From an optimization exercise on the open Yosys and OpenROAD flow, aimed at small area and a short achievable clock period; shortcuts taken in it are not production practice. At most, simulation tests tie the RTL to the original design; equivalence was not proved. Some runs may be left out. An edit can pass the tests and still lose a function that they never use. For runs 1 and 2, only the layout was checked, not whether the RTL still works. Power and IR drop assume default switching activity.

--- flow/design.v: outline only ---
// module divider: 3296 lines
module divider
(
    input              clk,
    input              reset,
    input  [31:0]      A,
    input  [31:0]      B,
    input              start,
    input  [7:0]       Physical_address_in,
    input  [31:0]      PC_in,
    input              divider_op_in,
    output             divide_zero_exception,
    output [31:0]      Result,
    output [7:0]       Physical_address_out,
    output [31:0]      PC_out,
    output             done
);
  // ...
==> flow/run.sh <==
#!/bin/bash
# synth_recipe.tcl (not shown) runs the flow's synth.tcl, then flattens the netlist and writes it again
# the make line also repeats each setting of config.mk as NAME=value (left out here)
make -C /OpenROAD-flow-scripts/flow DESIGN_CONFIG=/design/flow/config.mk WORK_HOME=/design/flow/orfs CLKGATE_MAP_FILE= SYNTH_SCRIPT=/design/flow/synth_recipe.tcl finish
==> flow/config.mk <==
export PLATFORM = sky130hd
export DESIGN_NAME = divider
export DESIGN_NICKNAME = divider
export VERILOG_FILES = /design/flow/design.v
export SDC_FILE = /design/flow/constraint.sdc
export NUM_CORES = 8
export LEC_CHECK = 0
export ABC_AREA = 1
export CAP_MARGIN = 20
export CORE_MARGIN = 2
export CORE_UTILIZATION = 40
export GPL_TIMING_DRIVEN = 0
export SLEW_MARGIN = 20
==> flow/constraint.sdc <==
create_clock -name core_clock -period 8.0 [get_ports {clk}]
set_input_delay 1.6000 -clock core_clock [delete_from_list [all_inputs] [get_ports {clk}]]
set_output_delay 1.6000 -clock core_clock [all_outputs]
set_load 0.01 [all_outputs]
Fig. 1: run 1, M1 wires
The bar under the picture is 100 um long. Supply wires on this layer in grey.
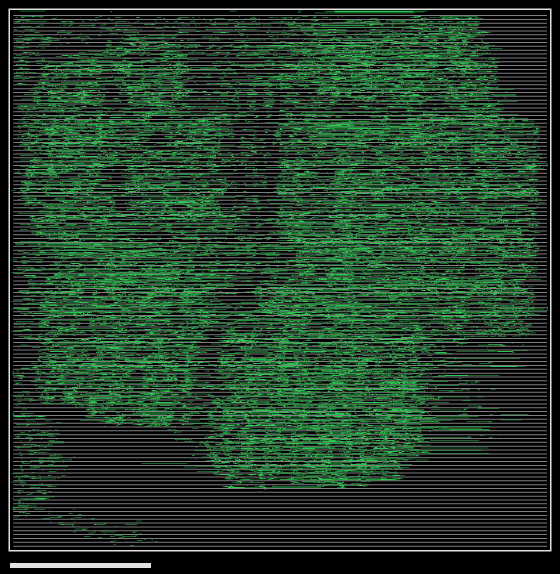
- nets with wire on the layer: 8156
- longest straight run: 118 um
vias after detailed routing: 48920
GR Util met1: 34.27%
Post-Route WL: 194.0 mm

Fig. 2: run 1, the metal 2 layer
The bar under the picture is 100 um long.
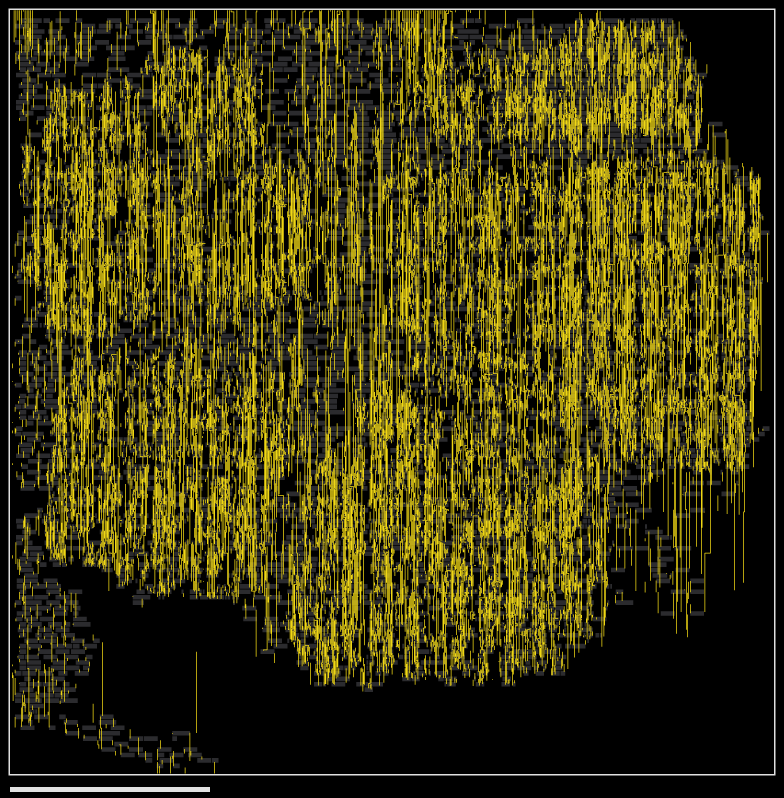
- main direction: vertical
- nets with wire on the layer: 7069
- wire length on this layer: 89.2 mm
met2 usage: 42.04%

Fig. 3: run 1, M3 wires
The bar under the picture is 100 um long.
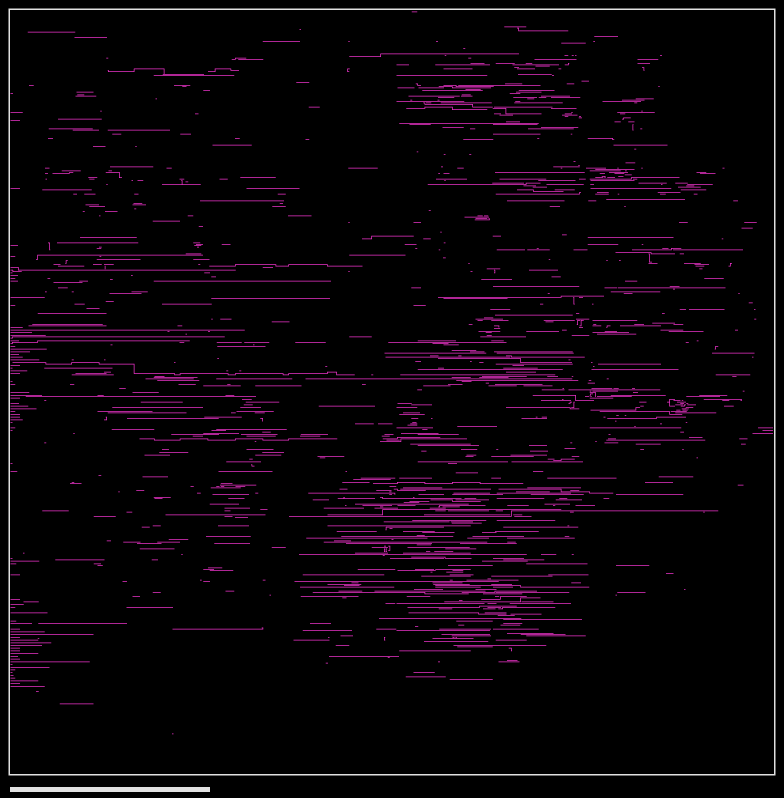
- wire length on this layer: 13900 um
- nets with wire on the layer: 686

==> results.sh, run 1 <==
export IMPL_outcome="finished with violations"
export IMPL_check_failures="negative setup slack"
export IMPL_fin_cells=9316
export IMPL_die_area_um2=146000
export IMPL_num_antenna_cells=1
export IMPL_p_comb_uw=6270
export IMPL_io_pins=182
export IMPL_pg_clk_uw=4110
export IMPL_crit_required_ps=6400
export IMPL_multi_input_area_share_pct=57.99
export IMPL_grt_pass1_vias=47240
export IMPL_rr_worst_depth=52
export IMPL_end_kind="output port"
export IMPL_yosys_area_top_type="dfxtp_1"
export IMPL_wl_met1_mm=82.18
export IMPL_grt_usage_pct=25.72
export IMPL_maxSlewHeadroom_pct=30.60
export IMPL_powerSeq_uw=4510
export IMPL_syn_inst=6810
export IMPL_overflow=0
export IMPL_worst_slew_pin_slew_ps=1032
export IMPL_synth_area_top_cells="dfxtp_1 (27%), ha_1 (17%), fa_1 (13%)"
export IMPL_setup_viol=32
export IMPL_cts_resized_gates=645
export IMPL_start_util_pct=40.33
export IMPL_cap_violations=0
export IMPL_rrSetupSlack_ps=180
export IMPL_finish_instance_area_um2=69880
export IMPL_clock_latency_ps=720
export IMPL_clkTransAtPathRegs_ps=70
export IMPL_ys_types=74
export IMPL_regArea_um2=15390
export IMPL_synth_xor_area_share_pct=5.296
export IMPL_p_seq_share_pct=30.3
export IMPL_fillers=13410
export IMPL_nonClkBufAreaFrac_pct=7.442
export IMPL_rsz0062_at_grt="yes"
export IMPL_top_layer="met5"
export IMPL_seq_area_frac_synth_pct=26.51
export IMPL_critPathBufInv=9
export IMPL_setup_ws_ps=-495.0
export IMPL_multi_input_comb_cells=5092
export IMPL_muxShareOfSynthArea_pct=0
export IMPL_nNonClkBuffers=585
export IMPL_synth_cell_area_um2=57170
export IMPL_start_kind="flop"
export IMPL_cpPeakStageDelay_ps=470
export IMPL_setup_tns_ps=-11370
export IMPL_place_area_um2=61370
export IMPL_final_clk_cell_share_pct=4.296
export IMPL_synth_top_cells_by_count="nand2_1 (1525), ha_1 (784), inv_1 (777)"
export IMPL_pre_cts_ws_ps=-1632
export IMPL_ys_warnings_count=1
export IMPL_dominant_cell_class="multi-input gates"
export IMPL_seq_cell_count=757
export IMPL_finalMaxSlewViolations=0
export IMPL_n_clock_buffer=101
export IMPL_most_common_layout_cells="nand2_1 (1433), ha_1 (738), inv_1 (701)"
export IMPL_top_power_group="combinational cells"
export IMPL_die_x_um=382.1
export IMPL_grt_max_degree=16
export IMPL_crit_path_top_delay_cell="fa_2"
export IMPL_synth_area_per_cell_um2=8.395
export IMPL_gp_congestion=0.9601
export IMPL_cts_hold_buffers=0
export IMPL_synthSimpleGateAreaFrac_pct=20.55
export IMPL_synth_top_family_by_area="adder cells"
export IMPL_via_per_inst=5.251
export IMPL_top_usage_layer="met2"
export IMPL_irDropWorstVdd_mv=0.2114
export IMPL_swShare_pct=38.17
export IMPL_postCtsSetupRepairBufs=152
export IMPL_wl_per_cell_um=20.82
export IMPL_async_flop_share_pct=0
export IMPL_power_leakage_uw=0.03356
export IMPL_synth_edff_count=0
export IMPL_seq_cell_share_pct=22.02
export IMPL_multi_input_area_um2=40520
export IMPL_wl_met2_mm=89.23
export IMPL_finalHoldViolations=0
export IMPL_rows=138
export IMPL_timing_hold_ws_ps=259.0
export IMPL_cts_tree="built"
export IMPL_placed_cells=8882
export IMPL_dpl_hpwl_mm=155.5
Fig. 4: run 1, M4 wires
Supply wires on this layer in grey.
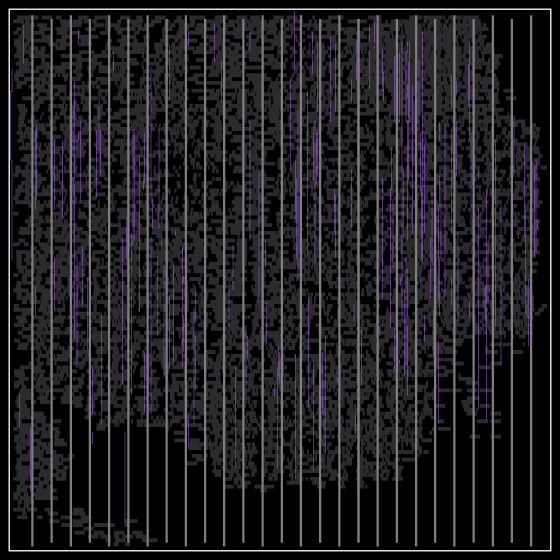

--- run 2 (diff from run 1) ---
==> flow/flow/run.sh (new file) <==
#!/bin/bash
set -euo pipefail
export BUFFER_PORTS_ARGS="-buffer_cell sky130_fd_sc_hd__buf_2"
export RECOVER_POWER=100
bash standard.sh > standard.log 2>&1
==> flow/standard.sh (new file) <==
#!/bin/bash
# synth_recipe.tcl (not shown) runs the flow's synth.tcl, then flattens the netlist and writes it again
# the make line also repeats each setting of config.mk as NAME=value (left out here)
make -C /OpenROAD-flow-scripts/flow DESIGN_CONFIG=/design/flow/config.mk WORK_HOME=/design/flow/orfs CLKGATE_MAP_FILE= SYNTH_SCRIPT=/design/flow/synth_recipe.tcl "${@:-finish}"
--- a/flow/config.mk
+++ b/flow/config.mk
@@ -8,6 +8,9 @@
 export ABC_AREA = 1
-export CAP_MARGIN = 20
+export CAP_MARGIN = 5
 export CORE_MARGIN = 2
 export CORE_UTILIZATION = 40
+export CTS_CLUSTER_DIAMETER = 100
+export CTS_CLUSTER_SIZE = 28
 export GPL_TIMING_DRIVEN = 0
-export SLEW_MARGIN = 20
+export SETUP_SLACK_MARGIN = 0.1
+export SLEW_MARGIN = 5
removed: flow/run.sh
Fig. 5: run 2, M4 wires
Supply wires on this layer in grey.
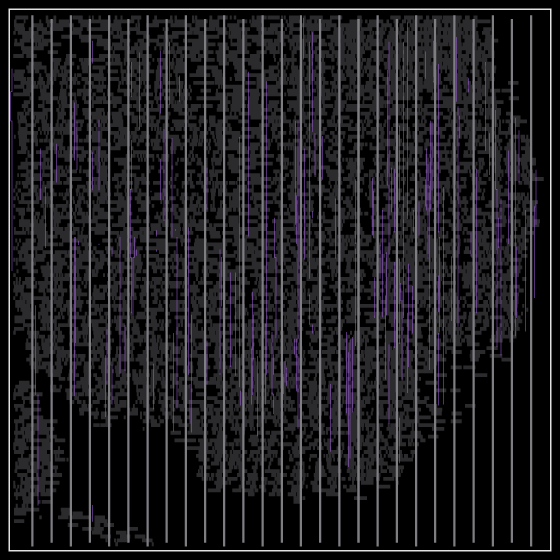
- nets with wire on the layer: 117
- main direction: vertical
- longest straight run: 207 um

Fig. 6: run 2, the metal 2 layer
The bar under the picture is 100 um long.
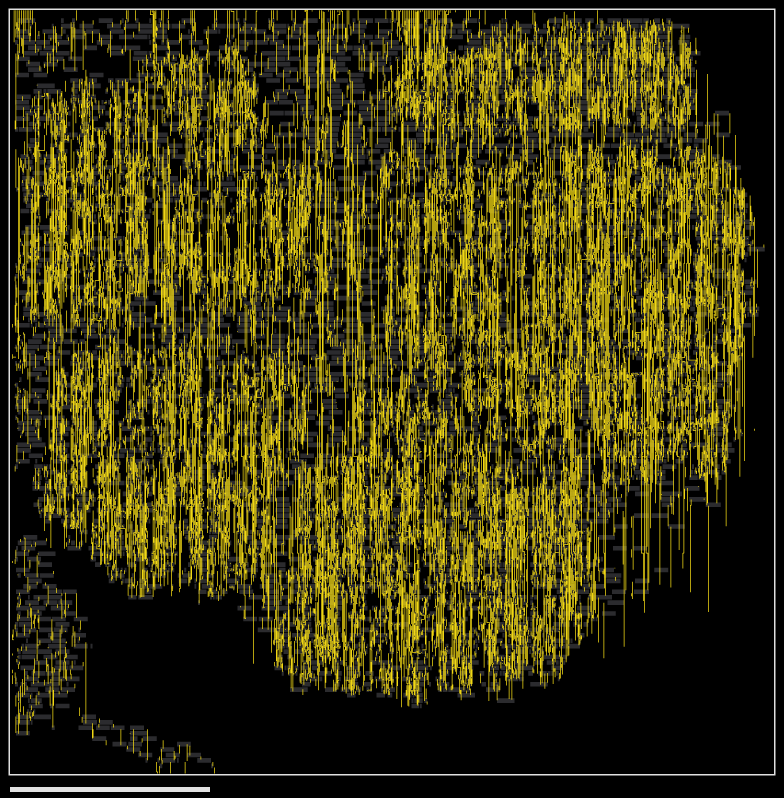
- share of all routed wire: 46%
- nets with wire on the layer: 7067

==> run 2 against run 1 <==
Against the previous run:
- fmax increased by 2.2%
- register-to-register slack got worse by 450 ps
- critical path depth decreased by 3
- clock skew decreased by 22 ps
- power decreased by 12%
- critical endpoint is now Result[30]
- still fails the layout checks on negative setup slack
- critical path type unchanged
- via count decreased by 0.77%
==> results.sh, run 2 <==
export IMPL_seq_area_frac_synth_pct=26.51
export IMPL_use_met1_pct=34.03
export IMPL_rows=138
export IMPL_dpl_hpwl_mm=155.9
export IMPL_irDropWorstVdd_mv=0.1839
export IMPL_start_kind="flop"
export IMPL_p_comb_uw=6210
export IMPL_synth_xor_area_share_pct=5.296
export IMPL_crit_path_top_delay_cell="fa_2"
export IMPL_timing_hold_ws_ps=311.2
export IMPL_fillers=13690
export IMPL_setup_ws_ps=-313.6
export IMPL_die_area_um2=146000
export IMPL_async_flop_share_pct=0
export IMPL_crit_required_ps=6400
export IMPL_ys_warnings_count=1
export IMPL_most_common_layout_cells="nand2_1 (1412), ha_1 (731), dfxtp_1 (720)"
export IMPL_grtUsageMet2_pct=42.84
export IMPL_worst_slew_pin_slew_ps=1335
export IMPL_synth_area_per_cell_um2=8.395
export IMPL_check_failures="negative setup slack"
export IMPL_cts_tree="built"
export IMPL_muxShareOfSynthArea_pct=0
export IMPL_synth_cell_area_um2=57170
export IMPL_fin_cells=9271
export IMPL_via_per_inst=5.236
export IMPL_seq_cell_count=757
export IMPL_cts_resized_gates=582
export IMPL_wl_met1_mm=82.71
export IMPL_swShare_pct=40.73
export IMPL_dominant_cell_class="multi-input gates"
export IMPL_grt_usage_pct=25.89
export IMPL_synthSimpleGateAreaFrac_pct=20.55
export IMPL_num_antenna_cells=1
export IMPL_finalHoldViolations=0
export IMPL_p_seq_share_pct=34.2
export IMPL_finalMaxSlewViolations=0
export IMPL_setup_tns_ps=-13430
export IMPL_cpPeakStageDelay_ps=440
export IMPL_top_usage_layer="met2"
export IMPL_regArea_um2=15240
export IMPL_nonClkBufAreaFrac_pct=6.865
export IMPL_pg_clk_uw=2440
export IMPL_maxSlewHeadroom_pct=10.17
export IMPL_clkTransAtPathRegs_ps=100
export IMPL_multi_input_comb_cells=5092
export IMPL_wl_met2_mm=89.67
export IMPL_synth_edff_count=0
export IMPL_io_pins=182
export IMPL_postCtsSetupRepairBufs=189
export IMPL_rrSetupSlack_ps=-270
export IMPL_wl_per_cell_um=20.95
export IMPL_power_leakage_uw=0.03267
export IMPL_cts_hold_buffers=0
export IMPL_grt_max_degree=29
export IMPL_syn_inst=6810
export IMPL_rsz0062_at_grt="yes"
export IMPL_wirelength_mm=194.2
export IMPL_synth_top_family_by_area="adder cells"
export IMPL_die_x_um=382.1
export IMPL_setup_viol=75
export IMPL_clock_latency_ps=670
export IMPL_nNonClkBuffers=630
export IMPL_placed_cells=8882
export IMPL_seq_cell_share_pct=22.50
export IMPL_outcome="finished with violations"
export IMPL_gp_congestion=0.9699
export IMPL_synth_area_top_cells="dfxtp_1 (27%), ha_1 (17%), fa_1 (13%)"
export IMPL_multi_input_area_share_pct=60.07
export IMPL_multi_input_area_um2=40690
export IMPL_cap_violations=0
Fig. 7: run 2, M3 wires
The bar under the picture is 100 um long.
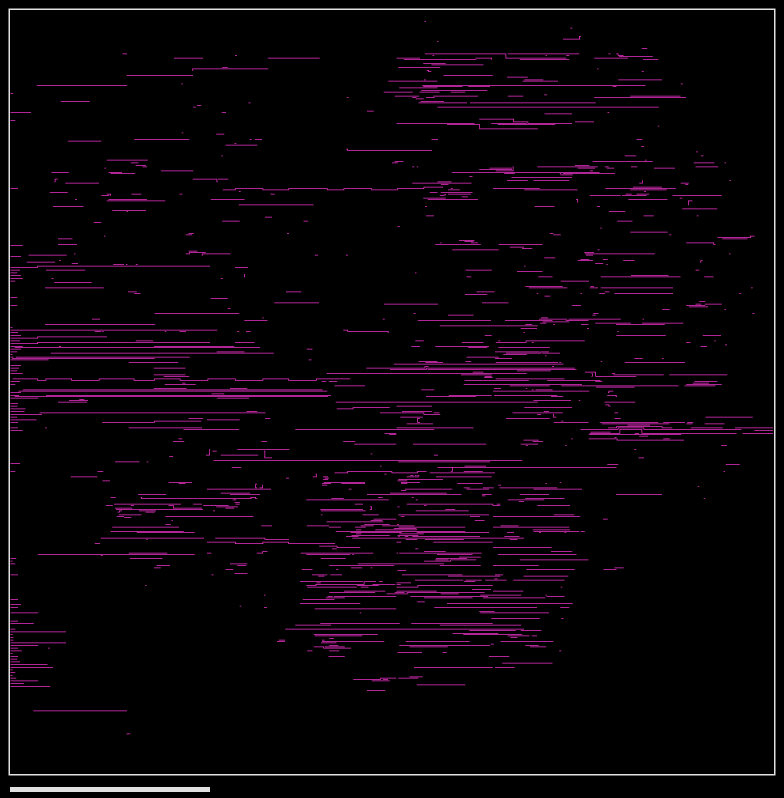
- main direction: horizontal
- share of all routed wire: 7.0%
- wire length on this layer: 13600 um
- longest straight run: 156 um
- nets with wire on the layer: 641

Fig. 8: run 2, M1 wires
The bar under the picture is 100 um long. Supply wires on this layer in grey.
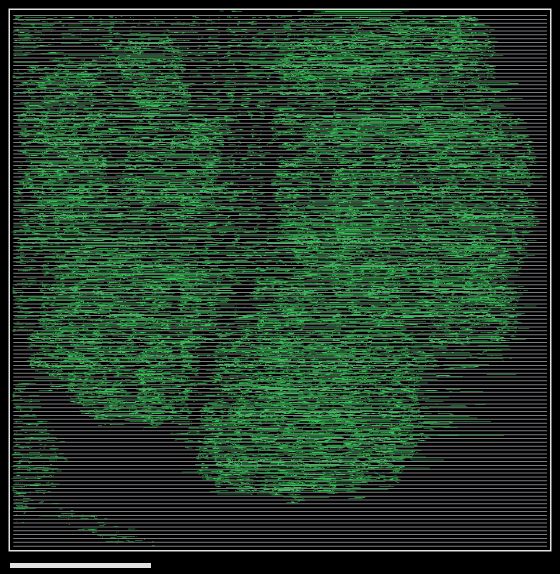

--- run 3: outline of the changes from run 2 ---
flow/design.v: 3296 -> 3429 lines; modules unchanged: 0
  divider: edited, 3296 -> 3429 lines
==> flow/run.sh (new file) <==
#!/bin/bash
# synth_recipe.tcl (not shown) runs the flow's synth.tcl, then flattens the netlist and writes it again
# the make line also repeats each setting of config.mk as NAME=value (left out here)
make -C /OpenROAD-flow-scripts/flow DESIGN_CONFIG=/design/flow/config.mk WORK_HOME=/design/flow/orfs CLKGATE_MAP_FILE= SYNTH_SCRIPT=/design/flow/synth_recipe.tcl finish
==> flow/config.mk (replaced) <==
export PLATFORM = sky130hd
export DESIGN_NAME = divider
export DESIGN_NICKNAME = divider
export VERILOG_FILES = /design/flow/design.v
export SDC_FILE = /design/flow/constraint.sdc
export NUM_CORES = 8
export LEC_CHECK = 0
export ABC_AREA = 1
export CAP_MARGIN = 20
export CORE_MARGIN = 2
export CORE_UTILIZATION = 40
export CTS_CLUSTER_SIZE = 24
export GPL_TIMING_DRIVEN = 0
export SLEW_MARGIN = 20
removed: flow/flow/run.sh
removed: flow/standard.sh
Fig. 9: run 3, M1 wires
The bar under the picture is 100 um long. Supply wires on this layer in grey.
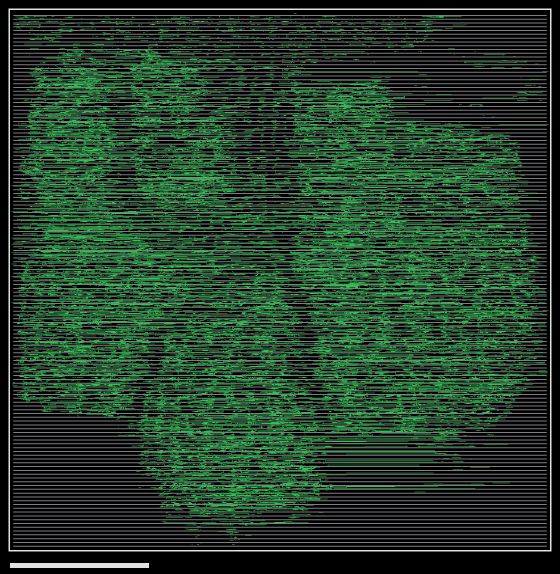
- main direction: horizontal
- share of all routed wire: 41%
- wire length on this layer: 82.0 mm
vias after detailed routing: 50680
Post-Route WL: 200.2 mm
GR Util met1: 32.22%

Fig. 10: run 3, M4 wires
Supply wires on this layer in grey.
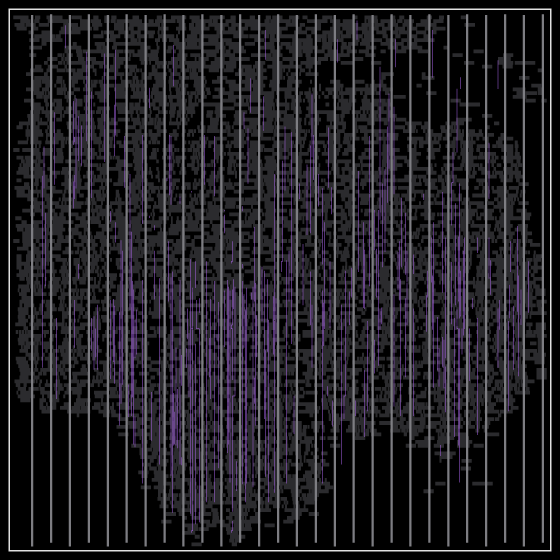
- nets with wire on the layer: 181
- wire length on this layer: 12400 um
- main direction: vertical
- longest straight run: 182 um

Fig. 11: run 3, M3 wires
The bar under the picture is 100 um long.
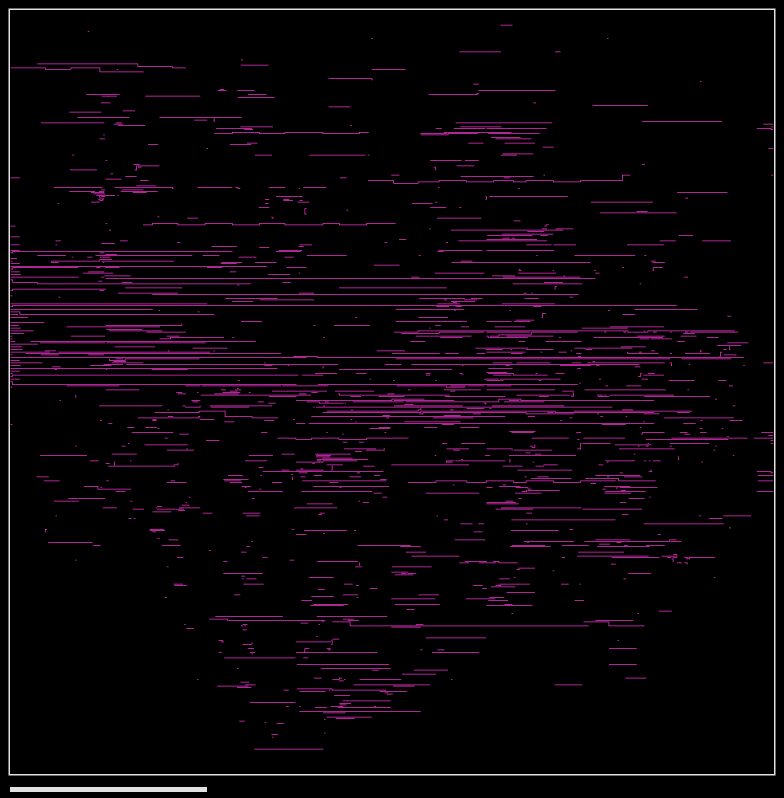
- wire length on this layer: 15000 um
- main direction: horizontal
- nets with wire on the layer: 685
met3 Use GR: 5.242%

==> run 3 against run 2 <==
Against the previous run:
- the run now finishes clean
- utilization increased by 0.54 points
- global-route usage about the same
- synthesized area increased by 2.8%
- critical path type unchanged
- critical endpoint is now Result[5]
==> results.sh, run 3 <==
export IMPL_outcome="finished clean"
export IMPL_synth_top_cells_by_count="nand2_1 (1540), inv_1 (875), ha_1 (816)"
export IMPL_setup_ws_ps=264.5
export IMPL_nNonClkBuffers=539
export IMPL_grtUsageMet2_pct=42.08
export IMPL_irDropWorstVdd_mv=0.1630
export IMPL_grt_pass1_vias=49660
export IMPL_p_seq_share_pct=31.8
export IMPL_gp_congestion=0.9862
export IMPL_rrSetupSlack_ps=300
export IMPL_yosys_area_top_type="dfxtp_1"
export IMPL_syn_inst=7087
export IMPL_pre_cts_ws_ps=-2328
export IMPL_synth_cell_area_um2=58800
export IMPL_synth_area_top_cells="dfxtp_1 (27%), ha_1 (17%), fa_1 (13%)"
export IMPL_p_comb_uw=5960
export IMPL_synth_area_per_cell_um2=8.296
export IMPL_dominant_cell_class="multi-input gates"
export IMPL_start_kind="flop"
export IMPL_synth_edff_count=0
export IMPL_synth_top_family_by_area="adder cells"
export IMPL_finalHoldViolations=0
export IMPL_rows=140
export IMPL_die_x_um=387.4
export IMPL_grt_max_degree=17
export IMPL_multi_input_area_share_pct=57.80
export IMPL_async_flop_share_pct=0
export IMPL_die_area_um2=150100
export IMPL_via_per_inst=5.289
export IMPL_most_common_layout_cells="nand2_1 (1450), inv_1 (806), ha_1 (773)"
export IMPL_regArea_um2=16020
export IMPL_multi_input_comb_cells=5278
export IMPL_num_antenna_cells=3
export IMPL_clkTransAtPathRegs_ps=60
export IMPL_overflow=0
export IMPL_rr_worst_depth=49
export IMPL_critPathBufInv=4
export IMPL_clock_latency_ps=730
export IMPL_crit_required_ps=6400
export IMPL_final_clk_cell_share_pct=4.493
export IMPL_wl_met1_mm=81.95
Testbench counts for the RTL of run 3, summed over its fixed seeds: latency 120,000, ops 24,000.
Fig. 12: run 3, routing congestion
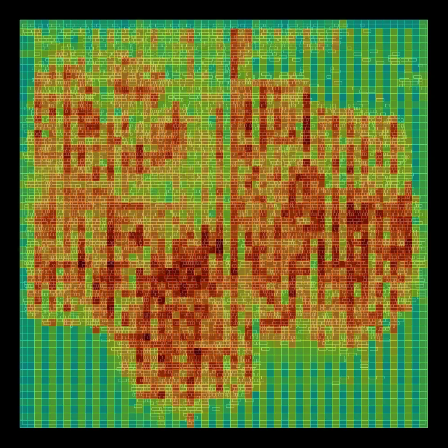

--- run 4 (diff from run 3) ---
--- a/flow/config.mk
+++ b/flow/config.mk
@@ -11,3 +11,4 @@
 export CORE_UTILIZATION = 40
-export CTS_CLUSTER_SIZE = 24
+export CTS_CLUSTER_DIAMETER = 60
+export CTS_CLUSTER_SIZE = 20
 export GPL_TIMING_DRIVEN = 0
Fig. 13: run 4, routing congestion
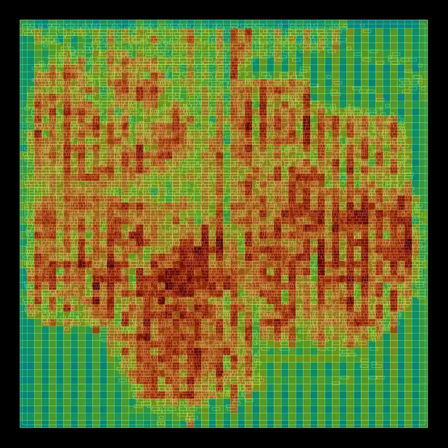
GR Util met1: 32.15%
met3 Use GR: 5.177%
gr busiest metal: met2

Fig. 14: run 4, M3 wires
The bar under the picture is 100 um long.
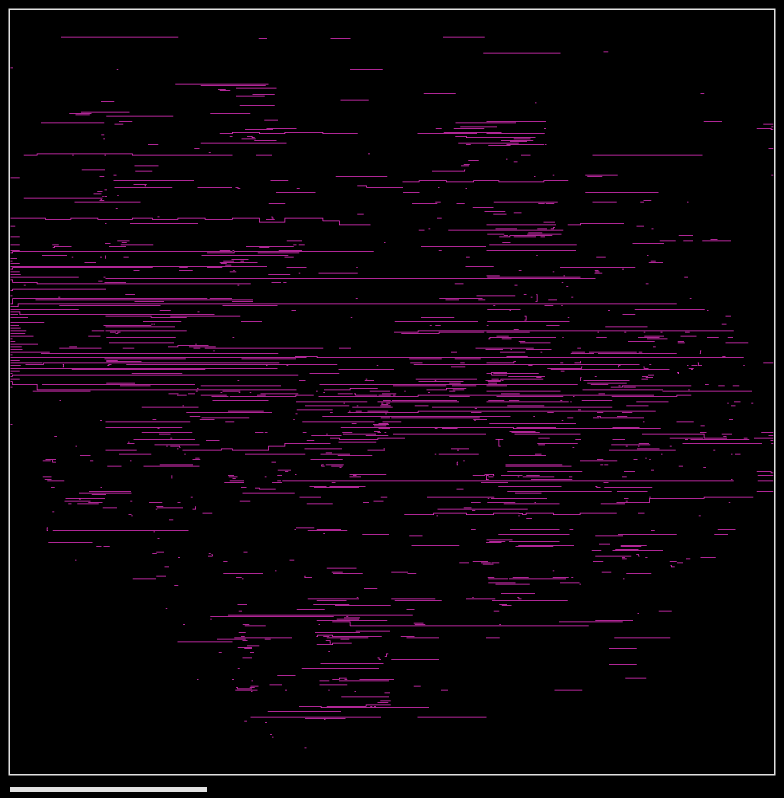
- share of all routed wire: 7.5%
- main direction: horizontal
- longest straight run: 334 um

==> run 4 against run 3 <==
Against the previous run:
- sequential share of layout area is 0.15 points higher
- largest power group unchanged
- register-to-register slack worse by 20 ps
- synthesized area unchanged
- sequential cell count stayed put
- synthesized cell count is the same
- first-iteration DRC count increased by 3.3%
- via count decreased by 0.31%
- fmax grew 0.25%
- clock skew decreased by 29 ps
- setup slack improved by 19 ps
- global-route usage is 0.076 points lower
==> results.sh, run 4 <==
export IMPL_crit_type="flop to flop"
export IMPL_multi_input_comb_cells=5279
export IMPL_pg_clk_uw=3860
export IMPL_nonClkBufAreaFrac_pct=6.626
export IMPL_crit_required_ps=8600
export IMPL_synth_cell_area_um2=58800
export IMPL_finalHoldViolations=0
export IMPL_seq_cell_share_pct=22.90
export IMPL_rr_worst_depth=44
export IMPL_cts_hold_buffers=0
export IMPL_synth_edff_count=0
export IMPL_synth_top_cells_by_count="nand2_1 (1540), inv_1 (875), ha_1 (816)"
export IMPL_crit_path_top_delay_cell="dfxtp_1"
export IMPL_multi_input_area_um2=40690
export IMPL_synth_top_family_by_area="adder cells"
export IMPL_placed_cells=9186
export IMPL_p_seq_share_pct=32.8
export IMPL_clkTransAtPathRegs_ps=80
export IMPL_dpl_hpwl_mm=162.5
export IMPL_powerSeq_uw=4810
export IMPL_outcome="finished clean"
export IMPL_synth_area_top_cells="dfxtp_1 (27%), ha_1 (17%), fa_1 (13%)"
export IMPL_fin_cells=9558
export IMPL_cp_depth=44
export IMPL_wl_met1_mm=81.66
export IMPL_dominant_cell_class="multi-input gates"
export IMPL_synth_xor_area_share_pct=5.452
export IMPL_grt_pass1_vias=49620
export IMPL_timing_hold_ws_ps=295.6
export IMPL_rows=140
export IMPL_muxShareOfSynthArea_pct=0
export IMPL_gp_congestion=0.9862
export IMPL_setup_viol=0
export IMPL_synthSimpleGateAreaFrac_pct=20.37
export IMPL_async_flop_share_pct=0
export IMPL_die_x_um=387.4
export IMPL_wirelength_mm=199.2
export IMPL_vias=50520
export IMPL_io_buffers=181
export IMPL_antenna_found_initial=25
export IMPL_regArea_um2=16030
export IMPL_swShare_pct=40.45
export IMPL_ys_warnings_count=1
export IMPL_start_util_pct=40.34
export IMPL_nNonClkBuffers=547
export IMPL_io_pins=182
export IMPL_wl_per_cell_um=20.84
export IMPL_num_antenna_cells=3
export IMPL_postCtsSetupRepairBufs=100
export IMPL_wl_met2_mm=89.82
export IMPL_cpPeakStageDelay_ps=610
export IMPL_syn_inst=7087
export IMPL_maxSlewHeadroom_pct=28.87
export IMPL_die_area_um2=150100
export IMPL_finish_instance_area_um2=70000
export IMPL_critPathBufInv=7
export IMPL_finalMaxSlewViolations=0
export IMPL_ys_types=65
export IMPL_grtUsageMet2_pct=41.98
export IMPL_grt_usage_pct=25.86
export IMPL_end_kind="flop"
export IMPL_drcViolationCount=0
export IMPL_wl_met3_mm=14.92
export IMPL_cts_resized_gates=378
export IMPL_seq_cell_count=790
export IMPL_final_clk_cell_share_pct=3.818
export IMPL_place_area_um2=63030
export IMPL_seq_area_frac_synth_pct=26.90
export IMPL_start_kind="flop"
export IMPL_multi_input_area_share_pct=58.14
export IMPL_pre_cts_ws_ps=-2328
export IMPL_overflow=0
export IMPL_fin_nets=8904
export IMPL_cap_violations=0
export IMPL_critPathMaxFanout=10
export IMPL_synth_area_per_cell_um2=8.296
export IMPL_cts_buffer_depth=3
export IMPL_clock_latency_ps=700
export IMPL_cts_tree="built"
export IMPL_fillers=14000
export IMPL_synth_ff_latch_count=790
export IMPL_top_layer="met5"
export IMPL_n_clock_buffer=83
export IMPL_worst_slew_pin_slew_ps=1063
export IMPL_power_leakage_uw=0.03411
export IMPL_top_power_group="combinational cells"
export IMPL_p_comb_uw=5990
export IMPL_yosys_area_top_type="dfxtp_1"
export IMPL_most_common_layout_cells="nand2_1 (1446), inv_1 (805), ha_1 (775)"
export IMPL_irDropWorstVdd_mv=0.1799
export IMPL_setup_tns_ps=0
Fig. 15: run 4, the metal 2 layer
The bar under the picture is 100 um long.
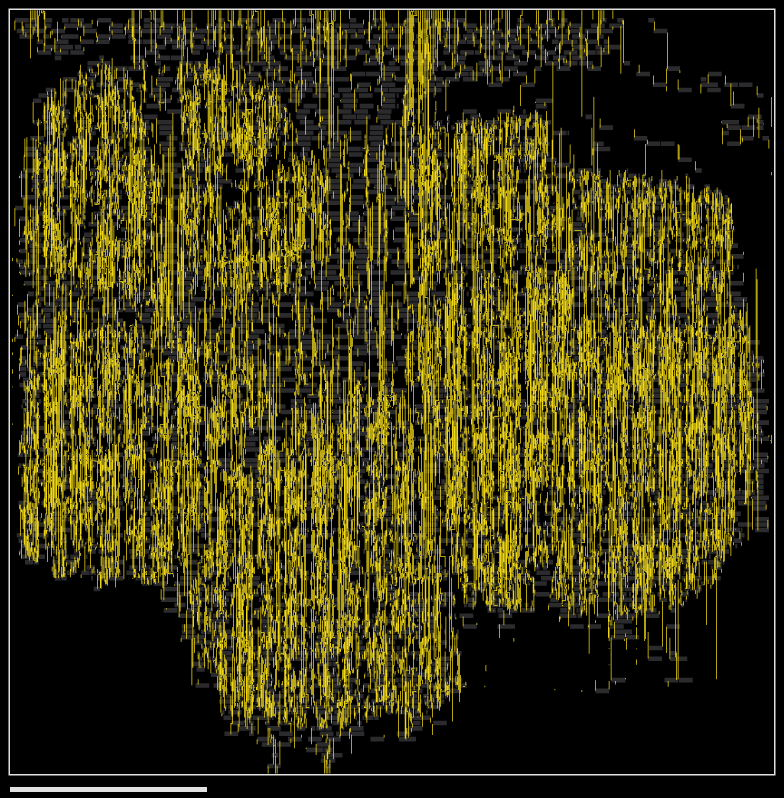
- nets with wire on the layer: 7284
- wire length on this layer: 89.8 mm

Fig. 16: run 4, M4 wires
Supply wires on this layer in grey.
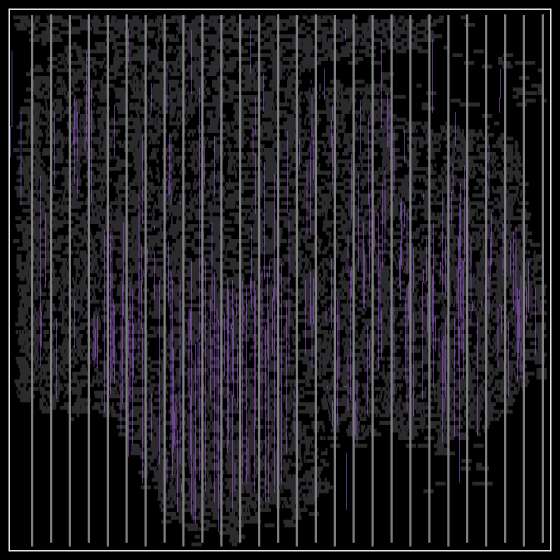

--- run 5 (diff from run 4) ---
--- a/flow/config.mk
+++ b/flow/config.mk
@@ -14,2 +14,3 @@
 export GPL_TIMING_DRIVEN = 0
+export SETUP_SLACK_MARGIN = 0.4
 export SLEW_MARGIN = 20
Fig. 17: run 5, M4 wires
Supply wires on this layer in grey.
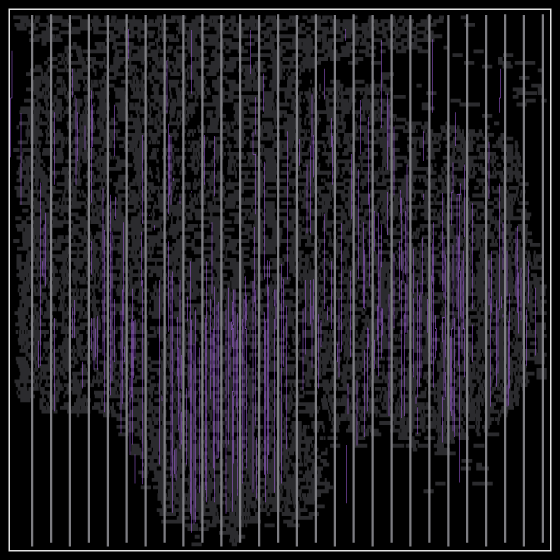
- main direction: vertical
- longest straight run: 181 um
- nets with wire on the layer: 198
- wire length on this layer: 14000 um
- share of all routed wire: 6.9%
vias after detailed routing: 51290
Post-Route WL: 203.8 mm

Fig. 18: run 5, M3 wires
The bar under the picture is 100 um long.
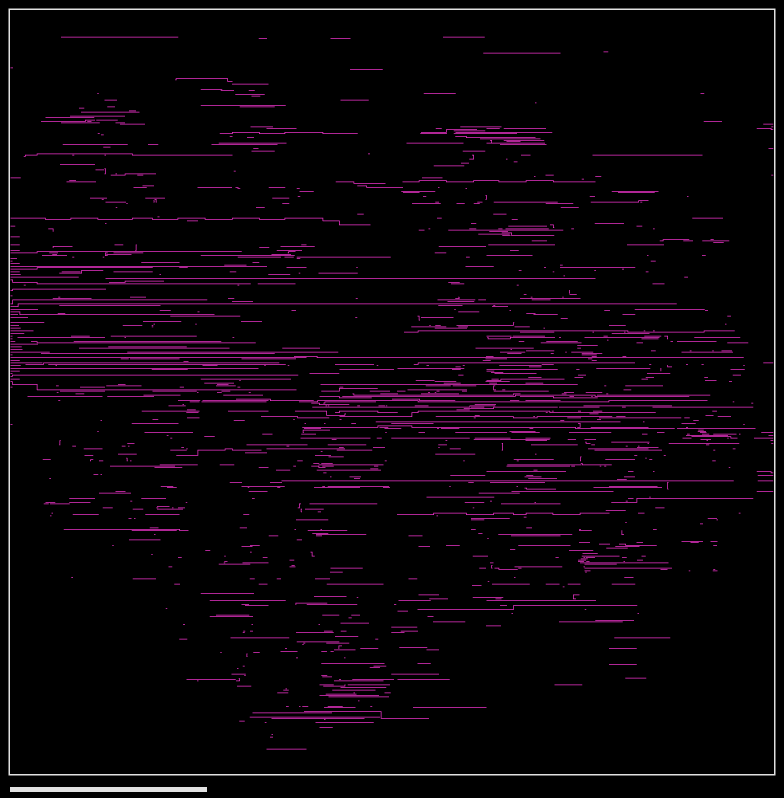
- longest straight run: 334 um
- share of all routed wire: 7.4%

==> run 5 against run 4 <==
Against the previous run:
- non-clock buffer count rose by 135
- combinational power grew 5.5%
- critical path depth grew 4
- highest routed layer unchanged
- synthesized area is the same
- largest power group unchanged
- critical path type unchanged
- largest cell class unchanged
==> results.sh, run 5 <==
export IMPL_grt_pass1_vias=50260
export IMPL_maxSlewHeadroom_pct=25.46
export IMPL_rsz0062_at_grt="yes"
export IMPL_die_x_um=387.4
export IMPL_grt_max_degree=21
export IMPL_multi_input_comb_cells=5278
export IMPL_grtUsageMet2_pct=42.25
export IMPL_grt_usage_pct=26.16
export IMPL_pg_clk_uw=3860
export IMPL_regArea_um2=16080
export IMPL_placed_cells=9186
export IMPL_synth_top_cells_by_count="nand2_1 (1540), inv_1 (875), ha_1 (816)"
export IMPL_num_antenna_cells=4
export IMPL_use_met1_pct=32.11
export IMPL_ys_types=65
export IMPL_postCtsSetupRepairBufs=170
export IMPL_outcome="finished clean"
export IMPL_most_common_layout_cells="nand2_1 (1375), inv_1 (777), ha_1 (722)"
export IMPL_critPathBufInv=9
export IMPL_async_flop_share_pct=0
export IMPL_drcViolationCount=0
export IMPL_start_util_pct=40.34
export IMPL_via_per_inst=5.292
export IMPL_critPathMaxFanout=10
export IMPL_final_clk_cell_share_pct=3.663
export IMPL_synth_xor_area_share_pct=5.452
export IMPL_top_usage_layer="met2"
export IMPL_p_comb_uw=6320
export IMPL_dpl_hpwl_mm=162.5
export IMPL_dominant_cell_class="multi-input gates"
export IMPL_nonClkBufAreaFrac_pct=8.124
export IMPL_cap_violations=0
export IMPL_synth_edff_count=0
export IMPL_io_pins=182
export IMPL_n_clock_buffer=83
export IMPL_crit_path_top_delay_cell="fa_2"
export IMPL_seq_area_frac_synth_pct=26.90
export IMPL_irDropWorstVdd_mv=0.1806
export IMPL_seq_cell_share_pct=22.04
export IMPL_yosys_area_top_type="dfxtp_1"
export IMPL_worst_slew_pin_slew_ps=1108
export IMPL_finalHoldViolations=0
export IMPL_die_area_um2=150100
Fig. 19: run 5, the metal 2 layer
The bar under the picture is 100 um long.
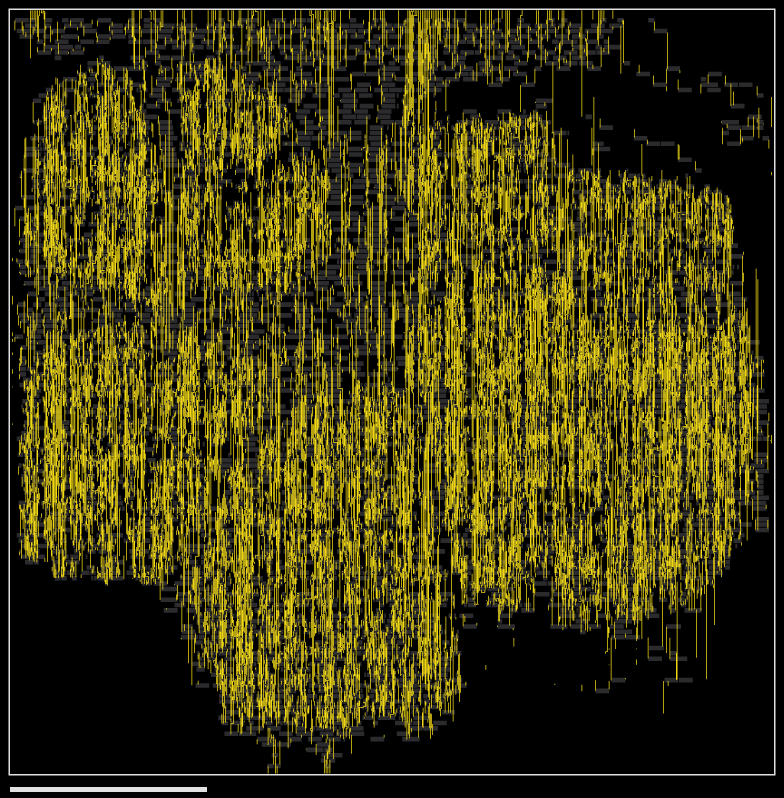
- nets with wire on the layer: 7467
- share of all routed wire: 45%
- wire length on this layer: 91.7 mm

Fig. 20: run 5, routing congestion
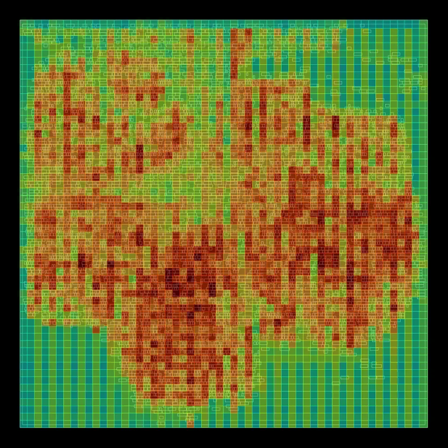

--- run 6 (diff from run 5) ---
--- a/flow/config.mk
+++ b/flow/config.mk
@@ -14,3 +14,3 @@
 export GPL_TIMING_DRIVEN = 0
-export SETUP_SLACK_MARGIN = 0.4
+export SETUP_SLACK_MARGIN = 0.8
 export SLEW_MARGIN = 20
Fig. 21: run 6, routing congestion
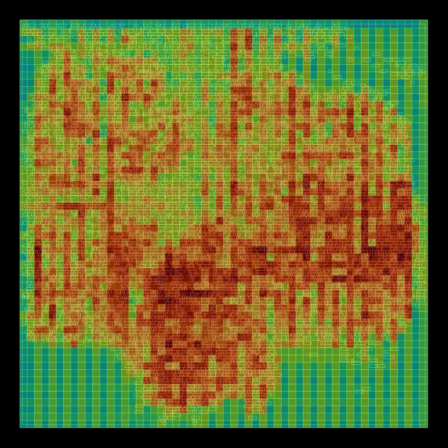
GRT Total Usage: 27.19%
met3 Use GR: 4.963%
drt wl/cell: 21.65 um

Fig. 22: run 6, M1 wires
The bar under the picture is 100 um long. Supply wires on this layer in grey.
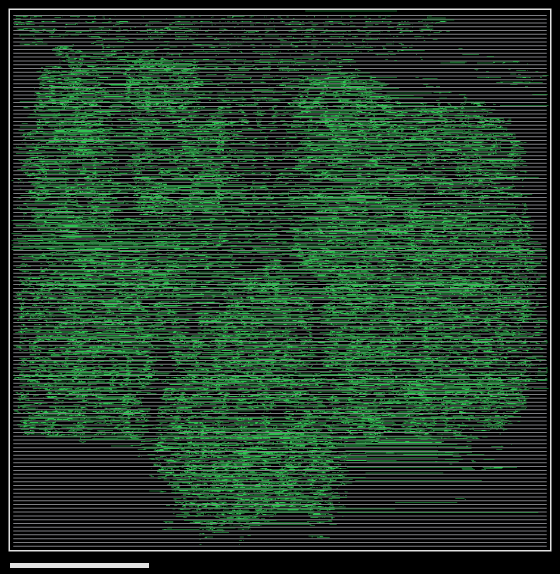
- share of all routed wire: 41%
- main direction: horizontal
- nets with wire on the layer: 8575
- wire length on this layer: 86.1 mm

==> run 6 against run 5 <==
Against the previous run:
- die area is the same
- clock-buffer cell count grew 8
- clock skew grew 4.1 ps
- sequential share of layout area shrank 0.30 points
- cell count grew 0.26%
- first-iteration DRC count shrank 2.5%
- clock power grew 2%
==> results.sh, run 6 <==
export IMPL_muxShareOfSynthArea_pct=0
export IMPL_synth_cell_area_um2=58800
export IMPL_pg_clk_uw=3930
export IMPL_rsz0062_at_grt="yes"
export IMPL_seq_cell_share_pct=21.74
export IMPL_grt_pass1_vias=51070
export IMPL_fin_cells=9718
export IMPL_drcViolationCount=0
export IMPL_overflow=0
export IMPL_synth_top_cells_by_count="nand2_1 (1540), inv_1 (875), ha_1 (816)"
export IMPL_start_kind="flop"
export IMPL_worst_slew_pin_slew_ps=1327
export IMPL_final_clk_cell_share_pct=3.799
export IMPL_io_buffers=181
export IMPL_use_met1_pct=33.68
export IMPL_crit_type="flop to flop"
export IMPL_async_flop_share_pct=0
export IMPL_worstPathArrival_ps=8040
export IMPL_postCtsSetupRepairBufs=265
export IMPL_clkTransAtPathRegs_ps=80
export IMPL_regArea_um2=16080
export IMPL_period_minus_slack_ps=7460
export IMPL_cp_depth=53
export IMPL_crit_required_ps=8580
export IMPL_cpPeakStageDelay_ps=540
export IMPL_cts_buffer_depth=3
export IMPL_wl_met3_mm=14.44
export IMPL_crit_path_top_delay_cell="fa_2"
export IMPL_cts_resized_gates=771
export IMPL_via_per_inst=5.301
export IMPL_critPathMaxFanout=7
export IMPL_num_antenna_cells=5
export IMPL_start_util_pct=40.34
export IMPL_multi_input_comb_cells=5278
export IMPL_outcome="finished clean"
export IMPL_antenna_found_initial=26
export IMPL_finalMaxSlewViolations=0
export IMPL_fin_nets=9061
export IMPL_seq_cell_count=790
export IMPL_cts_hold_buffers=0
export IMPL_yosysTopAreaCellShare_pct=26.90
export IMPL_syn_inst=7087
export IMPL_top_layer="met5"
export IMPL_irDropWorstVdd_mv=0.1613
export IMPL_most_common_layout_cells="nand2_1 (1358), inv_1 (770), ha_1 (713)"
export IMPL_grtUsageMet2_pct=44.94
export IMPL_multi_input_area_um2=42600
export IMPL_synth_area_top_cells="dfxtp_1 (27%), ha_1 (17%), fa_1 (13%)"
export IMPL_clock_latency_ps=740
export IMPL_synth_ff_latch_count=790
export IMPL_wl_met1_mm=86.13
export IMPL_powerSeq_uw=4820
export IMPL_die_x_um=387.4
export IMPL_multi_input_area_share_pct=57.59
export IMPL_synth_edff_count=0
export IMPL_rows=140
export IMPL_nNonClkBuffers=704
export IMPL_gp_congestion=0.9645
export IMPL_wl_met2_mm=96.76
export IMPL_setup_ws_ps=539.7
export IMPL_io_pins=182
export IMPL_ys_warnings_count=1
export IMPL_fillers=13650
export IMPL_die_area_um2=150100
export IMPL_rrSetupSlack_ps=540
export IMPL_synthSimpleGateAreaFrac_pct=20.37
export IMPL_power_leakage_uw=0.03539
export IMPL_cap_violations=0
export IMPL_seq_area_frac_synth_pct=26.90
export IMPL_finish_instance_area_um2=73970
export IMPL_critPathBufInv=20
export IMPL_grt_max_degree=21
export IMPL_p_comb_uw=6400
export IMPL_top_usage_layer="met2"
export IMPL_top_power_group="combinational cells"
export IMPL_setup_viol=0
export IMPL_synth_top_family_by_area="adder cells"
export IMPL_synth_xor_area_share_pct=5.452
export IMPL_ys_types=65
export IMPL_synth_area_per_cell_um2=8.296
export IMPL_place_area_um2=63030
export IMPL_dominant_cell_class="multi-input gates"
export IMPL_setup_tns_ps=0
export IMPL_dpl_hpwl_mm=165.9
export IMPL_pre_cts_ws_ps=-2395
export IMPL_cts_tree="built"
export IMPL_finalHoldViolations=0
export IMPL_end_kind="flop"
export IMPL_swShare_pct=40.36
Fig. 23: run 6, M3 wires
The bar under the picture is 100 um long.
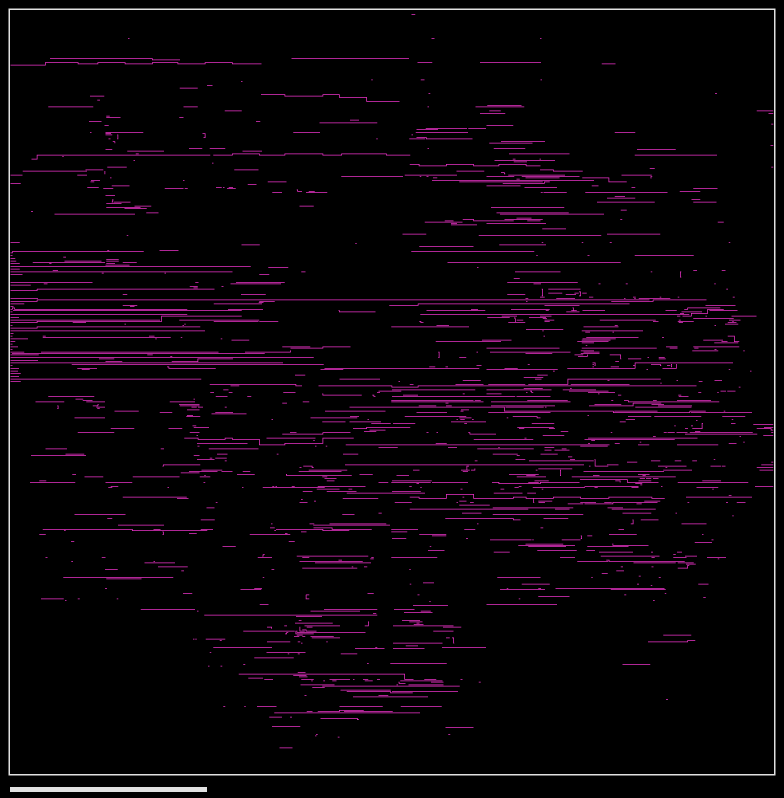
- share of all routed wire: 6.9%
- main direction: horizontal
- nets with wire on the layer: 668
vias after detailed routing: 51520
Post-Route WL: 210.4 mm

Fig. 24: run 6, the metal 2 layer
The bar under the picture is 100 um long.
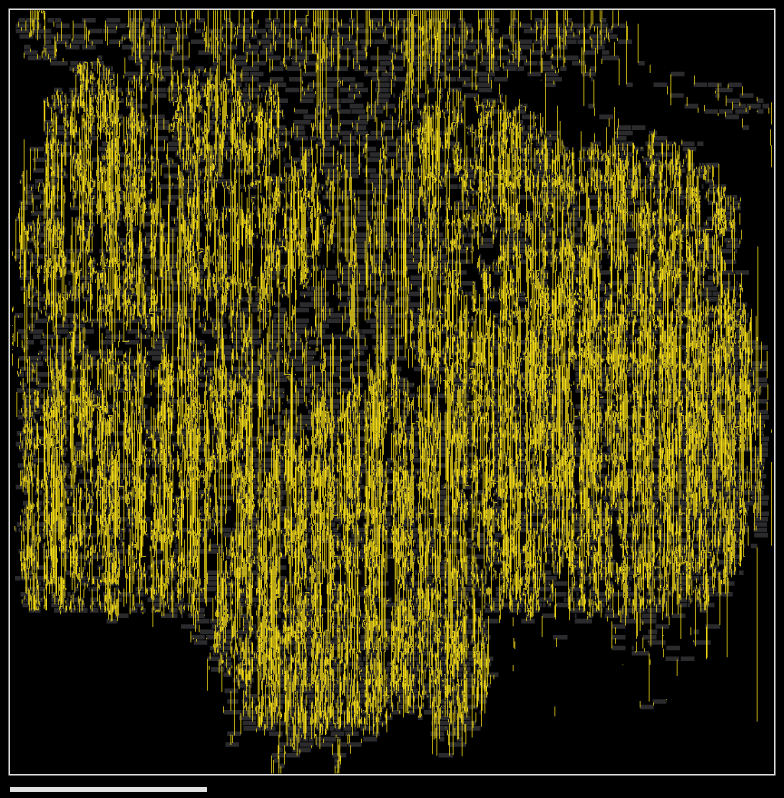

--- run 7 (diff from run 6) ---
--- a/flow/config.mk
+++ b/flow/config.mk
@@ -11,6 +11,3 @@
 export CORE_UTILIZATION = 40
-export CTS_CLUSTER_DIAMETER = 60
-export CTS_CLUSTER_SIZE = 20
 export GPL_TIMING_DRIVEN = 0
-export SETUP_SLACK_MARGIN = 0.8
 export SLEW_MARGIN = 20
Fig. 25: run 7, the metal 2 layer
The bar under the picture is 100 um long.
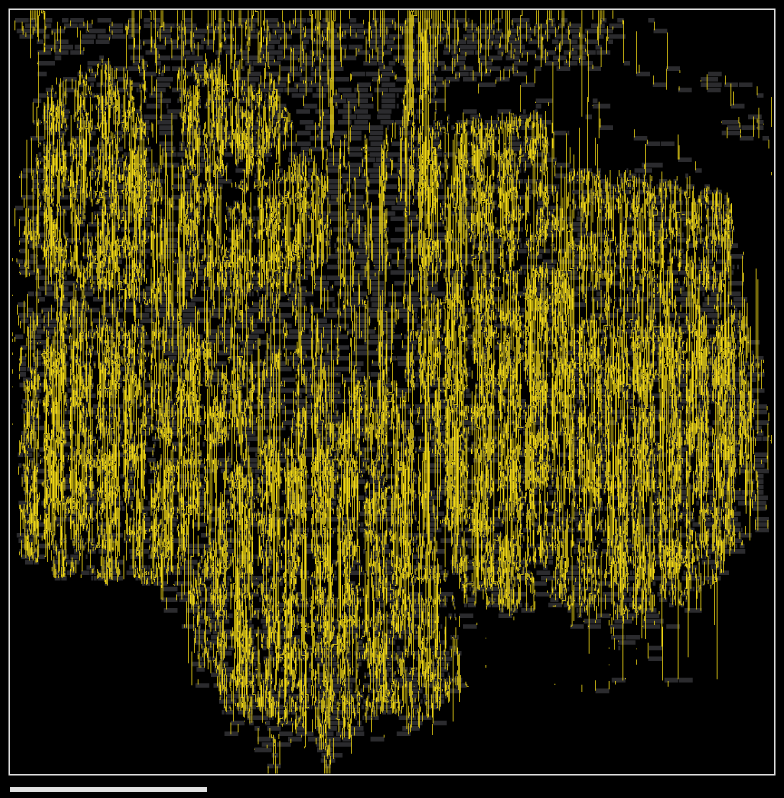
- wire length on this layer: 90.8 mm
- main direction: vertical
vias after detailed routing: 50680
Post-Route WL: 200.2 mm
met2 usage: 42.08%

==> run 7 against run 6 <==
Against the previous run:
- sequential share of layout area grew 1.0 points
- clock power grew 11%
- routed wire length shrank 4.9%
- die area is the same
==> results.sh, run 7 <==
export IMPL_drcViolationCount=0
export IMPL_clkTransAtPathRegs_ps=60
export IMPL_nonClkBufAreaFrac_pct=6.487
export IMPL_finish_instance_area_um2=70430
export IMPL_yosysTopAreaCellShare_pct=26.90
export IMPL_finalMaxSlewViolations=0
export IMPL_swShare_pct=38.98
export IMPL_cp_depth=24
export IMPL_yosys_area_top_type="dfxtp_1"
export IMPL_seq_cell_share_pct=22.75
export IMPL_start_kind="flop"
export IMPL_die_x_um=387.4
export IMPL_muxShareOfSynthArea_pct=0
export IMPL_start_util_pct=40.34
export IMPL_syn_inst=7087
export IMPL_p_comb_uw=5960
export IMPL_synthSimpleGateAreaFrac_pct=20.37
export IMPL_grt_pass1_vias=49660
export IMPL_fin_nets=8905
export IMPL_synth_top_family_by_area="adder cells"
export IMPL_wl_met2_mm=90.75
export IMPL_cts_hold_buffers=0
export IMPL_synth_ff_latch_count=790
export IMPL_via_per_inst=5.289
export IMPL_placed_cells=9186
export IMPL_irDropWorstVdd_mv=0.1630
export IMPL_nNonClkBuffers=539
export IMPL_powerSeq_uw=4820
export IMPL_place_area_um2=63030
export IMPL_synth_xor_area_share_pct=5.452
export IMPL_gp_congestion=0.9862
export IMPL_cpPeakStageDelay_ps=850
export IMPL_setup_tns_ps=0
export IMPL_most_common_layout_cells="nand2_1 (1450), inv_1 (806), ha_1 (773)"
export IMPL_regArea_um2=16020
export IMPL_rows=140
export IMPL_synth_top_cells_by_count="nand2_1 (1540), inv_1 (875), ha_1 (816)"
export IMPL_synth_area_per_cell_um2=8.296
export IMPL_worst_slew_pin_slew_ps=1150
export IMPL_cts_resized_gates=370
export IMPL_crit_required_ps=6400
export IMPL_cap_violations=0
export IMPL_critPathMaxFanout=10
export IMPL_final_clk_cell_share_pct=4.493
export IMPL_ys_types=65
export IMPL_synth_edff_count=0
export IMPL_period_minus_slack_ps=7736
export IMPL_setup_ws_ps=264.5
export IMPL_dpl_hpwl_mm=162.5
export IMPL_rrSetupSlack_ps=300
export IMPL_seq_area_frac_synth_pct=26.90
export IMPL_die_area_um2=150100
export IMPL_critPathBufInv=4
export IMPL_cts_tree="built"
export IMPL_pg_clk_uw=4350
export IMPL_antenna_found_initial=25
export IMPL_n_clock_buffer=110
export IMPL_top_usage_layer="met2"
export IMPL_end_kind="output port"
export IMPL_outcome="finished clean"
export IMPL_timing_hold_ws_ps=249.9
export IMPL_rsz0062_at_grt="yes"
export IMPL_top_layer="met5"
export IMPL_cts_buffer_depth=3
export IMPL_grt_max_degree=17
export IMPL_wl_per_cell_um=20.89
export IMPL_synth_cell_area_um2=58800
export IMPL_worstPathArrival_ps=6140
export IMPL_clock_latency_ps=730
export IMPL_io_pins=182
export IMPL_pre_cts_ws_ps=-2328
export IMPL_fin_cells=9582
export IMPL_ys_warnings_count=1
export IMPL_multi_input_comb_cells=5278
export IMPL_crit_type="flop to output port"
export IMPL_num_antenna_cells=3
export IMPL_grtUsageMet3_pct=5.242
export IMPL_grt_usage_pct=25.94
export IMPL_fillers=13970
export IMPL_overflow=0
export IMPL_multi_input_area_share_pct=57.80
export IMPL_synth_area_top_cells="dfxtp_1 (27%), ha_1 (17%), fa_1 (13%)"
--- run 8 (diff from run 7) ---
--- a/flow/config.mk
+++ b/flow/config.mk
@@ -11,2 +11,4 @@
 export CORE_UTILIZATION = 40
+export CTS_CLUSTER_DIAMETER = 100
+export CTS_CLUSTER_SIZE = 28
 export GPL_TIMING_DRIVEN = 0
Fig. 26: run 8, routing congestion
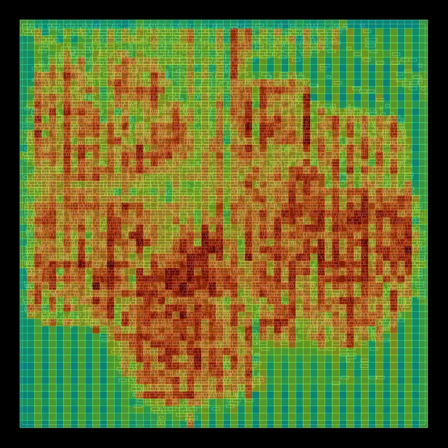
Final Util: 47.42%
GRT Total Usage: 25.76%
met3 Use GR: 4.788%
GR Util met1: 32.33%

Fig. 27: run 8, M3 wires
The bar under the picture is 100 um long.
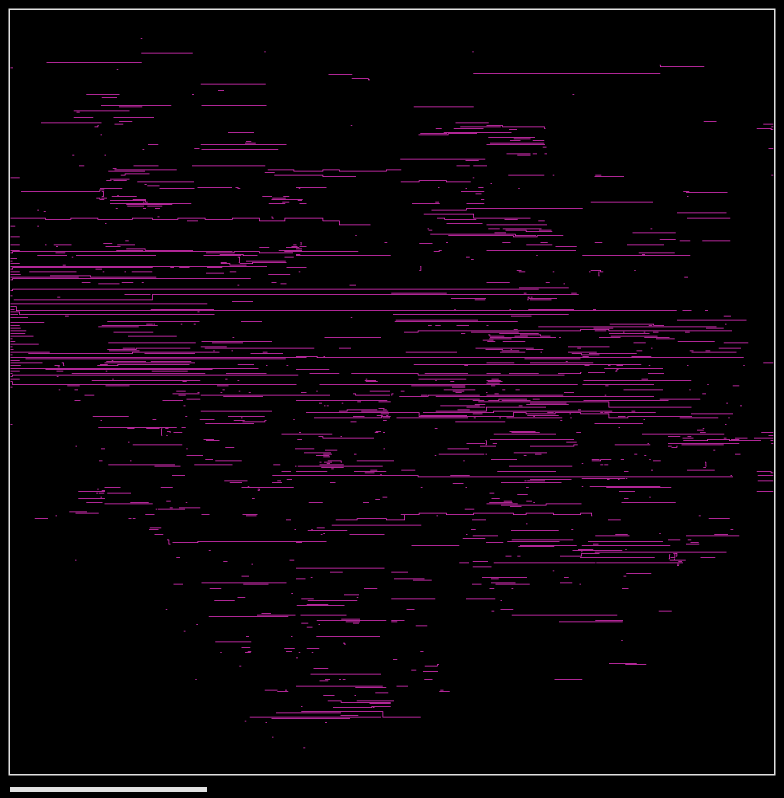
- main direction: horizontal
- nets with wire on the layer: 659
Post-Route WL: 198.9 mm
vias after detailed routing: 50320

Fig. 28: run 8, M1 wires
The bar under the picture is 100 um long. Supply wires on this layer in grey.
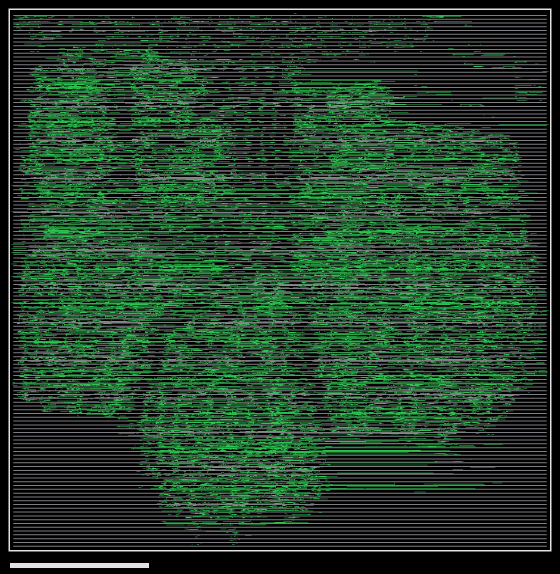
- longest straight run: 165 um
- nets with wire on the layer: 8424

==> run 8 against run 7 <==
Against the previous run:
- routed wire length decreased by 0.67%
- clock-buffer cell count decreased by 61
- first-iteration DRC count increased by 0.23%
- clock skew down 4.5 ps
- combinational power is 0.7% higher
==> results.sh, run 8 <==
export IMPL_period_minus_slack_ps=7731
export IMPL_antenna_found_initial=21
export IMPL_end_kind="output port"
export IMPL_nNonClkBuffers=559
export IMPL_irDropWorstVdd_mv=0.1539
export IMPL_fin_nets=8883
export IMPL_dpl_hpwl_mm=162.5
export IMPL_cp_depth=24
export IMPL_synth_top_cells_by_count="nand2_1 (1540), inv_1 (875), ha_1 (816)"
export IMPL_dominant_cell_class="multi-input gates"
export IMPL_nonClkBufAreaFrac_pct=6.835
export IMPL_start_util_pct=40.34
export IMPL_multi_input_comb_cells=5278
export IMPL_setup_ws_ps=269.5
export IMPL_postCtsSetupRepairBufs=106
export IMPL_crit_path_top_delay_cell="nor2_1"
export IMPL_yosysTopAreaCellShare_pct=26.90
export IMPL_seq_area_frac_synth_pct=26.90
export IMPL_ys_types=65
export IMPL_ys_warnings_count=1
export IMPL_pre_cts_ws_ps=-2328
export IMPL_pg_clk_uw=2810
export IMPL_top_usage_layer="met2"
export IMPL_synth_cell_area_um2=58800
export IMPL_via_per_inst=5.292
export IMPL_drcViolationCount=0
export IMPL_powerSeq_uw=4810
export IMPL_rr_worst_depth=47
export IMPL_crit_type="flop to output port"
export IMPL_worstPathArrival_ps=6130
export IMPL_clkTransAtPathRegs_ps=110
export IMPL_setup_tns_ps=0
export IMPL_most_common_layout_cells="nand2_1 (1454), inv_1 (804), ha_1 (775)"
export IMPL_fillers=14090
export IMPL_synth_top_family_by_area="adder cells"
export IMPL_crit_required_ps=6400
export IMPL_outcome="finished clean"
export IMPL_cpPeakStageDelay_ps=880
export IMPL_synth_area_top_cells="dfxtp_1 (27%), ha_1 (17%), fa_1 (13%)"
export IMPL_rsz0062_at_grt="yes"
export IMPL_fin_cells=9510
export IMPL_worst_slew_pin_slew_ps=1148
export IMPL_syn_inst=7087
export IMPL_finish_instance_area_um2=69110
Fig. 29: run 8, the metal 2 layer
The bar under the picture is 100 um long.
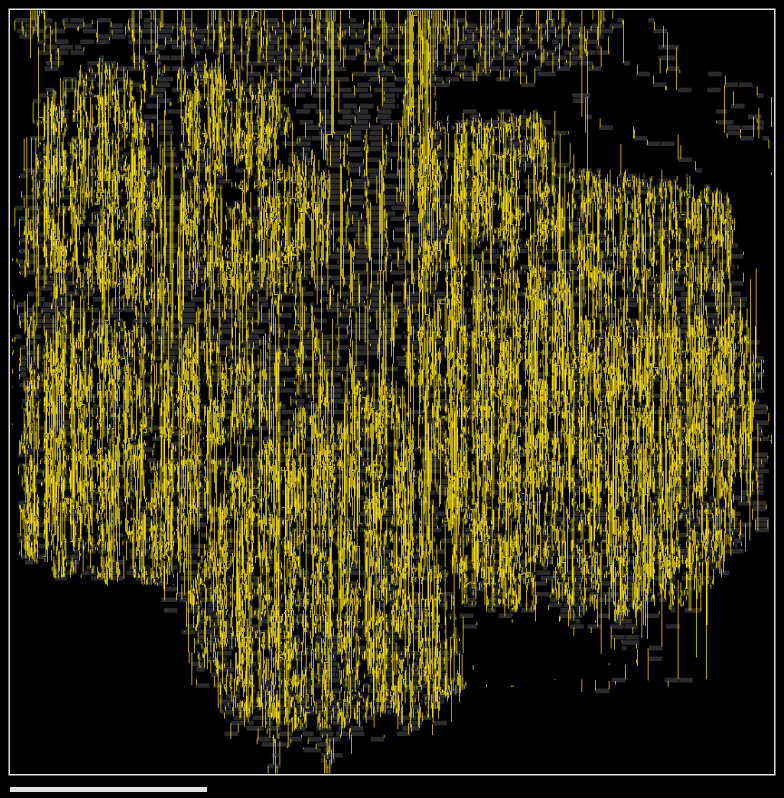

--- run 9 (diff from run 8) ---
--- a/flow/config.mk
+++ b/flow/config.mk
@@ -11,4 +11,4 @@
 export CORE_UTILIZATION = 40
-export CTS_CLUSTER_DIAMETER = 100
-export CTS_CLUSTER_SIZE = 28
+export CTS_CLUSTER_DIAMETER = 80
+export CTS_CLUSTER_SIZE = 32
 export GPL_TIMING_DRIVEN = 0
Fig. 30: run 9, the metal 2 layer
The bar under the picture is 100 um long.
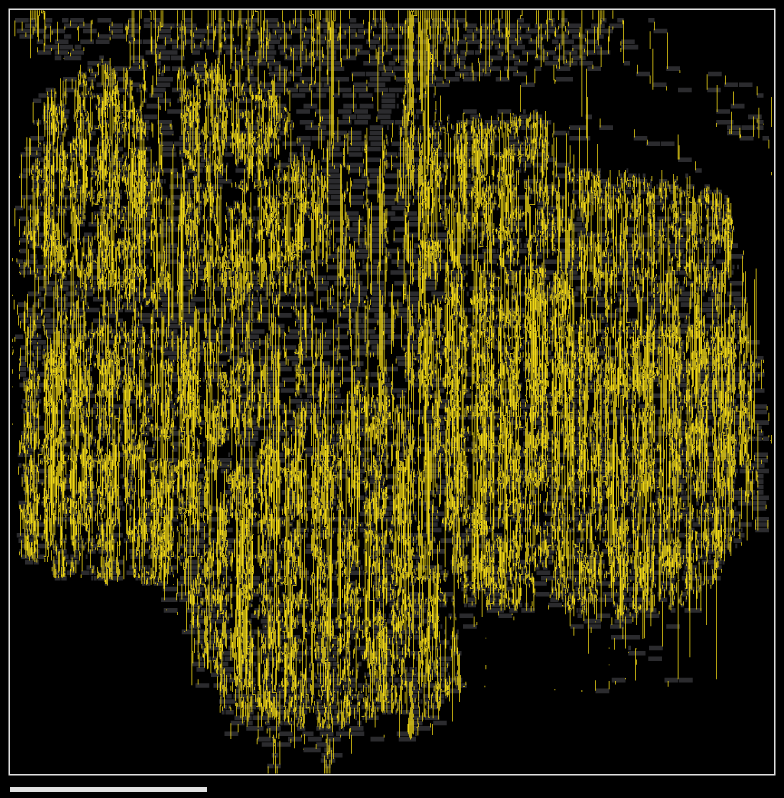
- main direction: vertical
- nets with wire on the layer: 7247
- share of all routed wire: 45%
- wire length on this layer: 89.2 mm
- longest straight run: 115 um

Fig. 31: run 9, M1 wires
The bar under the picture is 100 um long. Supply wires on this layer in grey.
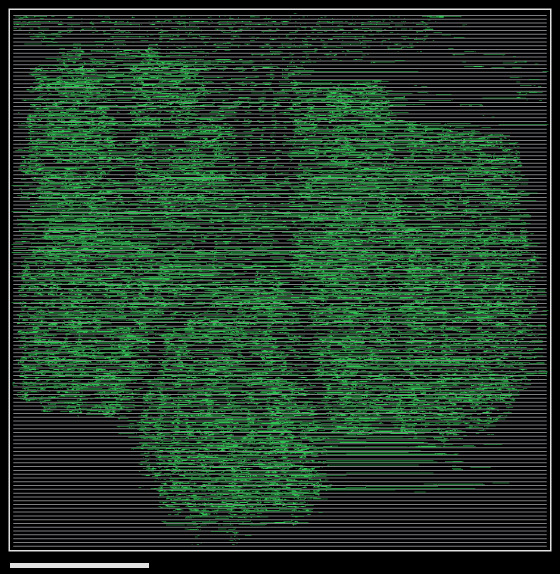
- longest straight run: 201 um
- nets with wire on the layer: 8407

Fig. 32: run 9, M3 wires
The bar under the picture is 100 um long.
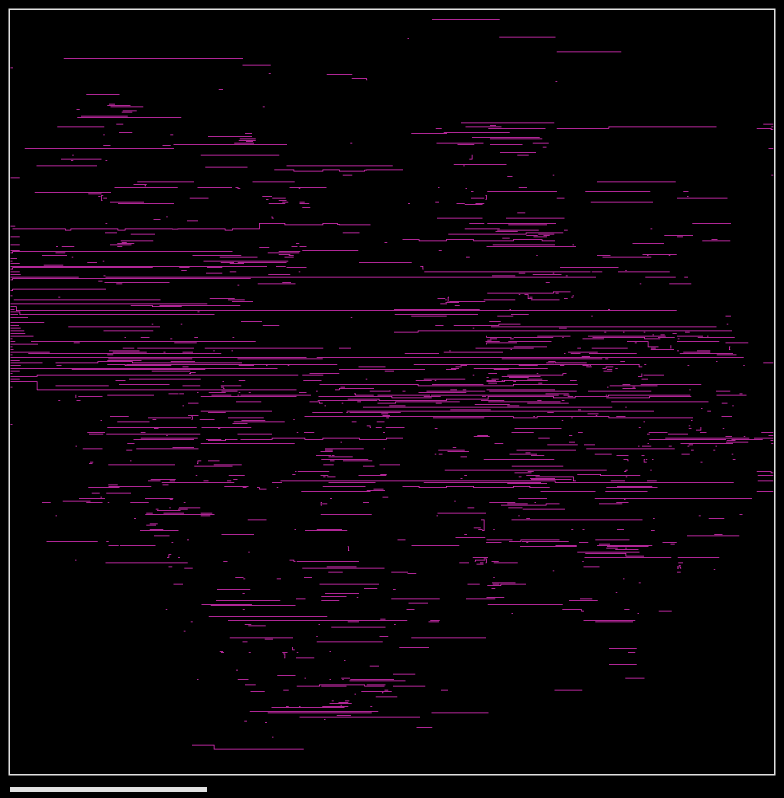
- share of all routed wire: 7.6%
- main direction: horizontal
vias after detailed routing: 50240
Post-Route WL: 198.2 mm

==> run 9 against run 8 <==
Against the previous run:
- non-clock buffer count fell by 17
- sequential cell count unchanged
- setup slack got worse by 39 ps
- routed wire length shrank 0.32%
- utilization increased by 0.26 points
- register-to-register slack about the same
- sequential share of layout area shrank 0.13 points
- global-route usage decreased by 0.063 points
- combinational power hardly changed
- largest power group unchanged
==> results.sh, run 9 <==
export IMPL_fin_cells=9516
export IMPL_rows=140
export IMPL_cap_violations=0
export IMPL_end_kind="output port"
export IMPL_swShare_pct=41.52
export IMPL_crit_type="flop to output port"
export IMPL_synth_cell_area_um2=58800
export IMPL_regArea_um2=16040
export IMPL_clkTransAtPathRegs_ps=110
export IMPL_ys_types=65
export IMPL_wl_met3_mm=15.14
export IMPL_setup_viol=0
export IMPL_rrSetupSlack_ps=280
export IMPL_grtUsageMet2_pct=41.60
export IMPL_num_antenna_cells=2
export IMPL_worstPathArrival_ps=6170
export IMPL_cts_hold_buffers=0
export IMPL_wl_per_cell_um=20.83
export IMPL_maxSlewHeadroom_pct=27.08
export IMPL_fin_nets=8873
export IMPL_power_leakage_uw=0.03378
export IMPL_crit_path_top_delay_cell="nor2_1"
export IMPL_antenna_found_initial=23
export IMPL_top_layer="met5"
export IMPL_syn_inst=7087
export IMPL_placed_cells=9186
export IMPL_start_util_pct=40.34
export IMPL_grt_pass1_vias=49380
export IMPL_outcome="finished clean"
export IMPL_critPathMaxFanout=10
export IMPL_use_met1_pct=32.02
export IMPL_synth_area_per_cell_um2=8.296
export IMPL_overflow=0
export IMPL_ys_warnings_count=1
export IMPL_synth_edff_count=0
export IMPL_timing_hold_ws_ps=310.9
export IMPL_yosys_area_top_type="dfxtp_1"
export IMPL_drcViolationCount=0
export IMPL_top_usage_layer="met2"
export IMPL_synth_area_top_cells="dfxtp_1 (27%), ha_1 (17%), fa_1 (13%)"
export IMPL_async_flop_share_pct=0
Fig. 33: run 9, M4 wires
Supply wires on this layer in grey.
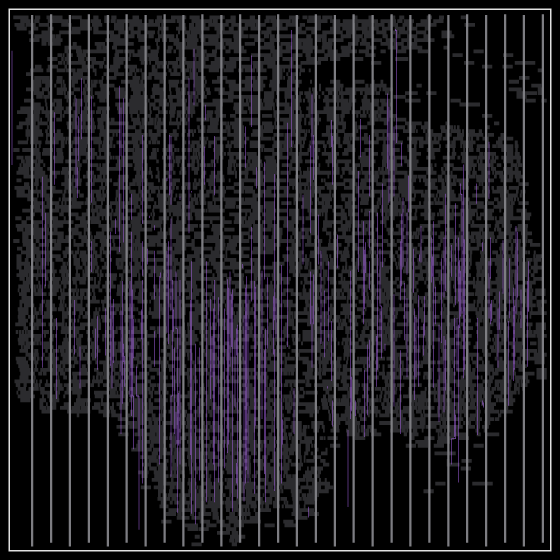

--- run 10 (diff from run 9) ---
==> flow/flow/run.sh (new file) <==
#!/bin/bash
set -euo pipefail
export BUFFER_PORTS_ARGS="-buffer_cell sky130_fd_sc_hd__buf_2"
export RECOVER_POWER=100
bash standard.sh > standard.log 2>&1
==> flow/standard.sh (new file) <==
#!/bin/bash
# synth_recipe.tcl (not shown) runs the flow's synth.tcl, then flattens the netlist and writes it again
# the make line also repeats each setting of config.mk as NAME=value (left out here)
make -C /OpenROAD-flow-scripts/flow DESIGN_CONFIG=/design/flow/config.mk WORK_HOME=/design/flow/orfs CLKGATE_MAP_FILE= SYNTH_SCRIPT=/design/flow/synth_recipe.tcl "${@:-finish}"
--- a/flow/config.mk
+++ b/flow/config.mk
@@ -11,5 +11,6 @@
 export CORE_UTILIZATION = 40
-export CTS_CLUSTER_DIAMETER = 80
-export CTS_CLUSTER_SIZE = 32
+export CTS_CLUSTER_DIAMETER = 100
+export CTS_CLUSTER_SIZE = 28
 export GPL_TIMING_DRIVEN = 0
+export SETUP_SLACK_MARGIN = 0.1
 export SLEW_MARGIN = 20
removed: flow/run.sh
Fig. 34: run 10, M4 wires
Supply wires on this layer in grey.
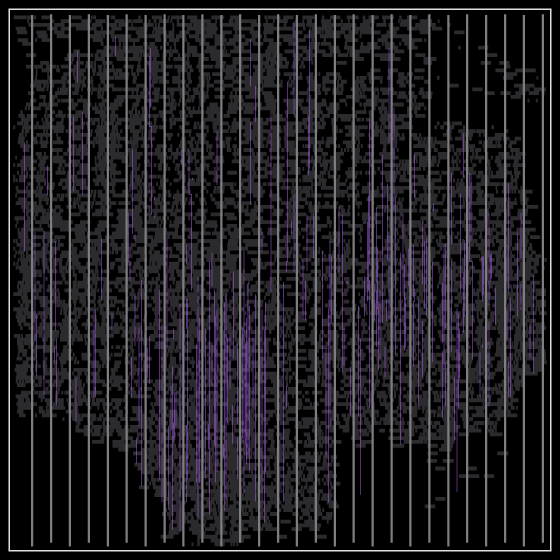
- longest straight run: 181 um
- nets with wire on the layer: 146
- share of all routed wire: 5.5%
- wire length on this layer: 11100 um

Fig. 35: run 10, M1 wires
The bar under the picture is 100 um long. Supply wires on this layer in grey.
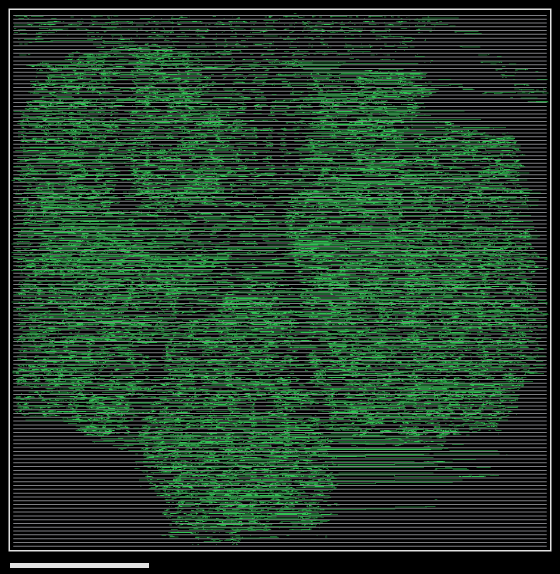
- wire length on this layer: 84.6 mm
- share of all routed wire: 42%
- main direction: horizontal
GR Util met1: 33.19%
Post-Route WL: 202.2 mm
vias after detailed routing: 50130

Fig. 36: run 10, M3 wires
The bar under the picture is 100 um long.
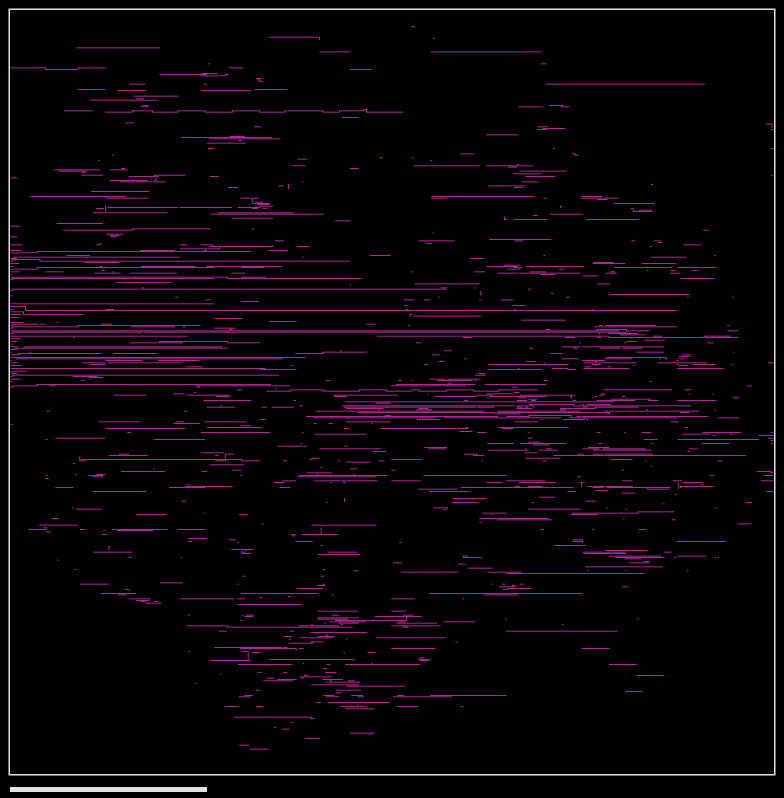
- longest straight run: 331 um
- main direction: horizontal
- wire length on this layer: 13400 um
- nets with wire on the layer: 586
- share of all routed wire: 6.7%

==> run 10 against run 9 <==
Against the previous run:
- still clean
- cell count hardly changed
- clock-buffer cell count fell by 15
- sequential power hardly changed
- critical path depth grew 23
==> results.sh, run 10 <==
export IMPL_outcome="finished clean"
export IMPL_wl_met1_mm=84.63
export IMPL_fin_cells=9513
export IMPL_rows=140
export IMPL_overflow=0
export IMPL_synthSimpleGateAreaFrac_pct=20.37
export IMPL_swShare_pct=41.87
export IMPL_nonClkBufAreaFrac_pct=5.581
export IMPL_yosys_area_top_type="dfxtp_1"
export IMPL_p_seq_share_pct=36.3
export IMPL_rr_worst_depth=47
export IMPL_powerSeq_uw=4810
export IMPL_seq_cell_share_pct=23.45
export IMPL_finish_instance_area_um2=68330
export IMPL_synth_xor_area_share_pct=5.452
export IMPL_power_leakage_uw=0.03323
export IMPL_io_pins=182
export IMPL_start_kind="flop"
export IMPL_rrSetupSlack_ps=290
export IMPL_dominant_cell_class="multi-input gates"
export IMPL_nNonClkBuffers=569
export IMPL_syn_inst=7087
export IMPL_synth_area_top_cells="dfxtp_1 (27%), ha_1 (17%), fa_1 (13%)"
export IMPL_gp_congestion=0.9813
export IMPL_pg_clk_uw=2550
export IMPL_most_common_layout_cells="nand2_1 (1435), inv_1 (798), ha_1 (759)"
export IMPL_final_util_pct=46.88
export IMPL_maxSlewHeadroom_pct=18.19
export IMPL_wl_per_cell_um=21.25
export IMPL_pre_cts_ws_ps=-2480
export IMPL_n_clock_buffer=43
export IMPL_multi_input_area_um2=41100
export IMPL_regArea_um2=16020
export IMPL_synth_edff_count=0
export IMPL_clock_latency_ps=680
export IMPL_multi_input_comb_cells=5278
export IMPL_antenna_found_initial=18
export IMPL_async_flop_share_pct=0
export IMPL_place_area_um2=62130
export IMPL_final_clk_cell_share_pct=2.051
export IMPL_seq_area_frac_synth_pct=26.90
export IMPL_setup_ws_ps=288.4
export IMPL_p_comb_uw=5910
export IMPL_grt_max_degree=29
export IMPL_period_minus_slack_ps=7712
export IMPL_io_buffers=181
Fig. 37: run 10, the metal 2 layer
The bar under the picture is 100 um long.
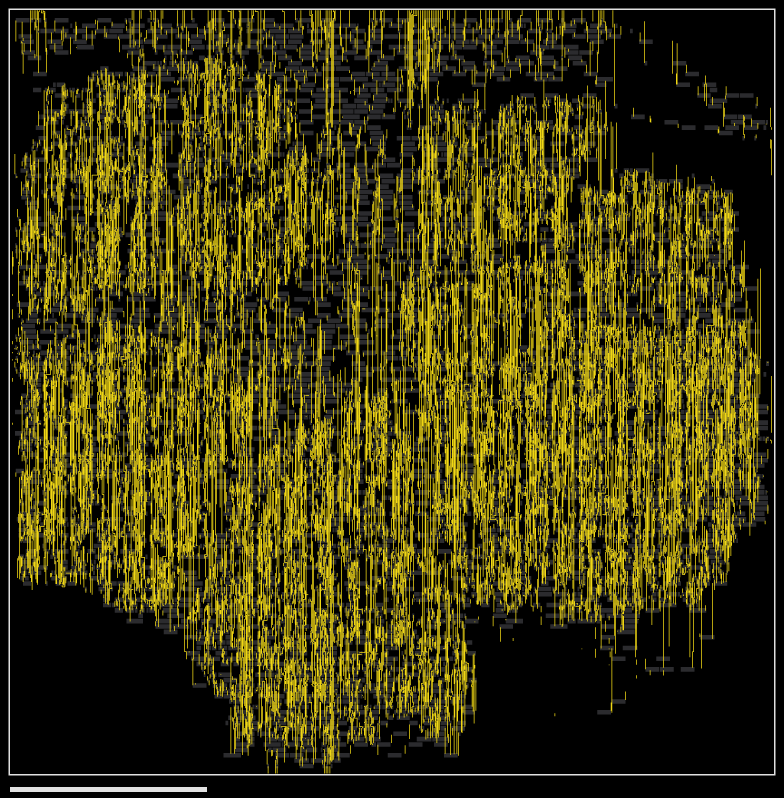

--- run 11 (diff from run 10) ---
--- a/flow/config.mk
+++ b/flow/config.mk
@@ -14,3 +14,2 @@
 export GPL_TIMING_DRIVEN = 0
-export SETUP_SLACK_MARGIN = 0.1
 export SLEW_MARGIN = 20
Fig. 38: run 11, the metal 2 layer
The bar under the picture is 100 um long.
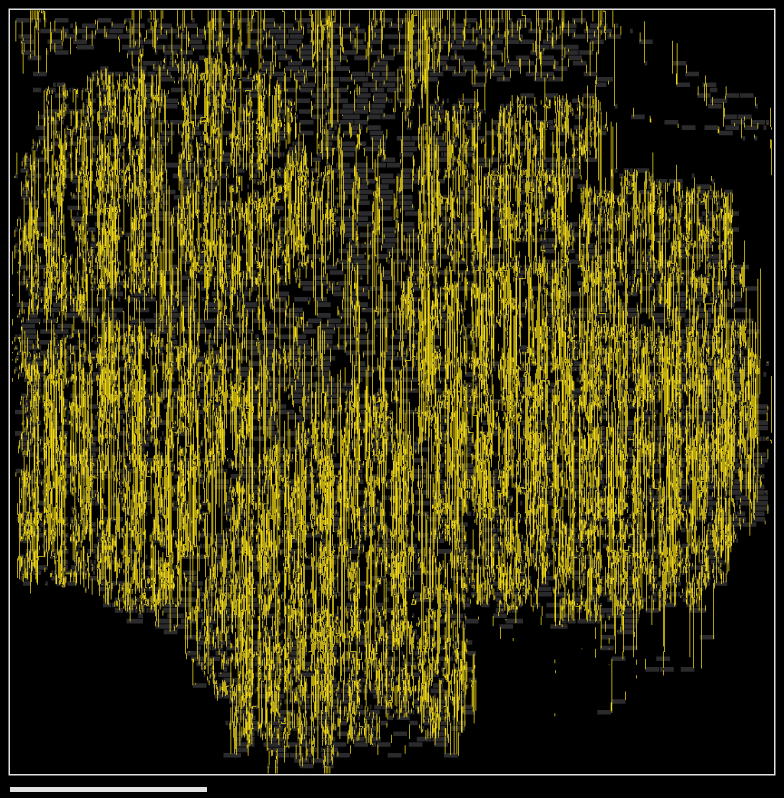
- longest straight run: 89.1 um
- nets with wire on the layer: 7198
- wire length on this layer: 93.0 mm
vias after detailed routing: 49980
Post-Route WL: 201.6 mm
met2 usage: 43.61%

Fig. 39: run 11, M1 wires
The bar under the picture is 100 um long. Supply wires on this layer in grey.
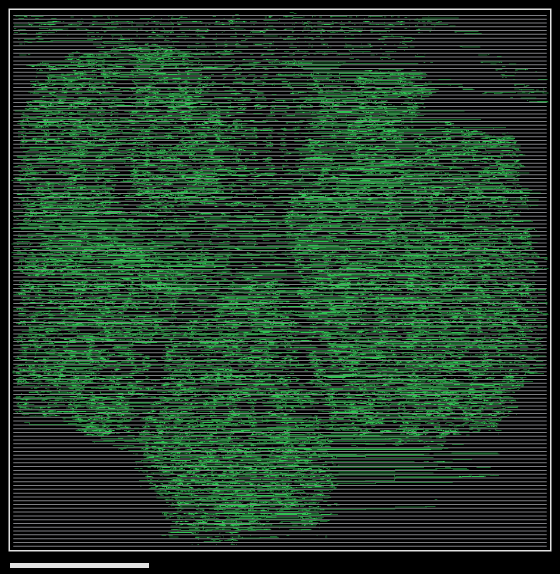
- main direction: horizontal
- share of all routed wire: 42%
- wire length on this layer: 84.9 mm
GR Util met1: 33.05%

Fig. 40: run 11, routing congestion
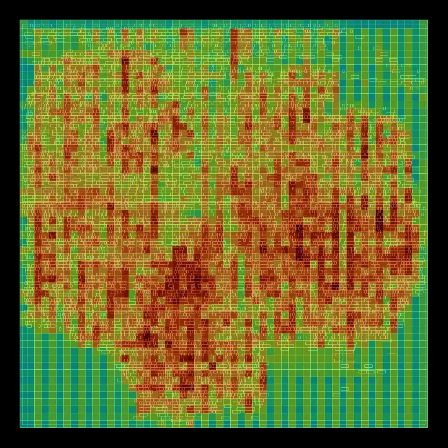
met3 Use GR: 4.548%
GRT Total Usage: 26.21%
Final Util: 46.65%
drt wl/cell: 21.27 um

==> run 11 against run 10 <==
Against the previous run:
- sequential share of layout area is 0.13 points higher
- worst hold slack improved by 2.5 ps
- still clean on timing, DRC and antenna
- utilization shrank 0.24 points
- power decreased by 0.34%
==> results.sh, run 11 <==
export IMPL_top_power_group="combinational cells"
export IMPL_crit_path_top_delay_cell="dfxtp_1"
export IMPL_rows=140
export IMPL_synthSimpleGateAreaFrac_pct=20.37
export IMPL_placed_cells=9186
export IMPL_multi_input_comb_cells=5278
export IMPL_pg_clk_uw=2550
export IMPL_nNonClkBuffers=536
export IMPL_rr_worst_depth=44
export IMPL_io_pins=182
export IMPL_yosysTopAreaCellShare_pct=26.90
export IMPL_dpl_hpwl_mm=166.2
export IMPL_internal_power_uw=7690
export IMPL_drive_above_1_share_pct=15.81
export IMPL_period_minus_slack_ps=7723
export IMPL_via_per_inst=5.273
export IMPL_die_area_um2=150100
export IMPL_die_x_um=387.4
export IMPL_fin_cells=9479
export IMPL_finish_instance_area_um2=67990
export IMPL_postCtsSetupRepairBufs=108
export IMPL_synth_xor_area_share_pct=5.452
export IMPL_synth_area_per_cell_um2=8.296
export IMPL_synth_top_family_by_area="adder cells"
export IMPL_worst_slew_pin_slew_ps=1080
export IMPL_start_util_pct=40.34
export IMPL_grt_max_degree=29
export IMPL_seq_area_frac_synth_pct=26.90
export IMPL_synth_top_cells_by_count="nand2_1 (1540), inv_1 (875), ha_1 (816)"
export IMPL_fin_nets=8855
export IMPL_nonClkBufAreaFrac_pct=5.447
export IMPL_rrSetupSlack_ps=280
export IMPL_swShare_pct=41.84
export IMPL_timing_hold_ws_ps=327.1
export IMPL_cts_hold_buffers=0
export IMPL_end_kind="flop"
export IMPL_synth_ff_latch_count=790
export IMPL_setup_ws_ps=276.6
export IMPL_cpPeakStageDelay_ps=580
export IMPL_num_antenna_cells=5
export IMPL_rsz0062_at_grt="yes"
export IMPL_setup_viol=0
export IMPL_wl_met1_mm=84.89
export IMPL_async_flop_share_pct=0
export IMPL_muxShareOfSynthArea_pct=0
export IMPL_regArea_um2=16030
export IMPL_p_comb_uw=5860
export IMPL_syn_inst=7087
export IMPL_seq_cell_count=790
export IMPL_irDropWorstVdd_mv=0.1536
export IMPL_gp_congestion=0.9813
export IMPL_cts_resized_gates=401
export IMPL_finalHoldViolations=0
export IMPL_power_leakage_uw=0.03335
export IMPL_maxSlewHeadroom_pct=27.36
export IMPL_setup_tns_ps=0
export IMPL_final_clk_cell_share_pct=2.061
export IMPL_fillers=14360
export IMPL_critPathMaxFanout=10
export IMPL_yosys_area_top_type="dfxtp_1"
export IMPL_n_clock_buffer=43
export IMPL_outcome="finished clean"
export IMPL_clkTransAtPathRegs_ps=110
export IMPL_powerSeq_uw=4810
export IMPL_crit_type="flop to flop"
export IMPL_cp_depth=44
export IMPL_cts_tree="built"
export IMPL_io_buffers=181
export IMPL_wl_met3_mm=13.04
export IMPL_top_usage_layer="met2"
export IMPL_grt_pass1_vias=49070
export IMPL_pre_cts_ws_ps=-2480
export IMPL_ys_warnings_count=1
export IMPL_start_kind="flop"
export IMPL_worstPathArrival_ps=8330
export IMPL_finalMaxSlewViolations=0
export IMPL_dominant_cell_class="multi-input gates"
export IMPL_drcViolationCount=0
export IMPL_overflow=0
export IMPL_critPathBufInv=5
export IMPL_synth_area_top_cells="dfxtp_1 (27%), ha_1 (17%), fa_1 (13%)"
export IMPL_top_layer="met5"
export IMPL_synth_cell_area_um2=58800
export IMPL_synth_edff_count=0
export IMPL_multi_input_area_um2=40870
export IMPL_place_area_um2=62130
export IMPL_clock_latency_ps=680
export IMPL_most_common_layout_cells="nand2_1 (1447), inv_1 (800), ha_1 (765)"
export IMPL_cap_violations=0
Fig. 41: run 11, M3 wires
The bar under the picture is 100 um long.
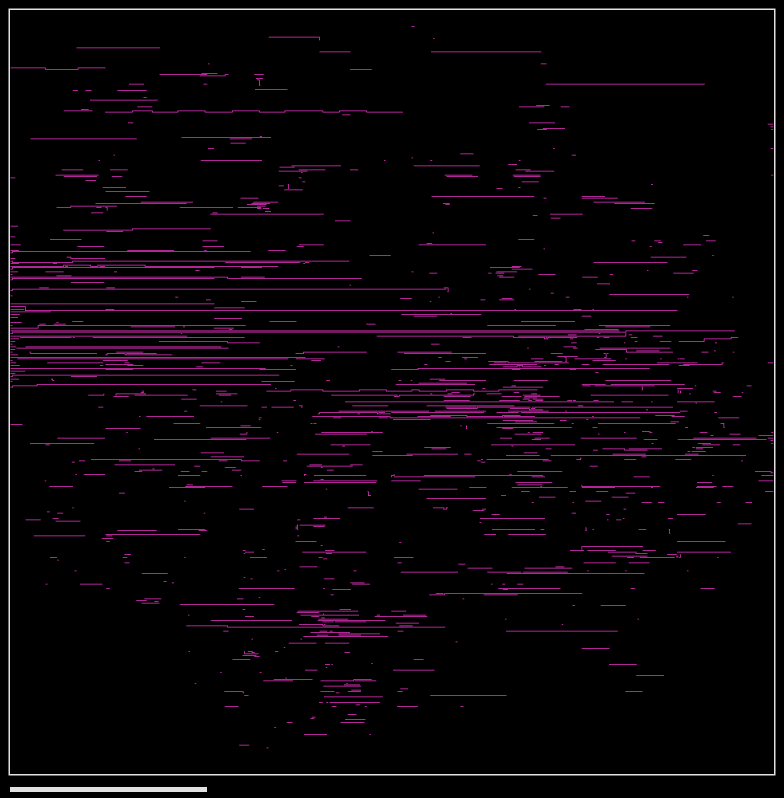

--- run 12 (diff from run 11) ---
--- a/flow/config.mk
+++ b/flow/config.mk
@@ -8,3 +8,3 @@
 export ABC_AREA = 1
-export CAP_MARGIN = 20
+export CAP_MARGIN = 5
 export CORE_MARGIN = 2
@@ -14,2 +14,2 @@
 export GPL_TIMING_DRIVEN = 0
-export SLEW_MARGIN = 20
+export SLEW_MARGIN = 5
Fig. 42: run 12, M3 wires
The bar under the picture is 100 um long.
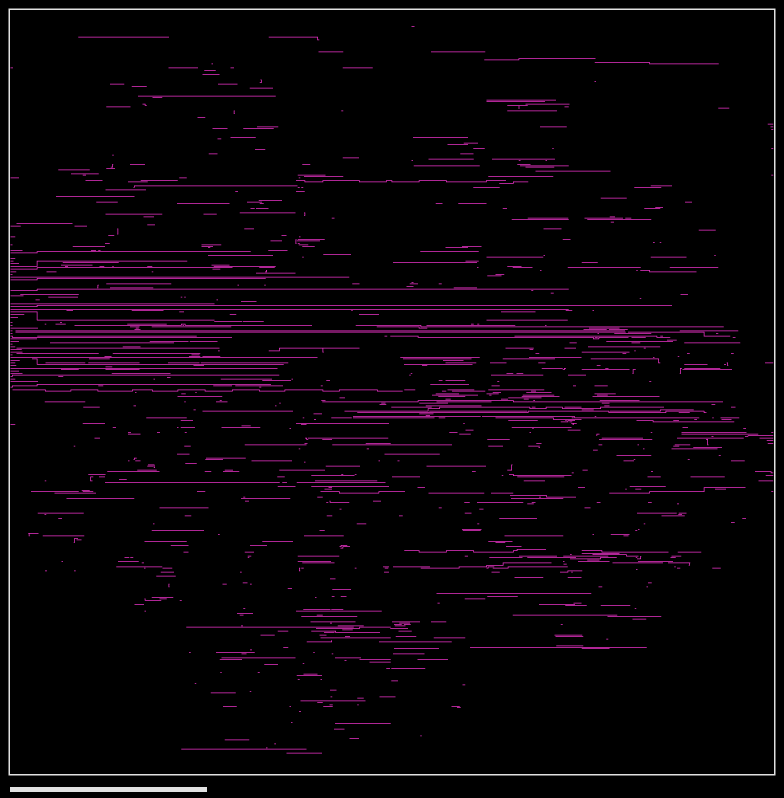
- longest straight run: 322 um
- nets with wire on the layer: 591
- share of all routed wire: 6.8%
- main direction: horizontal

Fig. 43: run 12, M4 wires
Supply wires on this layer in grey.
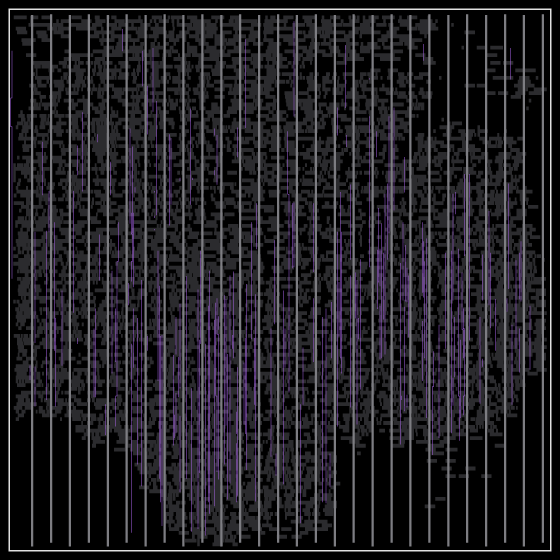
- main direction: vertical
- wire length on this layer: 11200 um

==> run 12 against run 11 <==
Against the previous run:
- critical path depth grew 10
- still clean on timing, DRC and antenna
- synthesized cell count is the same
- power grew 1.0%
==> results.sh, run 12 <==
export IMPL_rsz0062_at_grt="yes"
export IMPL_seq_cell_share_pct=23.53
export IMPL_pg_clk_uw=2680
export IMPL_wl_per_cell_um=21.31
export IMPL_crit_required_ps=8590
export IMPL_most_common_layout_cells="nand2_1 (1448), inv_1 (804), ha_1 (761)"
export IMPL_cts_resized_gates=423
export IMPL_outcome="finished clean"
export IMPL_final_clk_cell_share_pct=2.256
export IMPL_worstPathArrival_ps=8260
export IMPL_crit_type="flop to flop"
export IMPL_grt_pass1_vias=49330
export IMPL_wl_met3_mm=13.68
export IMPL_grt_usage_pct=26.29
export IMPL_maxSlewHeadroom_pct=16.29
export IMPL_clock_latency_ps=700
export IMPL_start_util_pct=40.34
export IMPL_ys_types=65
export IMPL_rows=140
export IMPL_rr_worst_depth=54
export IMPL_n_clock_buffer=47
export IMPL_finalMaxSlewViolations=0
export IMPL_synth_xor_area_share_pct=5.452
export IMPL_synth_area_top_cells="dfxtp_1 (27%), ha_1 (17%), fa_1 (13%)"
export IMPL_setup_ws_ps=329.9
export IMPL_grtUsageMet2_pct=43.64
export IMPL_timing_hold_ws_ps=320.0
export IMPL_clkTransAtPathRegs_ps=100
export IMPL_wl_met2_mm=92.52
export IMPL_internal_power_uw=7779
export IMPL_top_layer="met5"
export IMPL_swShare_pct=41.76
export IMPL_p_comb_uw=5860
export IMPL_synthSimpleGateAreaFrac_pct=20.37
export IMPL_fillers=14340
export IMPL_cpPeakStageDelay_ps=430
export IMPL_finish_instance_area_um2=68060
export IMPL_cts_hold_buffers=0
export IMPL_grtUsageMet3_pct=4.869
export IMPL_nNonClkBuffers=520
export IMPL_antenna_found_initial=17
export IMPL_seq_area_frac_synth_pct=26.90
export IMPL_yosys_area_top_type="dfxtp_1"
export IMPL_critPathMaxFanout=6
export IMPL_crit_path_top_delay_cell="dfxtp_4"
export IMPL_fin_nets=8842
export IMPL_seq_cell_count=790
export IMPL_dominant_cell_class="multi-input gates"
export IMPL_synth_top_family_by_area="adder cells"
export IMPL_cp_depth=54
export IMPL_async_flop_share_pct=0
export IMPL_rrSetupSlack_ps=330
export IMPL_gp_congestion=0.9813
export IMPL_multi_input_area_um2=40980
Fig. 44: run 12, M1 wires
The bar under the picture is 100 um long. Supply wires on this layer in grey.
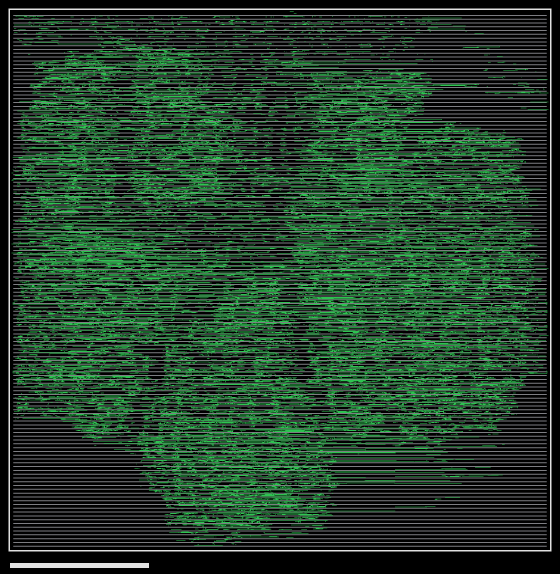
- longest straight run: 177 um
- main direction: horizontal
- share of all routed wire: 42%
- nets with wire on the layer: 8371
Post-Route WL: 201.8 mm
GR Util met1: 32.91%

Fig. 45: run 12, the metal 2 layer
The bar under the picture is 100 um long.
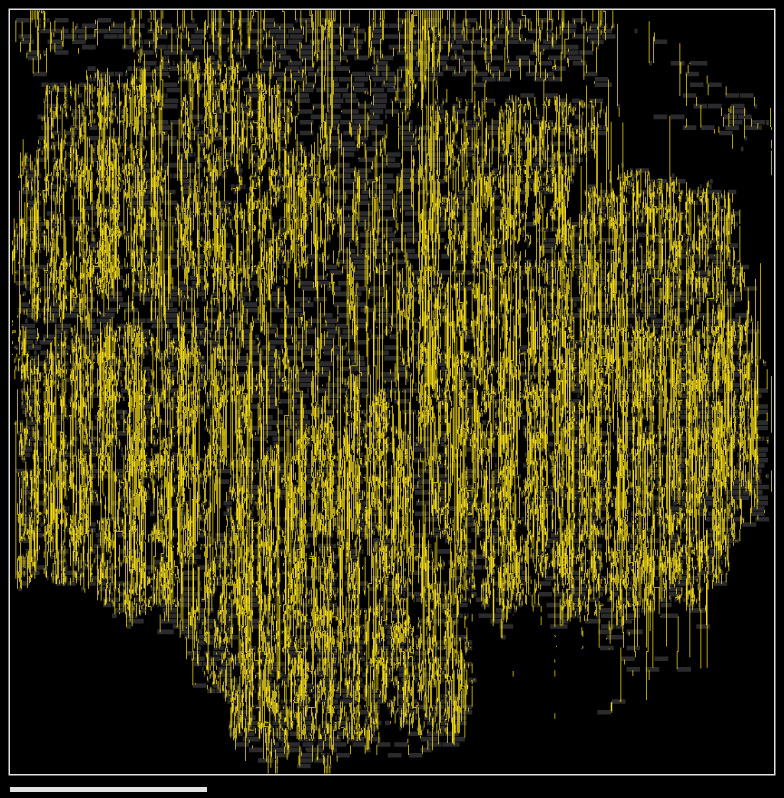

--- run 13 (diff from run 12) ---
--- a/flow/config.mk
+++ b/flow/config.mk
@@ -14,2 +14,3 @@
 export GPL_TIMING_DRIVEN = 0
+export SETUP_SLACK_MARGIN = 0.5
 export SLEW_MARGIN = 5
Fig. 46: run 13, the metal 2 layer
The bar under the picture is 100 um long.
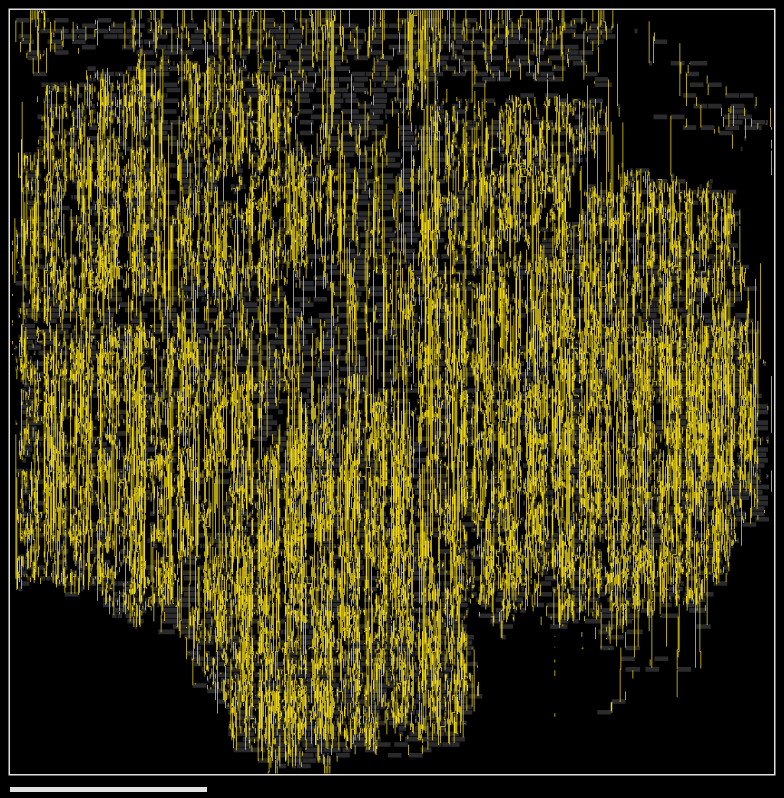
- main direction: vertical
- longest straight run: 121 um
met2 usage: 44.36%
Post-Route WL: 209.6 mm
vias after detailed routing: 51260

Fig. 47: run 13, routing congestion
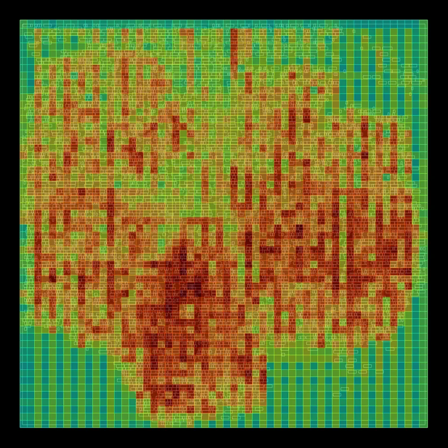
GR Util met1: 33.64%
met3 Use GR: 4.604%

==> run 13 against run 12 <==
Against the previous run:
- design area is 5.7% higher
- register-to-register slack better by 50 ps
- worst hold slack worse by 0.96 ps
- sequential share of layout area is 1.3 points lower
- clock skew is 3.3 ps higher
- clock power hardly changed
- via count is 3.1% higher
- sequential cell count stayed put
- first-iteration DRC count is 7.4% higher
- power is 3.2% higher
- non-clock buffer count is 214 higher
- synthesized cell count stayed put
==> results.sh, run 13 <==
export IMPL_postCtsSetupRepairBufs=248
export IMPL_top_layer="met5"
export IMPL_nNonClkBuffers=734
export IMPL_rr_worst_depth=49
export IMPL_worst_slew_pin_slew_ps=1256
export IMPL_wl_met3_mm=14.20
export IMPL_setup_ws_ps=375.9
export IMPL_top_usage_layer="met2"
export IMPL_final_util_pct=49.34
export IMPL_seq_area_frac_synth_pct=26.90
export IMPL_seq_cell_share_pct=22.20
export IMPL_critPathMaxFanout=8
export IMPL_syn_inst=7087
export IMPL_top_power_group="combinational cells"
export IMPL_die_area_um2=150100
export IMPL_synth_edff_count=0
export IMPL_setup_tns_ps=0
export IMPL_via_per_inst=5.294
export IMPL_die_x_um=387.4
export IMPL_muxShareOfSynthArea_pct=0
export IMPL_synth_xor_area_share_pct=5.452
export IMPL_synth_top_cells_by_count="nand2_1 (1540), inv_1 (875), ha_1 (816)"
export IMPL_rows=140
export IMPL_rsz0062_at_grt="yes"
export IMPL_synth_top_family_by_area="adder cells"
export IMPL_power_leakage_uw=0.03440
export IMPL_cts_hold_buffers=0
export IMPL_clock_skew_ps=62.32
export IMPL_cap_violations=0
export IMPL_timing_hold_ws_ps=319.1
export IMPL_pg_clk_uw=2680
export IMPL_cts_root_buf="clkbuf_16"
export IMPL_wl_met1_mm=86.30
export IMPL_regArea_um2=15960
export IMPL_wl_met2_mm=95.62
export IMPL_finalHoldViolations=0
export IMPL_maxSlewHeadroom_pct=15.46
export IMPL_fin_cells=9684
export IMPL_placed_cells=9186
export IMPL_wl_per_cell_um=21.65
export IMPL_crit_required_ps=8540
export IMPL_pre_cts_ws_ps=-2522
export IMPL_fin_nets=9057
export IMPL_dominant_cell_class="multi-input gates"
export IMPL_p_seq_share_pct=34.9
export IMPL_most_common_layout_cells="nand2_1 (1339), inv_1 (766), dfxtp_1 (744)"
export IMPL_grt_pass1_vias=50310
export IMPL_outcome="finished clean"
export IMPL_multi_input_area_share_pct=59.68
export IMPL_overflow=0
export IMPL_start_kind="flop"
export IMPL_seq_cell_count=790
export IMPL_p_comb_uw=6290
export IMPL_crit_type="flop to flop"
export IMPL_async_flop_share_pct=0
export IMPL_synth_ff_latch_count=790
export IMPL_n_clock_buffer=47
export IMPL_ys_types=65
export IMPL_powerSeq_uw=4810
export IMPL_synthSimpleGateAreaFrac_pct=20.37
export IMPL_crit_path_top_delay_cell="dfxtp_1"
export IMPL_io_pins=182
export IMPL_cpPeakStageDelay_ps=540
export IMPL_place_area_um2=62110
export IMPL_swShare_pct=41.89
export IMPL_cts_buffer_depth=3
export IMPL_whs_path_depth=0
export IMPL_critPathTopFamily="simple AND/OR/NAND/NOR gates"
export IMPL_period_minus_slack_ps=7624
export IMPL_clock_latency_ps=700
export IMPL_finalMaxSlewViolations=0
export IMPL_yosysTopAreaCellShare_pct=26.90
export IMPL_cts_tree="built"
export IMPL_ys_warnings_count=1
export IMPL_finish_instance_area_um2=71910
export IMPL_critPathBufInv=8
export IMPL_worstPathArrival_ps=8160
export IMPL_yosys_area_top_type="dfxtp_1"
export IMPL_end_kind="flop"
export IMPL_synth_area_top_cells="dfxtp_1 (27%), ha_1 (17%), fa_1 (13%)"
export IMPL_multi_input_area_um2=42910
export IMPL_synth_area_per_cell_um2=8.296
export IMPL_rrSetupSlack_ps=380
export IMPL_final_clk_cell_share_pct=2.135
export IMPL_fillers=13980
export IMPL_dpl_hpwl_mm=166.4
export IMPL_antenna_found_initial=22
export IMPL_irDropWorstVdd_mv=0.1488
export IMPL_io_buffers=181
export IMPL_gp_congestion=0.9813
export IMPL_setup_viol=0
export IMPL_grt_usage_pct=26.83
export IMPL_drtAntennaViolNets=0
export IMPL_drcViolationCount=0
export IMPL_synth_cell_area_um2=58800
export IMPL_grt_max_degree=29
export IMPL_start_util_pct=40.34
export IMPL_clkTransAtPathRegs_ps=100
export IMPL_die_y_um=387.4
export IMPL_nonClkBufAreaFrac_pct=7.528
export IMPL_internal_power_uw=8011
export IMPL_cts_resized_gates=726
export IMPL_drive_above_1_share_pct=19.94
export IMPL_synth_compound_area_share_pct=9.810
export IMPL_multi_input_comb_cells=5278
export IMPL_synthAdderAreaFrac_pct=30.75
export IMPL_num_antenna_cells=4
export IMPL_cp_depth=49
Fig. 48: run 13, M3 wires
The bar under the picture is 100 um long.
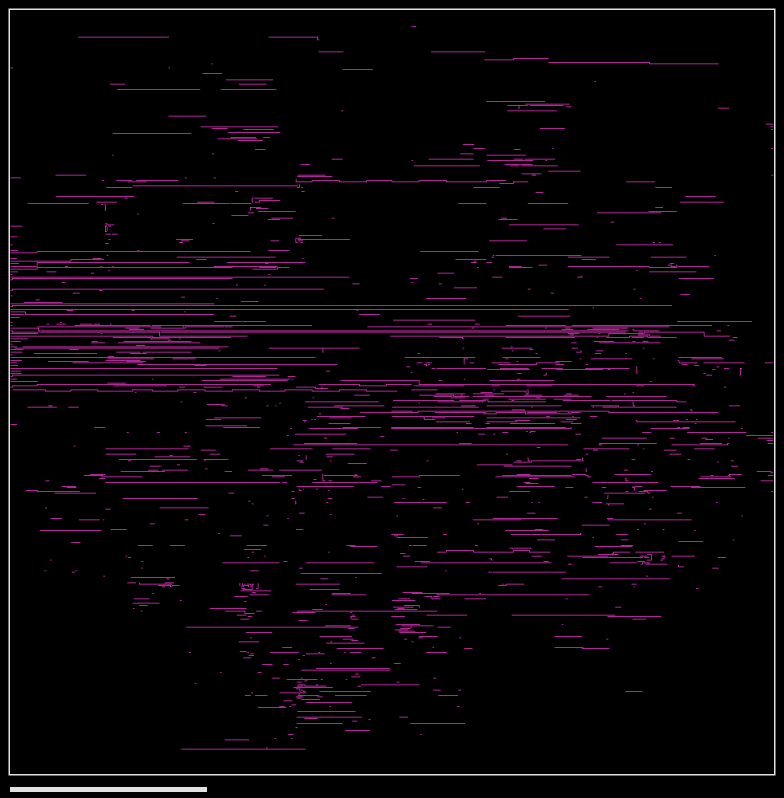
- nets with wire on the layer: 655
- wire length on this layer: 14200 um
- main direction: horizontal
- share of all routed wire: 6.8%
- longest straight run: 334 um

Fig. 49: run 13, M4 wires
Supply wires on this layer in grey.
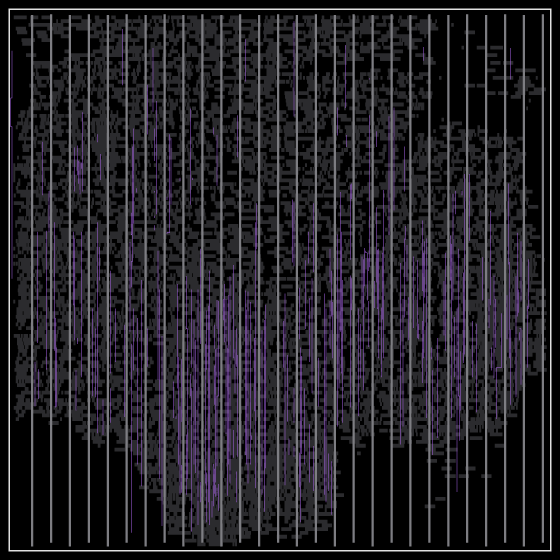

--- run 14 (diff from run 13) ---
--- a/flow/config.mk
+++ b/flow/config.mk
@@ -14,3 +14,3 @@
 export GPL_TIMING_DRIVEN = 0
-export SETUP_SLACK_MARGIN = 0.5
+export SETUP_SLACK_MARGIN = 0.1
 export SLEW_MARGIN = 5
Fig. 50: run 14, M4 wires
Supply wires on this layer in grey.
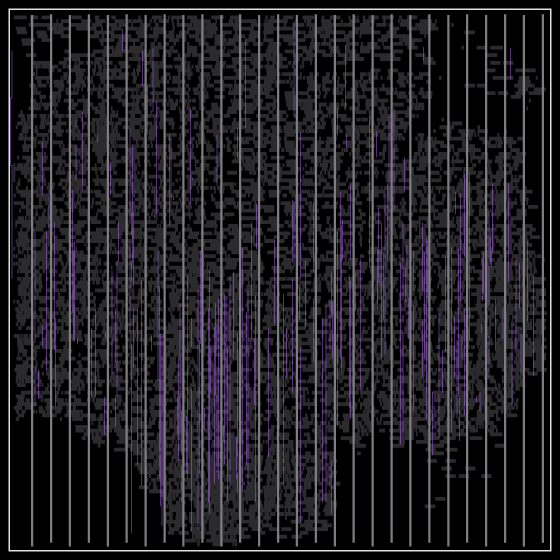
- main direction: vertical
- nets with wire on the layer: 156
Post-Route WL: 203.4 mm
vias after detailed routing: 50140

Fig. 51: run 14, M1 wires
The bar under the picture is 100 um long. Supply wires on this layer in grey.
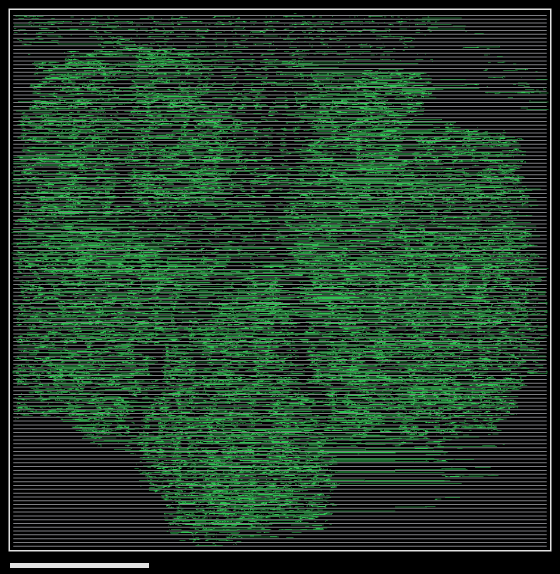
- share of all routed wire: 42%
- wire length on this layer: 85.3 mm
- nets with wire on the layer: 8444
- main direction: horizontal
- longest straight run: 111 um
GR Util met1: 33.12%

Fig. 52: run 14, the metal 2 layer
The bar under the picture is 100 um long.
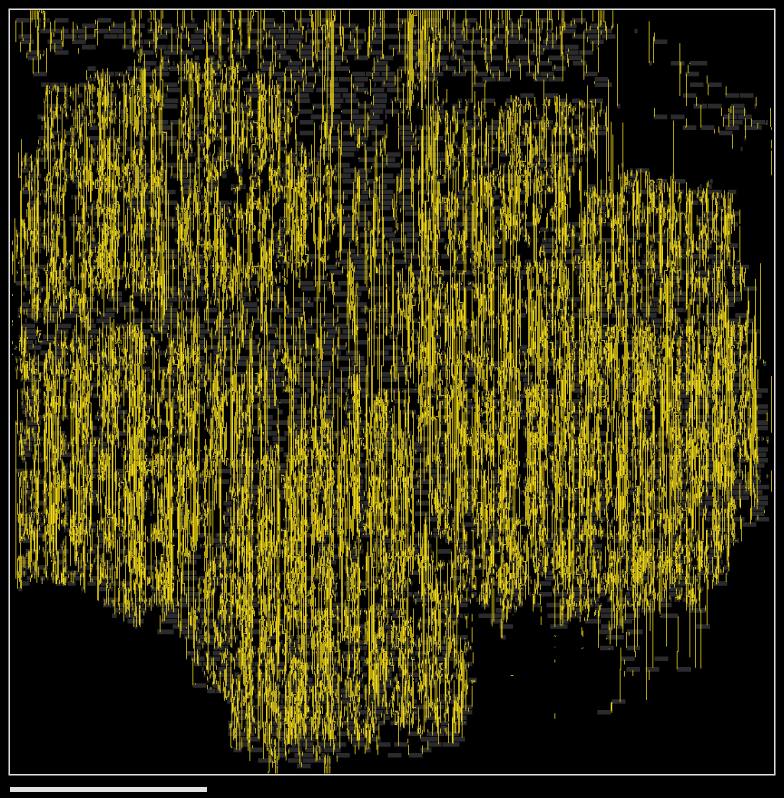
- nets with wire on the layer: 7231
- longest straight run: 122 um
- share of all routed wire: 46%
- wire length on this layer: 93.1 mm
met2 usage: 43.94%

==> run 14 against run 13 <==
Against the previous run:
- critical path depth is 5 higher
- via count shrank 2.2%
- design area down 4.6%
- sequential cell count stayed put
- cell count fell by 1.6%
- critical path type unchanged
- clock power about the same
- clock skew is 2.9 ps lower
- largest cell class unchanged
- still clean
- sequential share of layout area up 1.2 points
- register-to-register slack lost 80 ps
- worst hold slack better by 0.95 ps
==> results.sh, run 14 <==
export IMPL_crit_type="flop to flop"
export IMPL_outcome="finished clean"
export IMPL_ys_types=65
export IMPL_gp_congestion=0.9813
export IMPL_placed_cells=9186
export IMPL_pre_cts_ws_ps=-2522
export IMPL_clock_skew_ps=59.43
export IMPL_crit_path_top_delay_cell="fa_1"
export IMPL_finish_instance_area_um2=68620
export IMPL_power_leakage_uw=0.03328
export IMPL_critPathTopFamily="buffers and inverters"
export IMPL_synthSimpleGateAreaFrac_pct=20.37
export IMPL_synth_edff_count=0
export IMPL_fin_cells=9533
export IMPL_top_layer="met5"
export IMPL_end_kind="flop"
export IMPL_worstPathArrival_ps=8290
export IMPL_nNonClkBuffers=581
export IMPL_synth_compound_area_share_pct=9.810
export IMPL_grt_pass1_vias=49520
export IMPL_dpl_hpwl_mm=166.4
export IMPL_setup_ws_ps=297.6
export IMPL_irDropWorstVdd_mv=0.1495
export IMPL_drcViolationCount=0
export IMPL_cts_resized_gates=472
export IMPL_synth_top_family_by_area="adder cells"
export IMPL_clock_latency_ps=700
export IMPL_cts_root_buf="clkbuf_16"
export IMPL_setup_viol=0
export IMPL_drive_above_1_share_pct=15.10
export IMPL_n_clock_buffer=47
export IMPL_final_util_pct=47.08
export IMPL_muxShareOfSynthArea_pct=0
export IMPL_start_kind="flop"
export IMPL_io_buffers=181
export IMPL_wl_per_cell_um=21.33
export IMPL_ys_warnings_count=1
export IMPL_antenna_found_initial=17
export IMPL_crit_required_ps=8590
export IMPL_cts_tree="built"
export IMPL_cap_violations=0
export IMPL_yosys_area_top_type="dfxtp_1"
export IMPL_top_power_group="combinational cells"
export IMPL_p_seq_share_pct=35.9
export IMPL_clkTransAtPathRegs_ps=100
export IMPL_seq_cell_share_pct=23.35
export IMPL_wl_met2_mm=93.07
export IMPL_multi_input_comb_cells=5278
export IMPL_multi_input_area_share_pct=60.10
export IMPL_whs_path_depth=0
export IMPL_die_x_um=387.4

-- static timing again, ports no longer ideal --
How much do the figures lean on ideal ports? The routed layouts below were timed once more, with nothing changed but the port constraints. Step 1 sets driving cells, clkbuf_16 on the clock port and buf_2 on the other inputs (assumed; they add their load-dependent delay and slew). Step 2 moves the port delays by t, midway between the first and last clock arrival at a register: inputs arrive t later, outputs are due t later. That takes back most of the time a late clock gives input paths. a / b / c = ideal / step 1 / step 2; a / b = the first two.
run	shift t [ns]	setup WS [ns]	clock arrival spread, ns	slew at the worst register clock pin (ns)
run 1	0.746	-0.495 / -0.564 / -0.183	0.079 / 0.079	0.07 / 0.07
run 2	0.714	-0.314 / -0.387 / -0.665	0.055 / 0.055	0.11 / 0.11
run 3	0.777	0.264 / 0.182 / -0.103	0.083 / 0.082	0.07 / 0.07
run 4	0.762	0.284 / 0.271 / -0.101	0.059 / 0.059	0.08 / 0.08
run 5	0.762	0.556 / 0.556 / 0.100	0.056 / 0.055	0.08 / 0.08
run 6	0.784	0.540 / 0.540 / -0.035	0.072 / 0.072	0.08 / 0.08
run 7	0.777	0.264 / 0.182 / -0.103	0.083 / 0.082	0.07 / 0.07
run 8	0.777	0.269 / 0.190 / -0.120	0.076 / 0.076	0.11 / 0.11
run 9	0.766	0.231 / 0.153 / -0.114	0.044 / 0.044	0.11 / 0.11
run 10	0.740	0.288 / 0.288 / -0.110	0.071 / 0.071	0.11 / 0.11
run 11	0.740	0.277 / 0.277 / -0.077	0.066 / 0.066	0.11 / 0.11
run 12	0.746	0.330 / 0.330 / 0.021	0.069 / 0.068	0.11 / 0.11
run 13	0.750	0.376 / 0.376 / -0.013	0.073 / 0.073	0.11 / 0.11
run 14	0.749	0.298 / 0.298 / -0.042	0.069 / 0.070	0.11 / 0.11
Met with ideal ports but missed after step 2: setup timing in 10 of these runs. For run 6, which loses most, drivers alone change the setup slack by 0.000 ns; drivers and shift together by -0.575 ns.
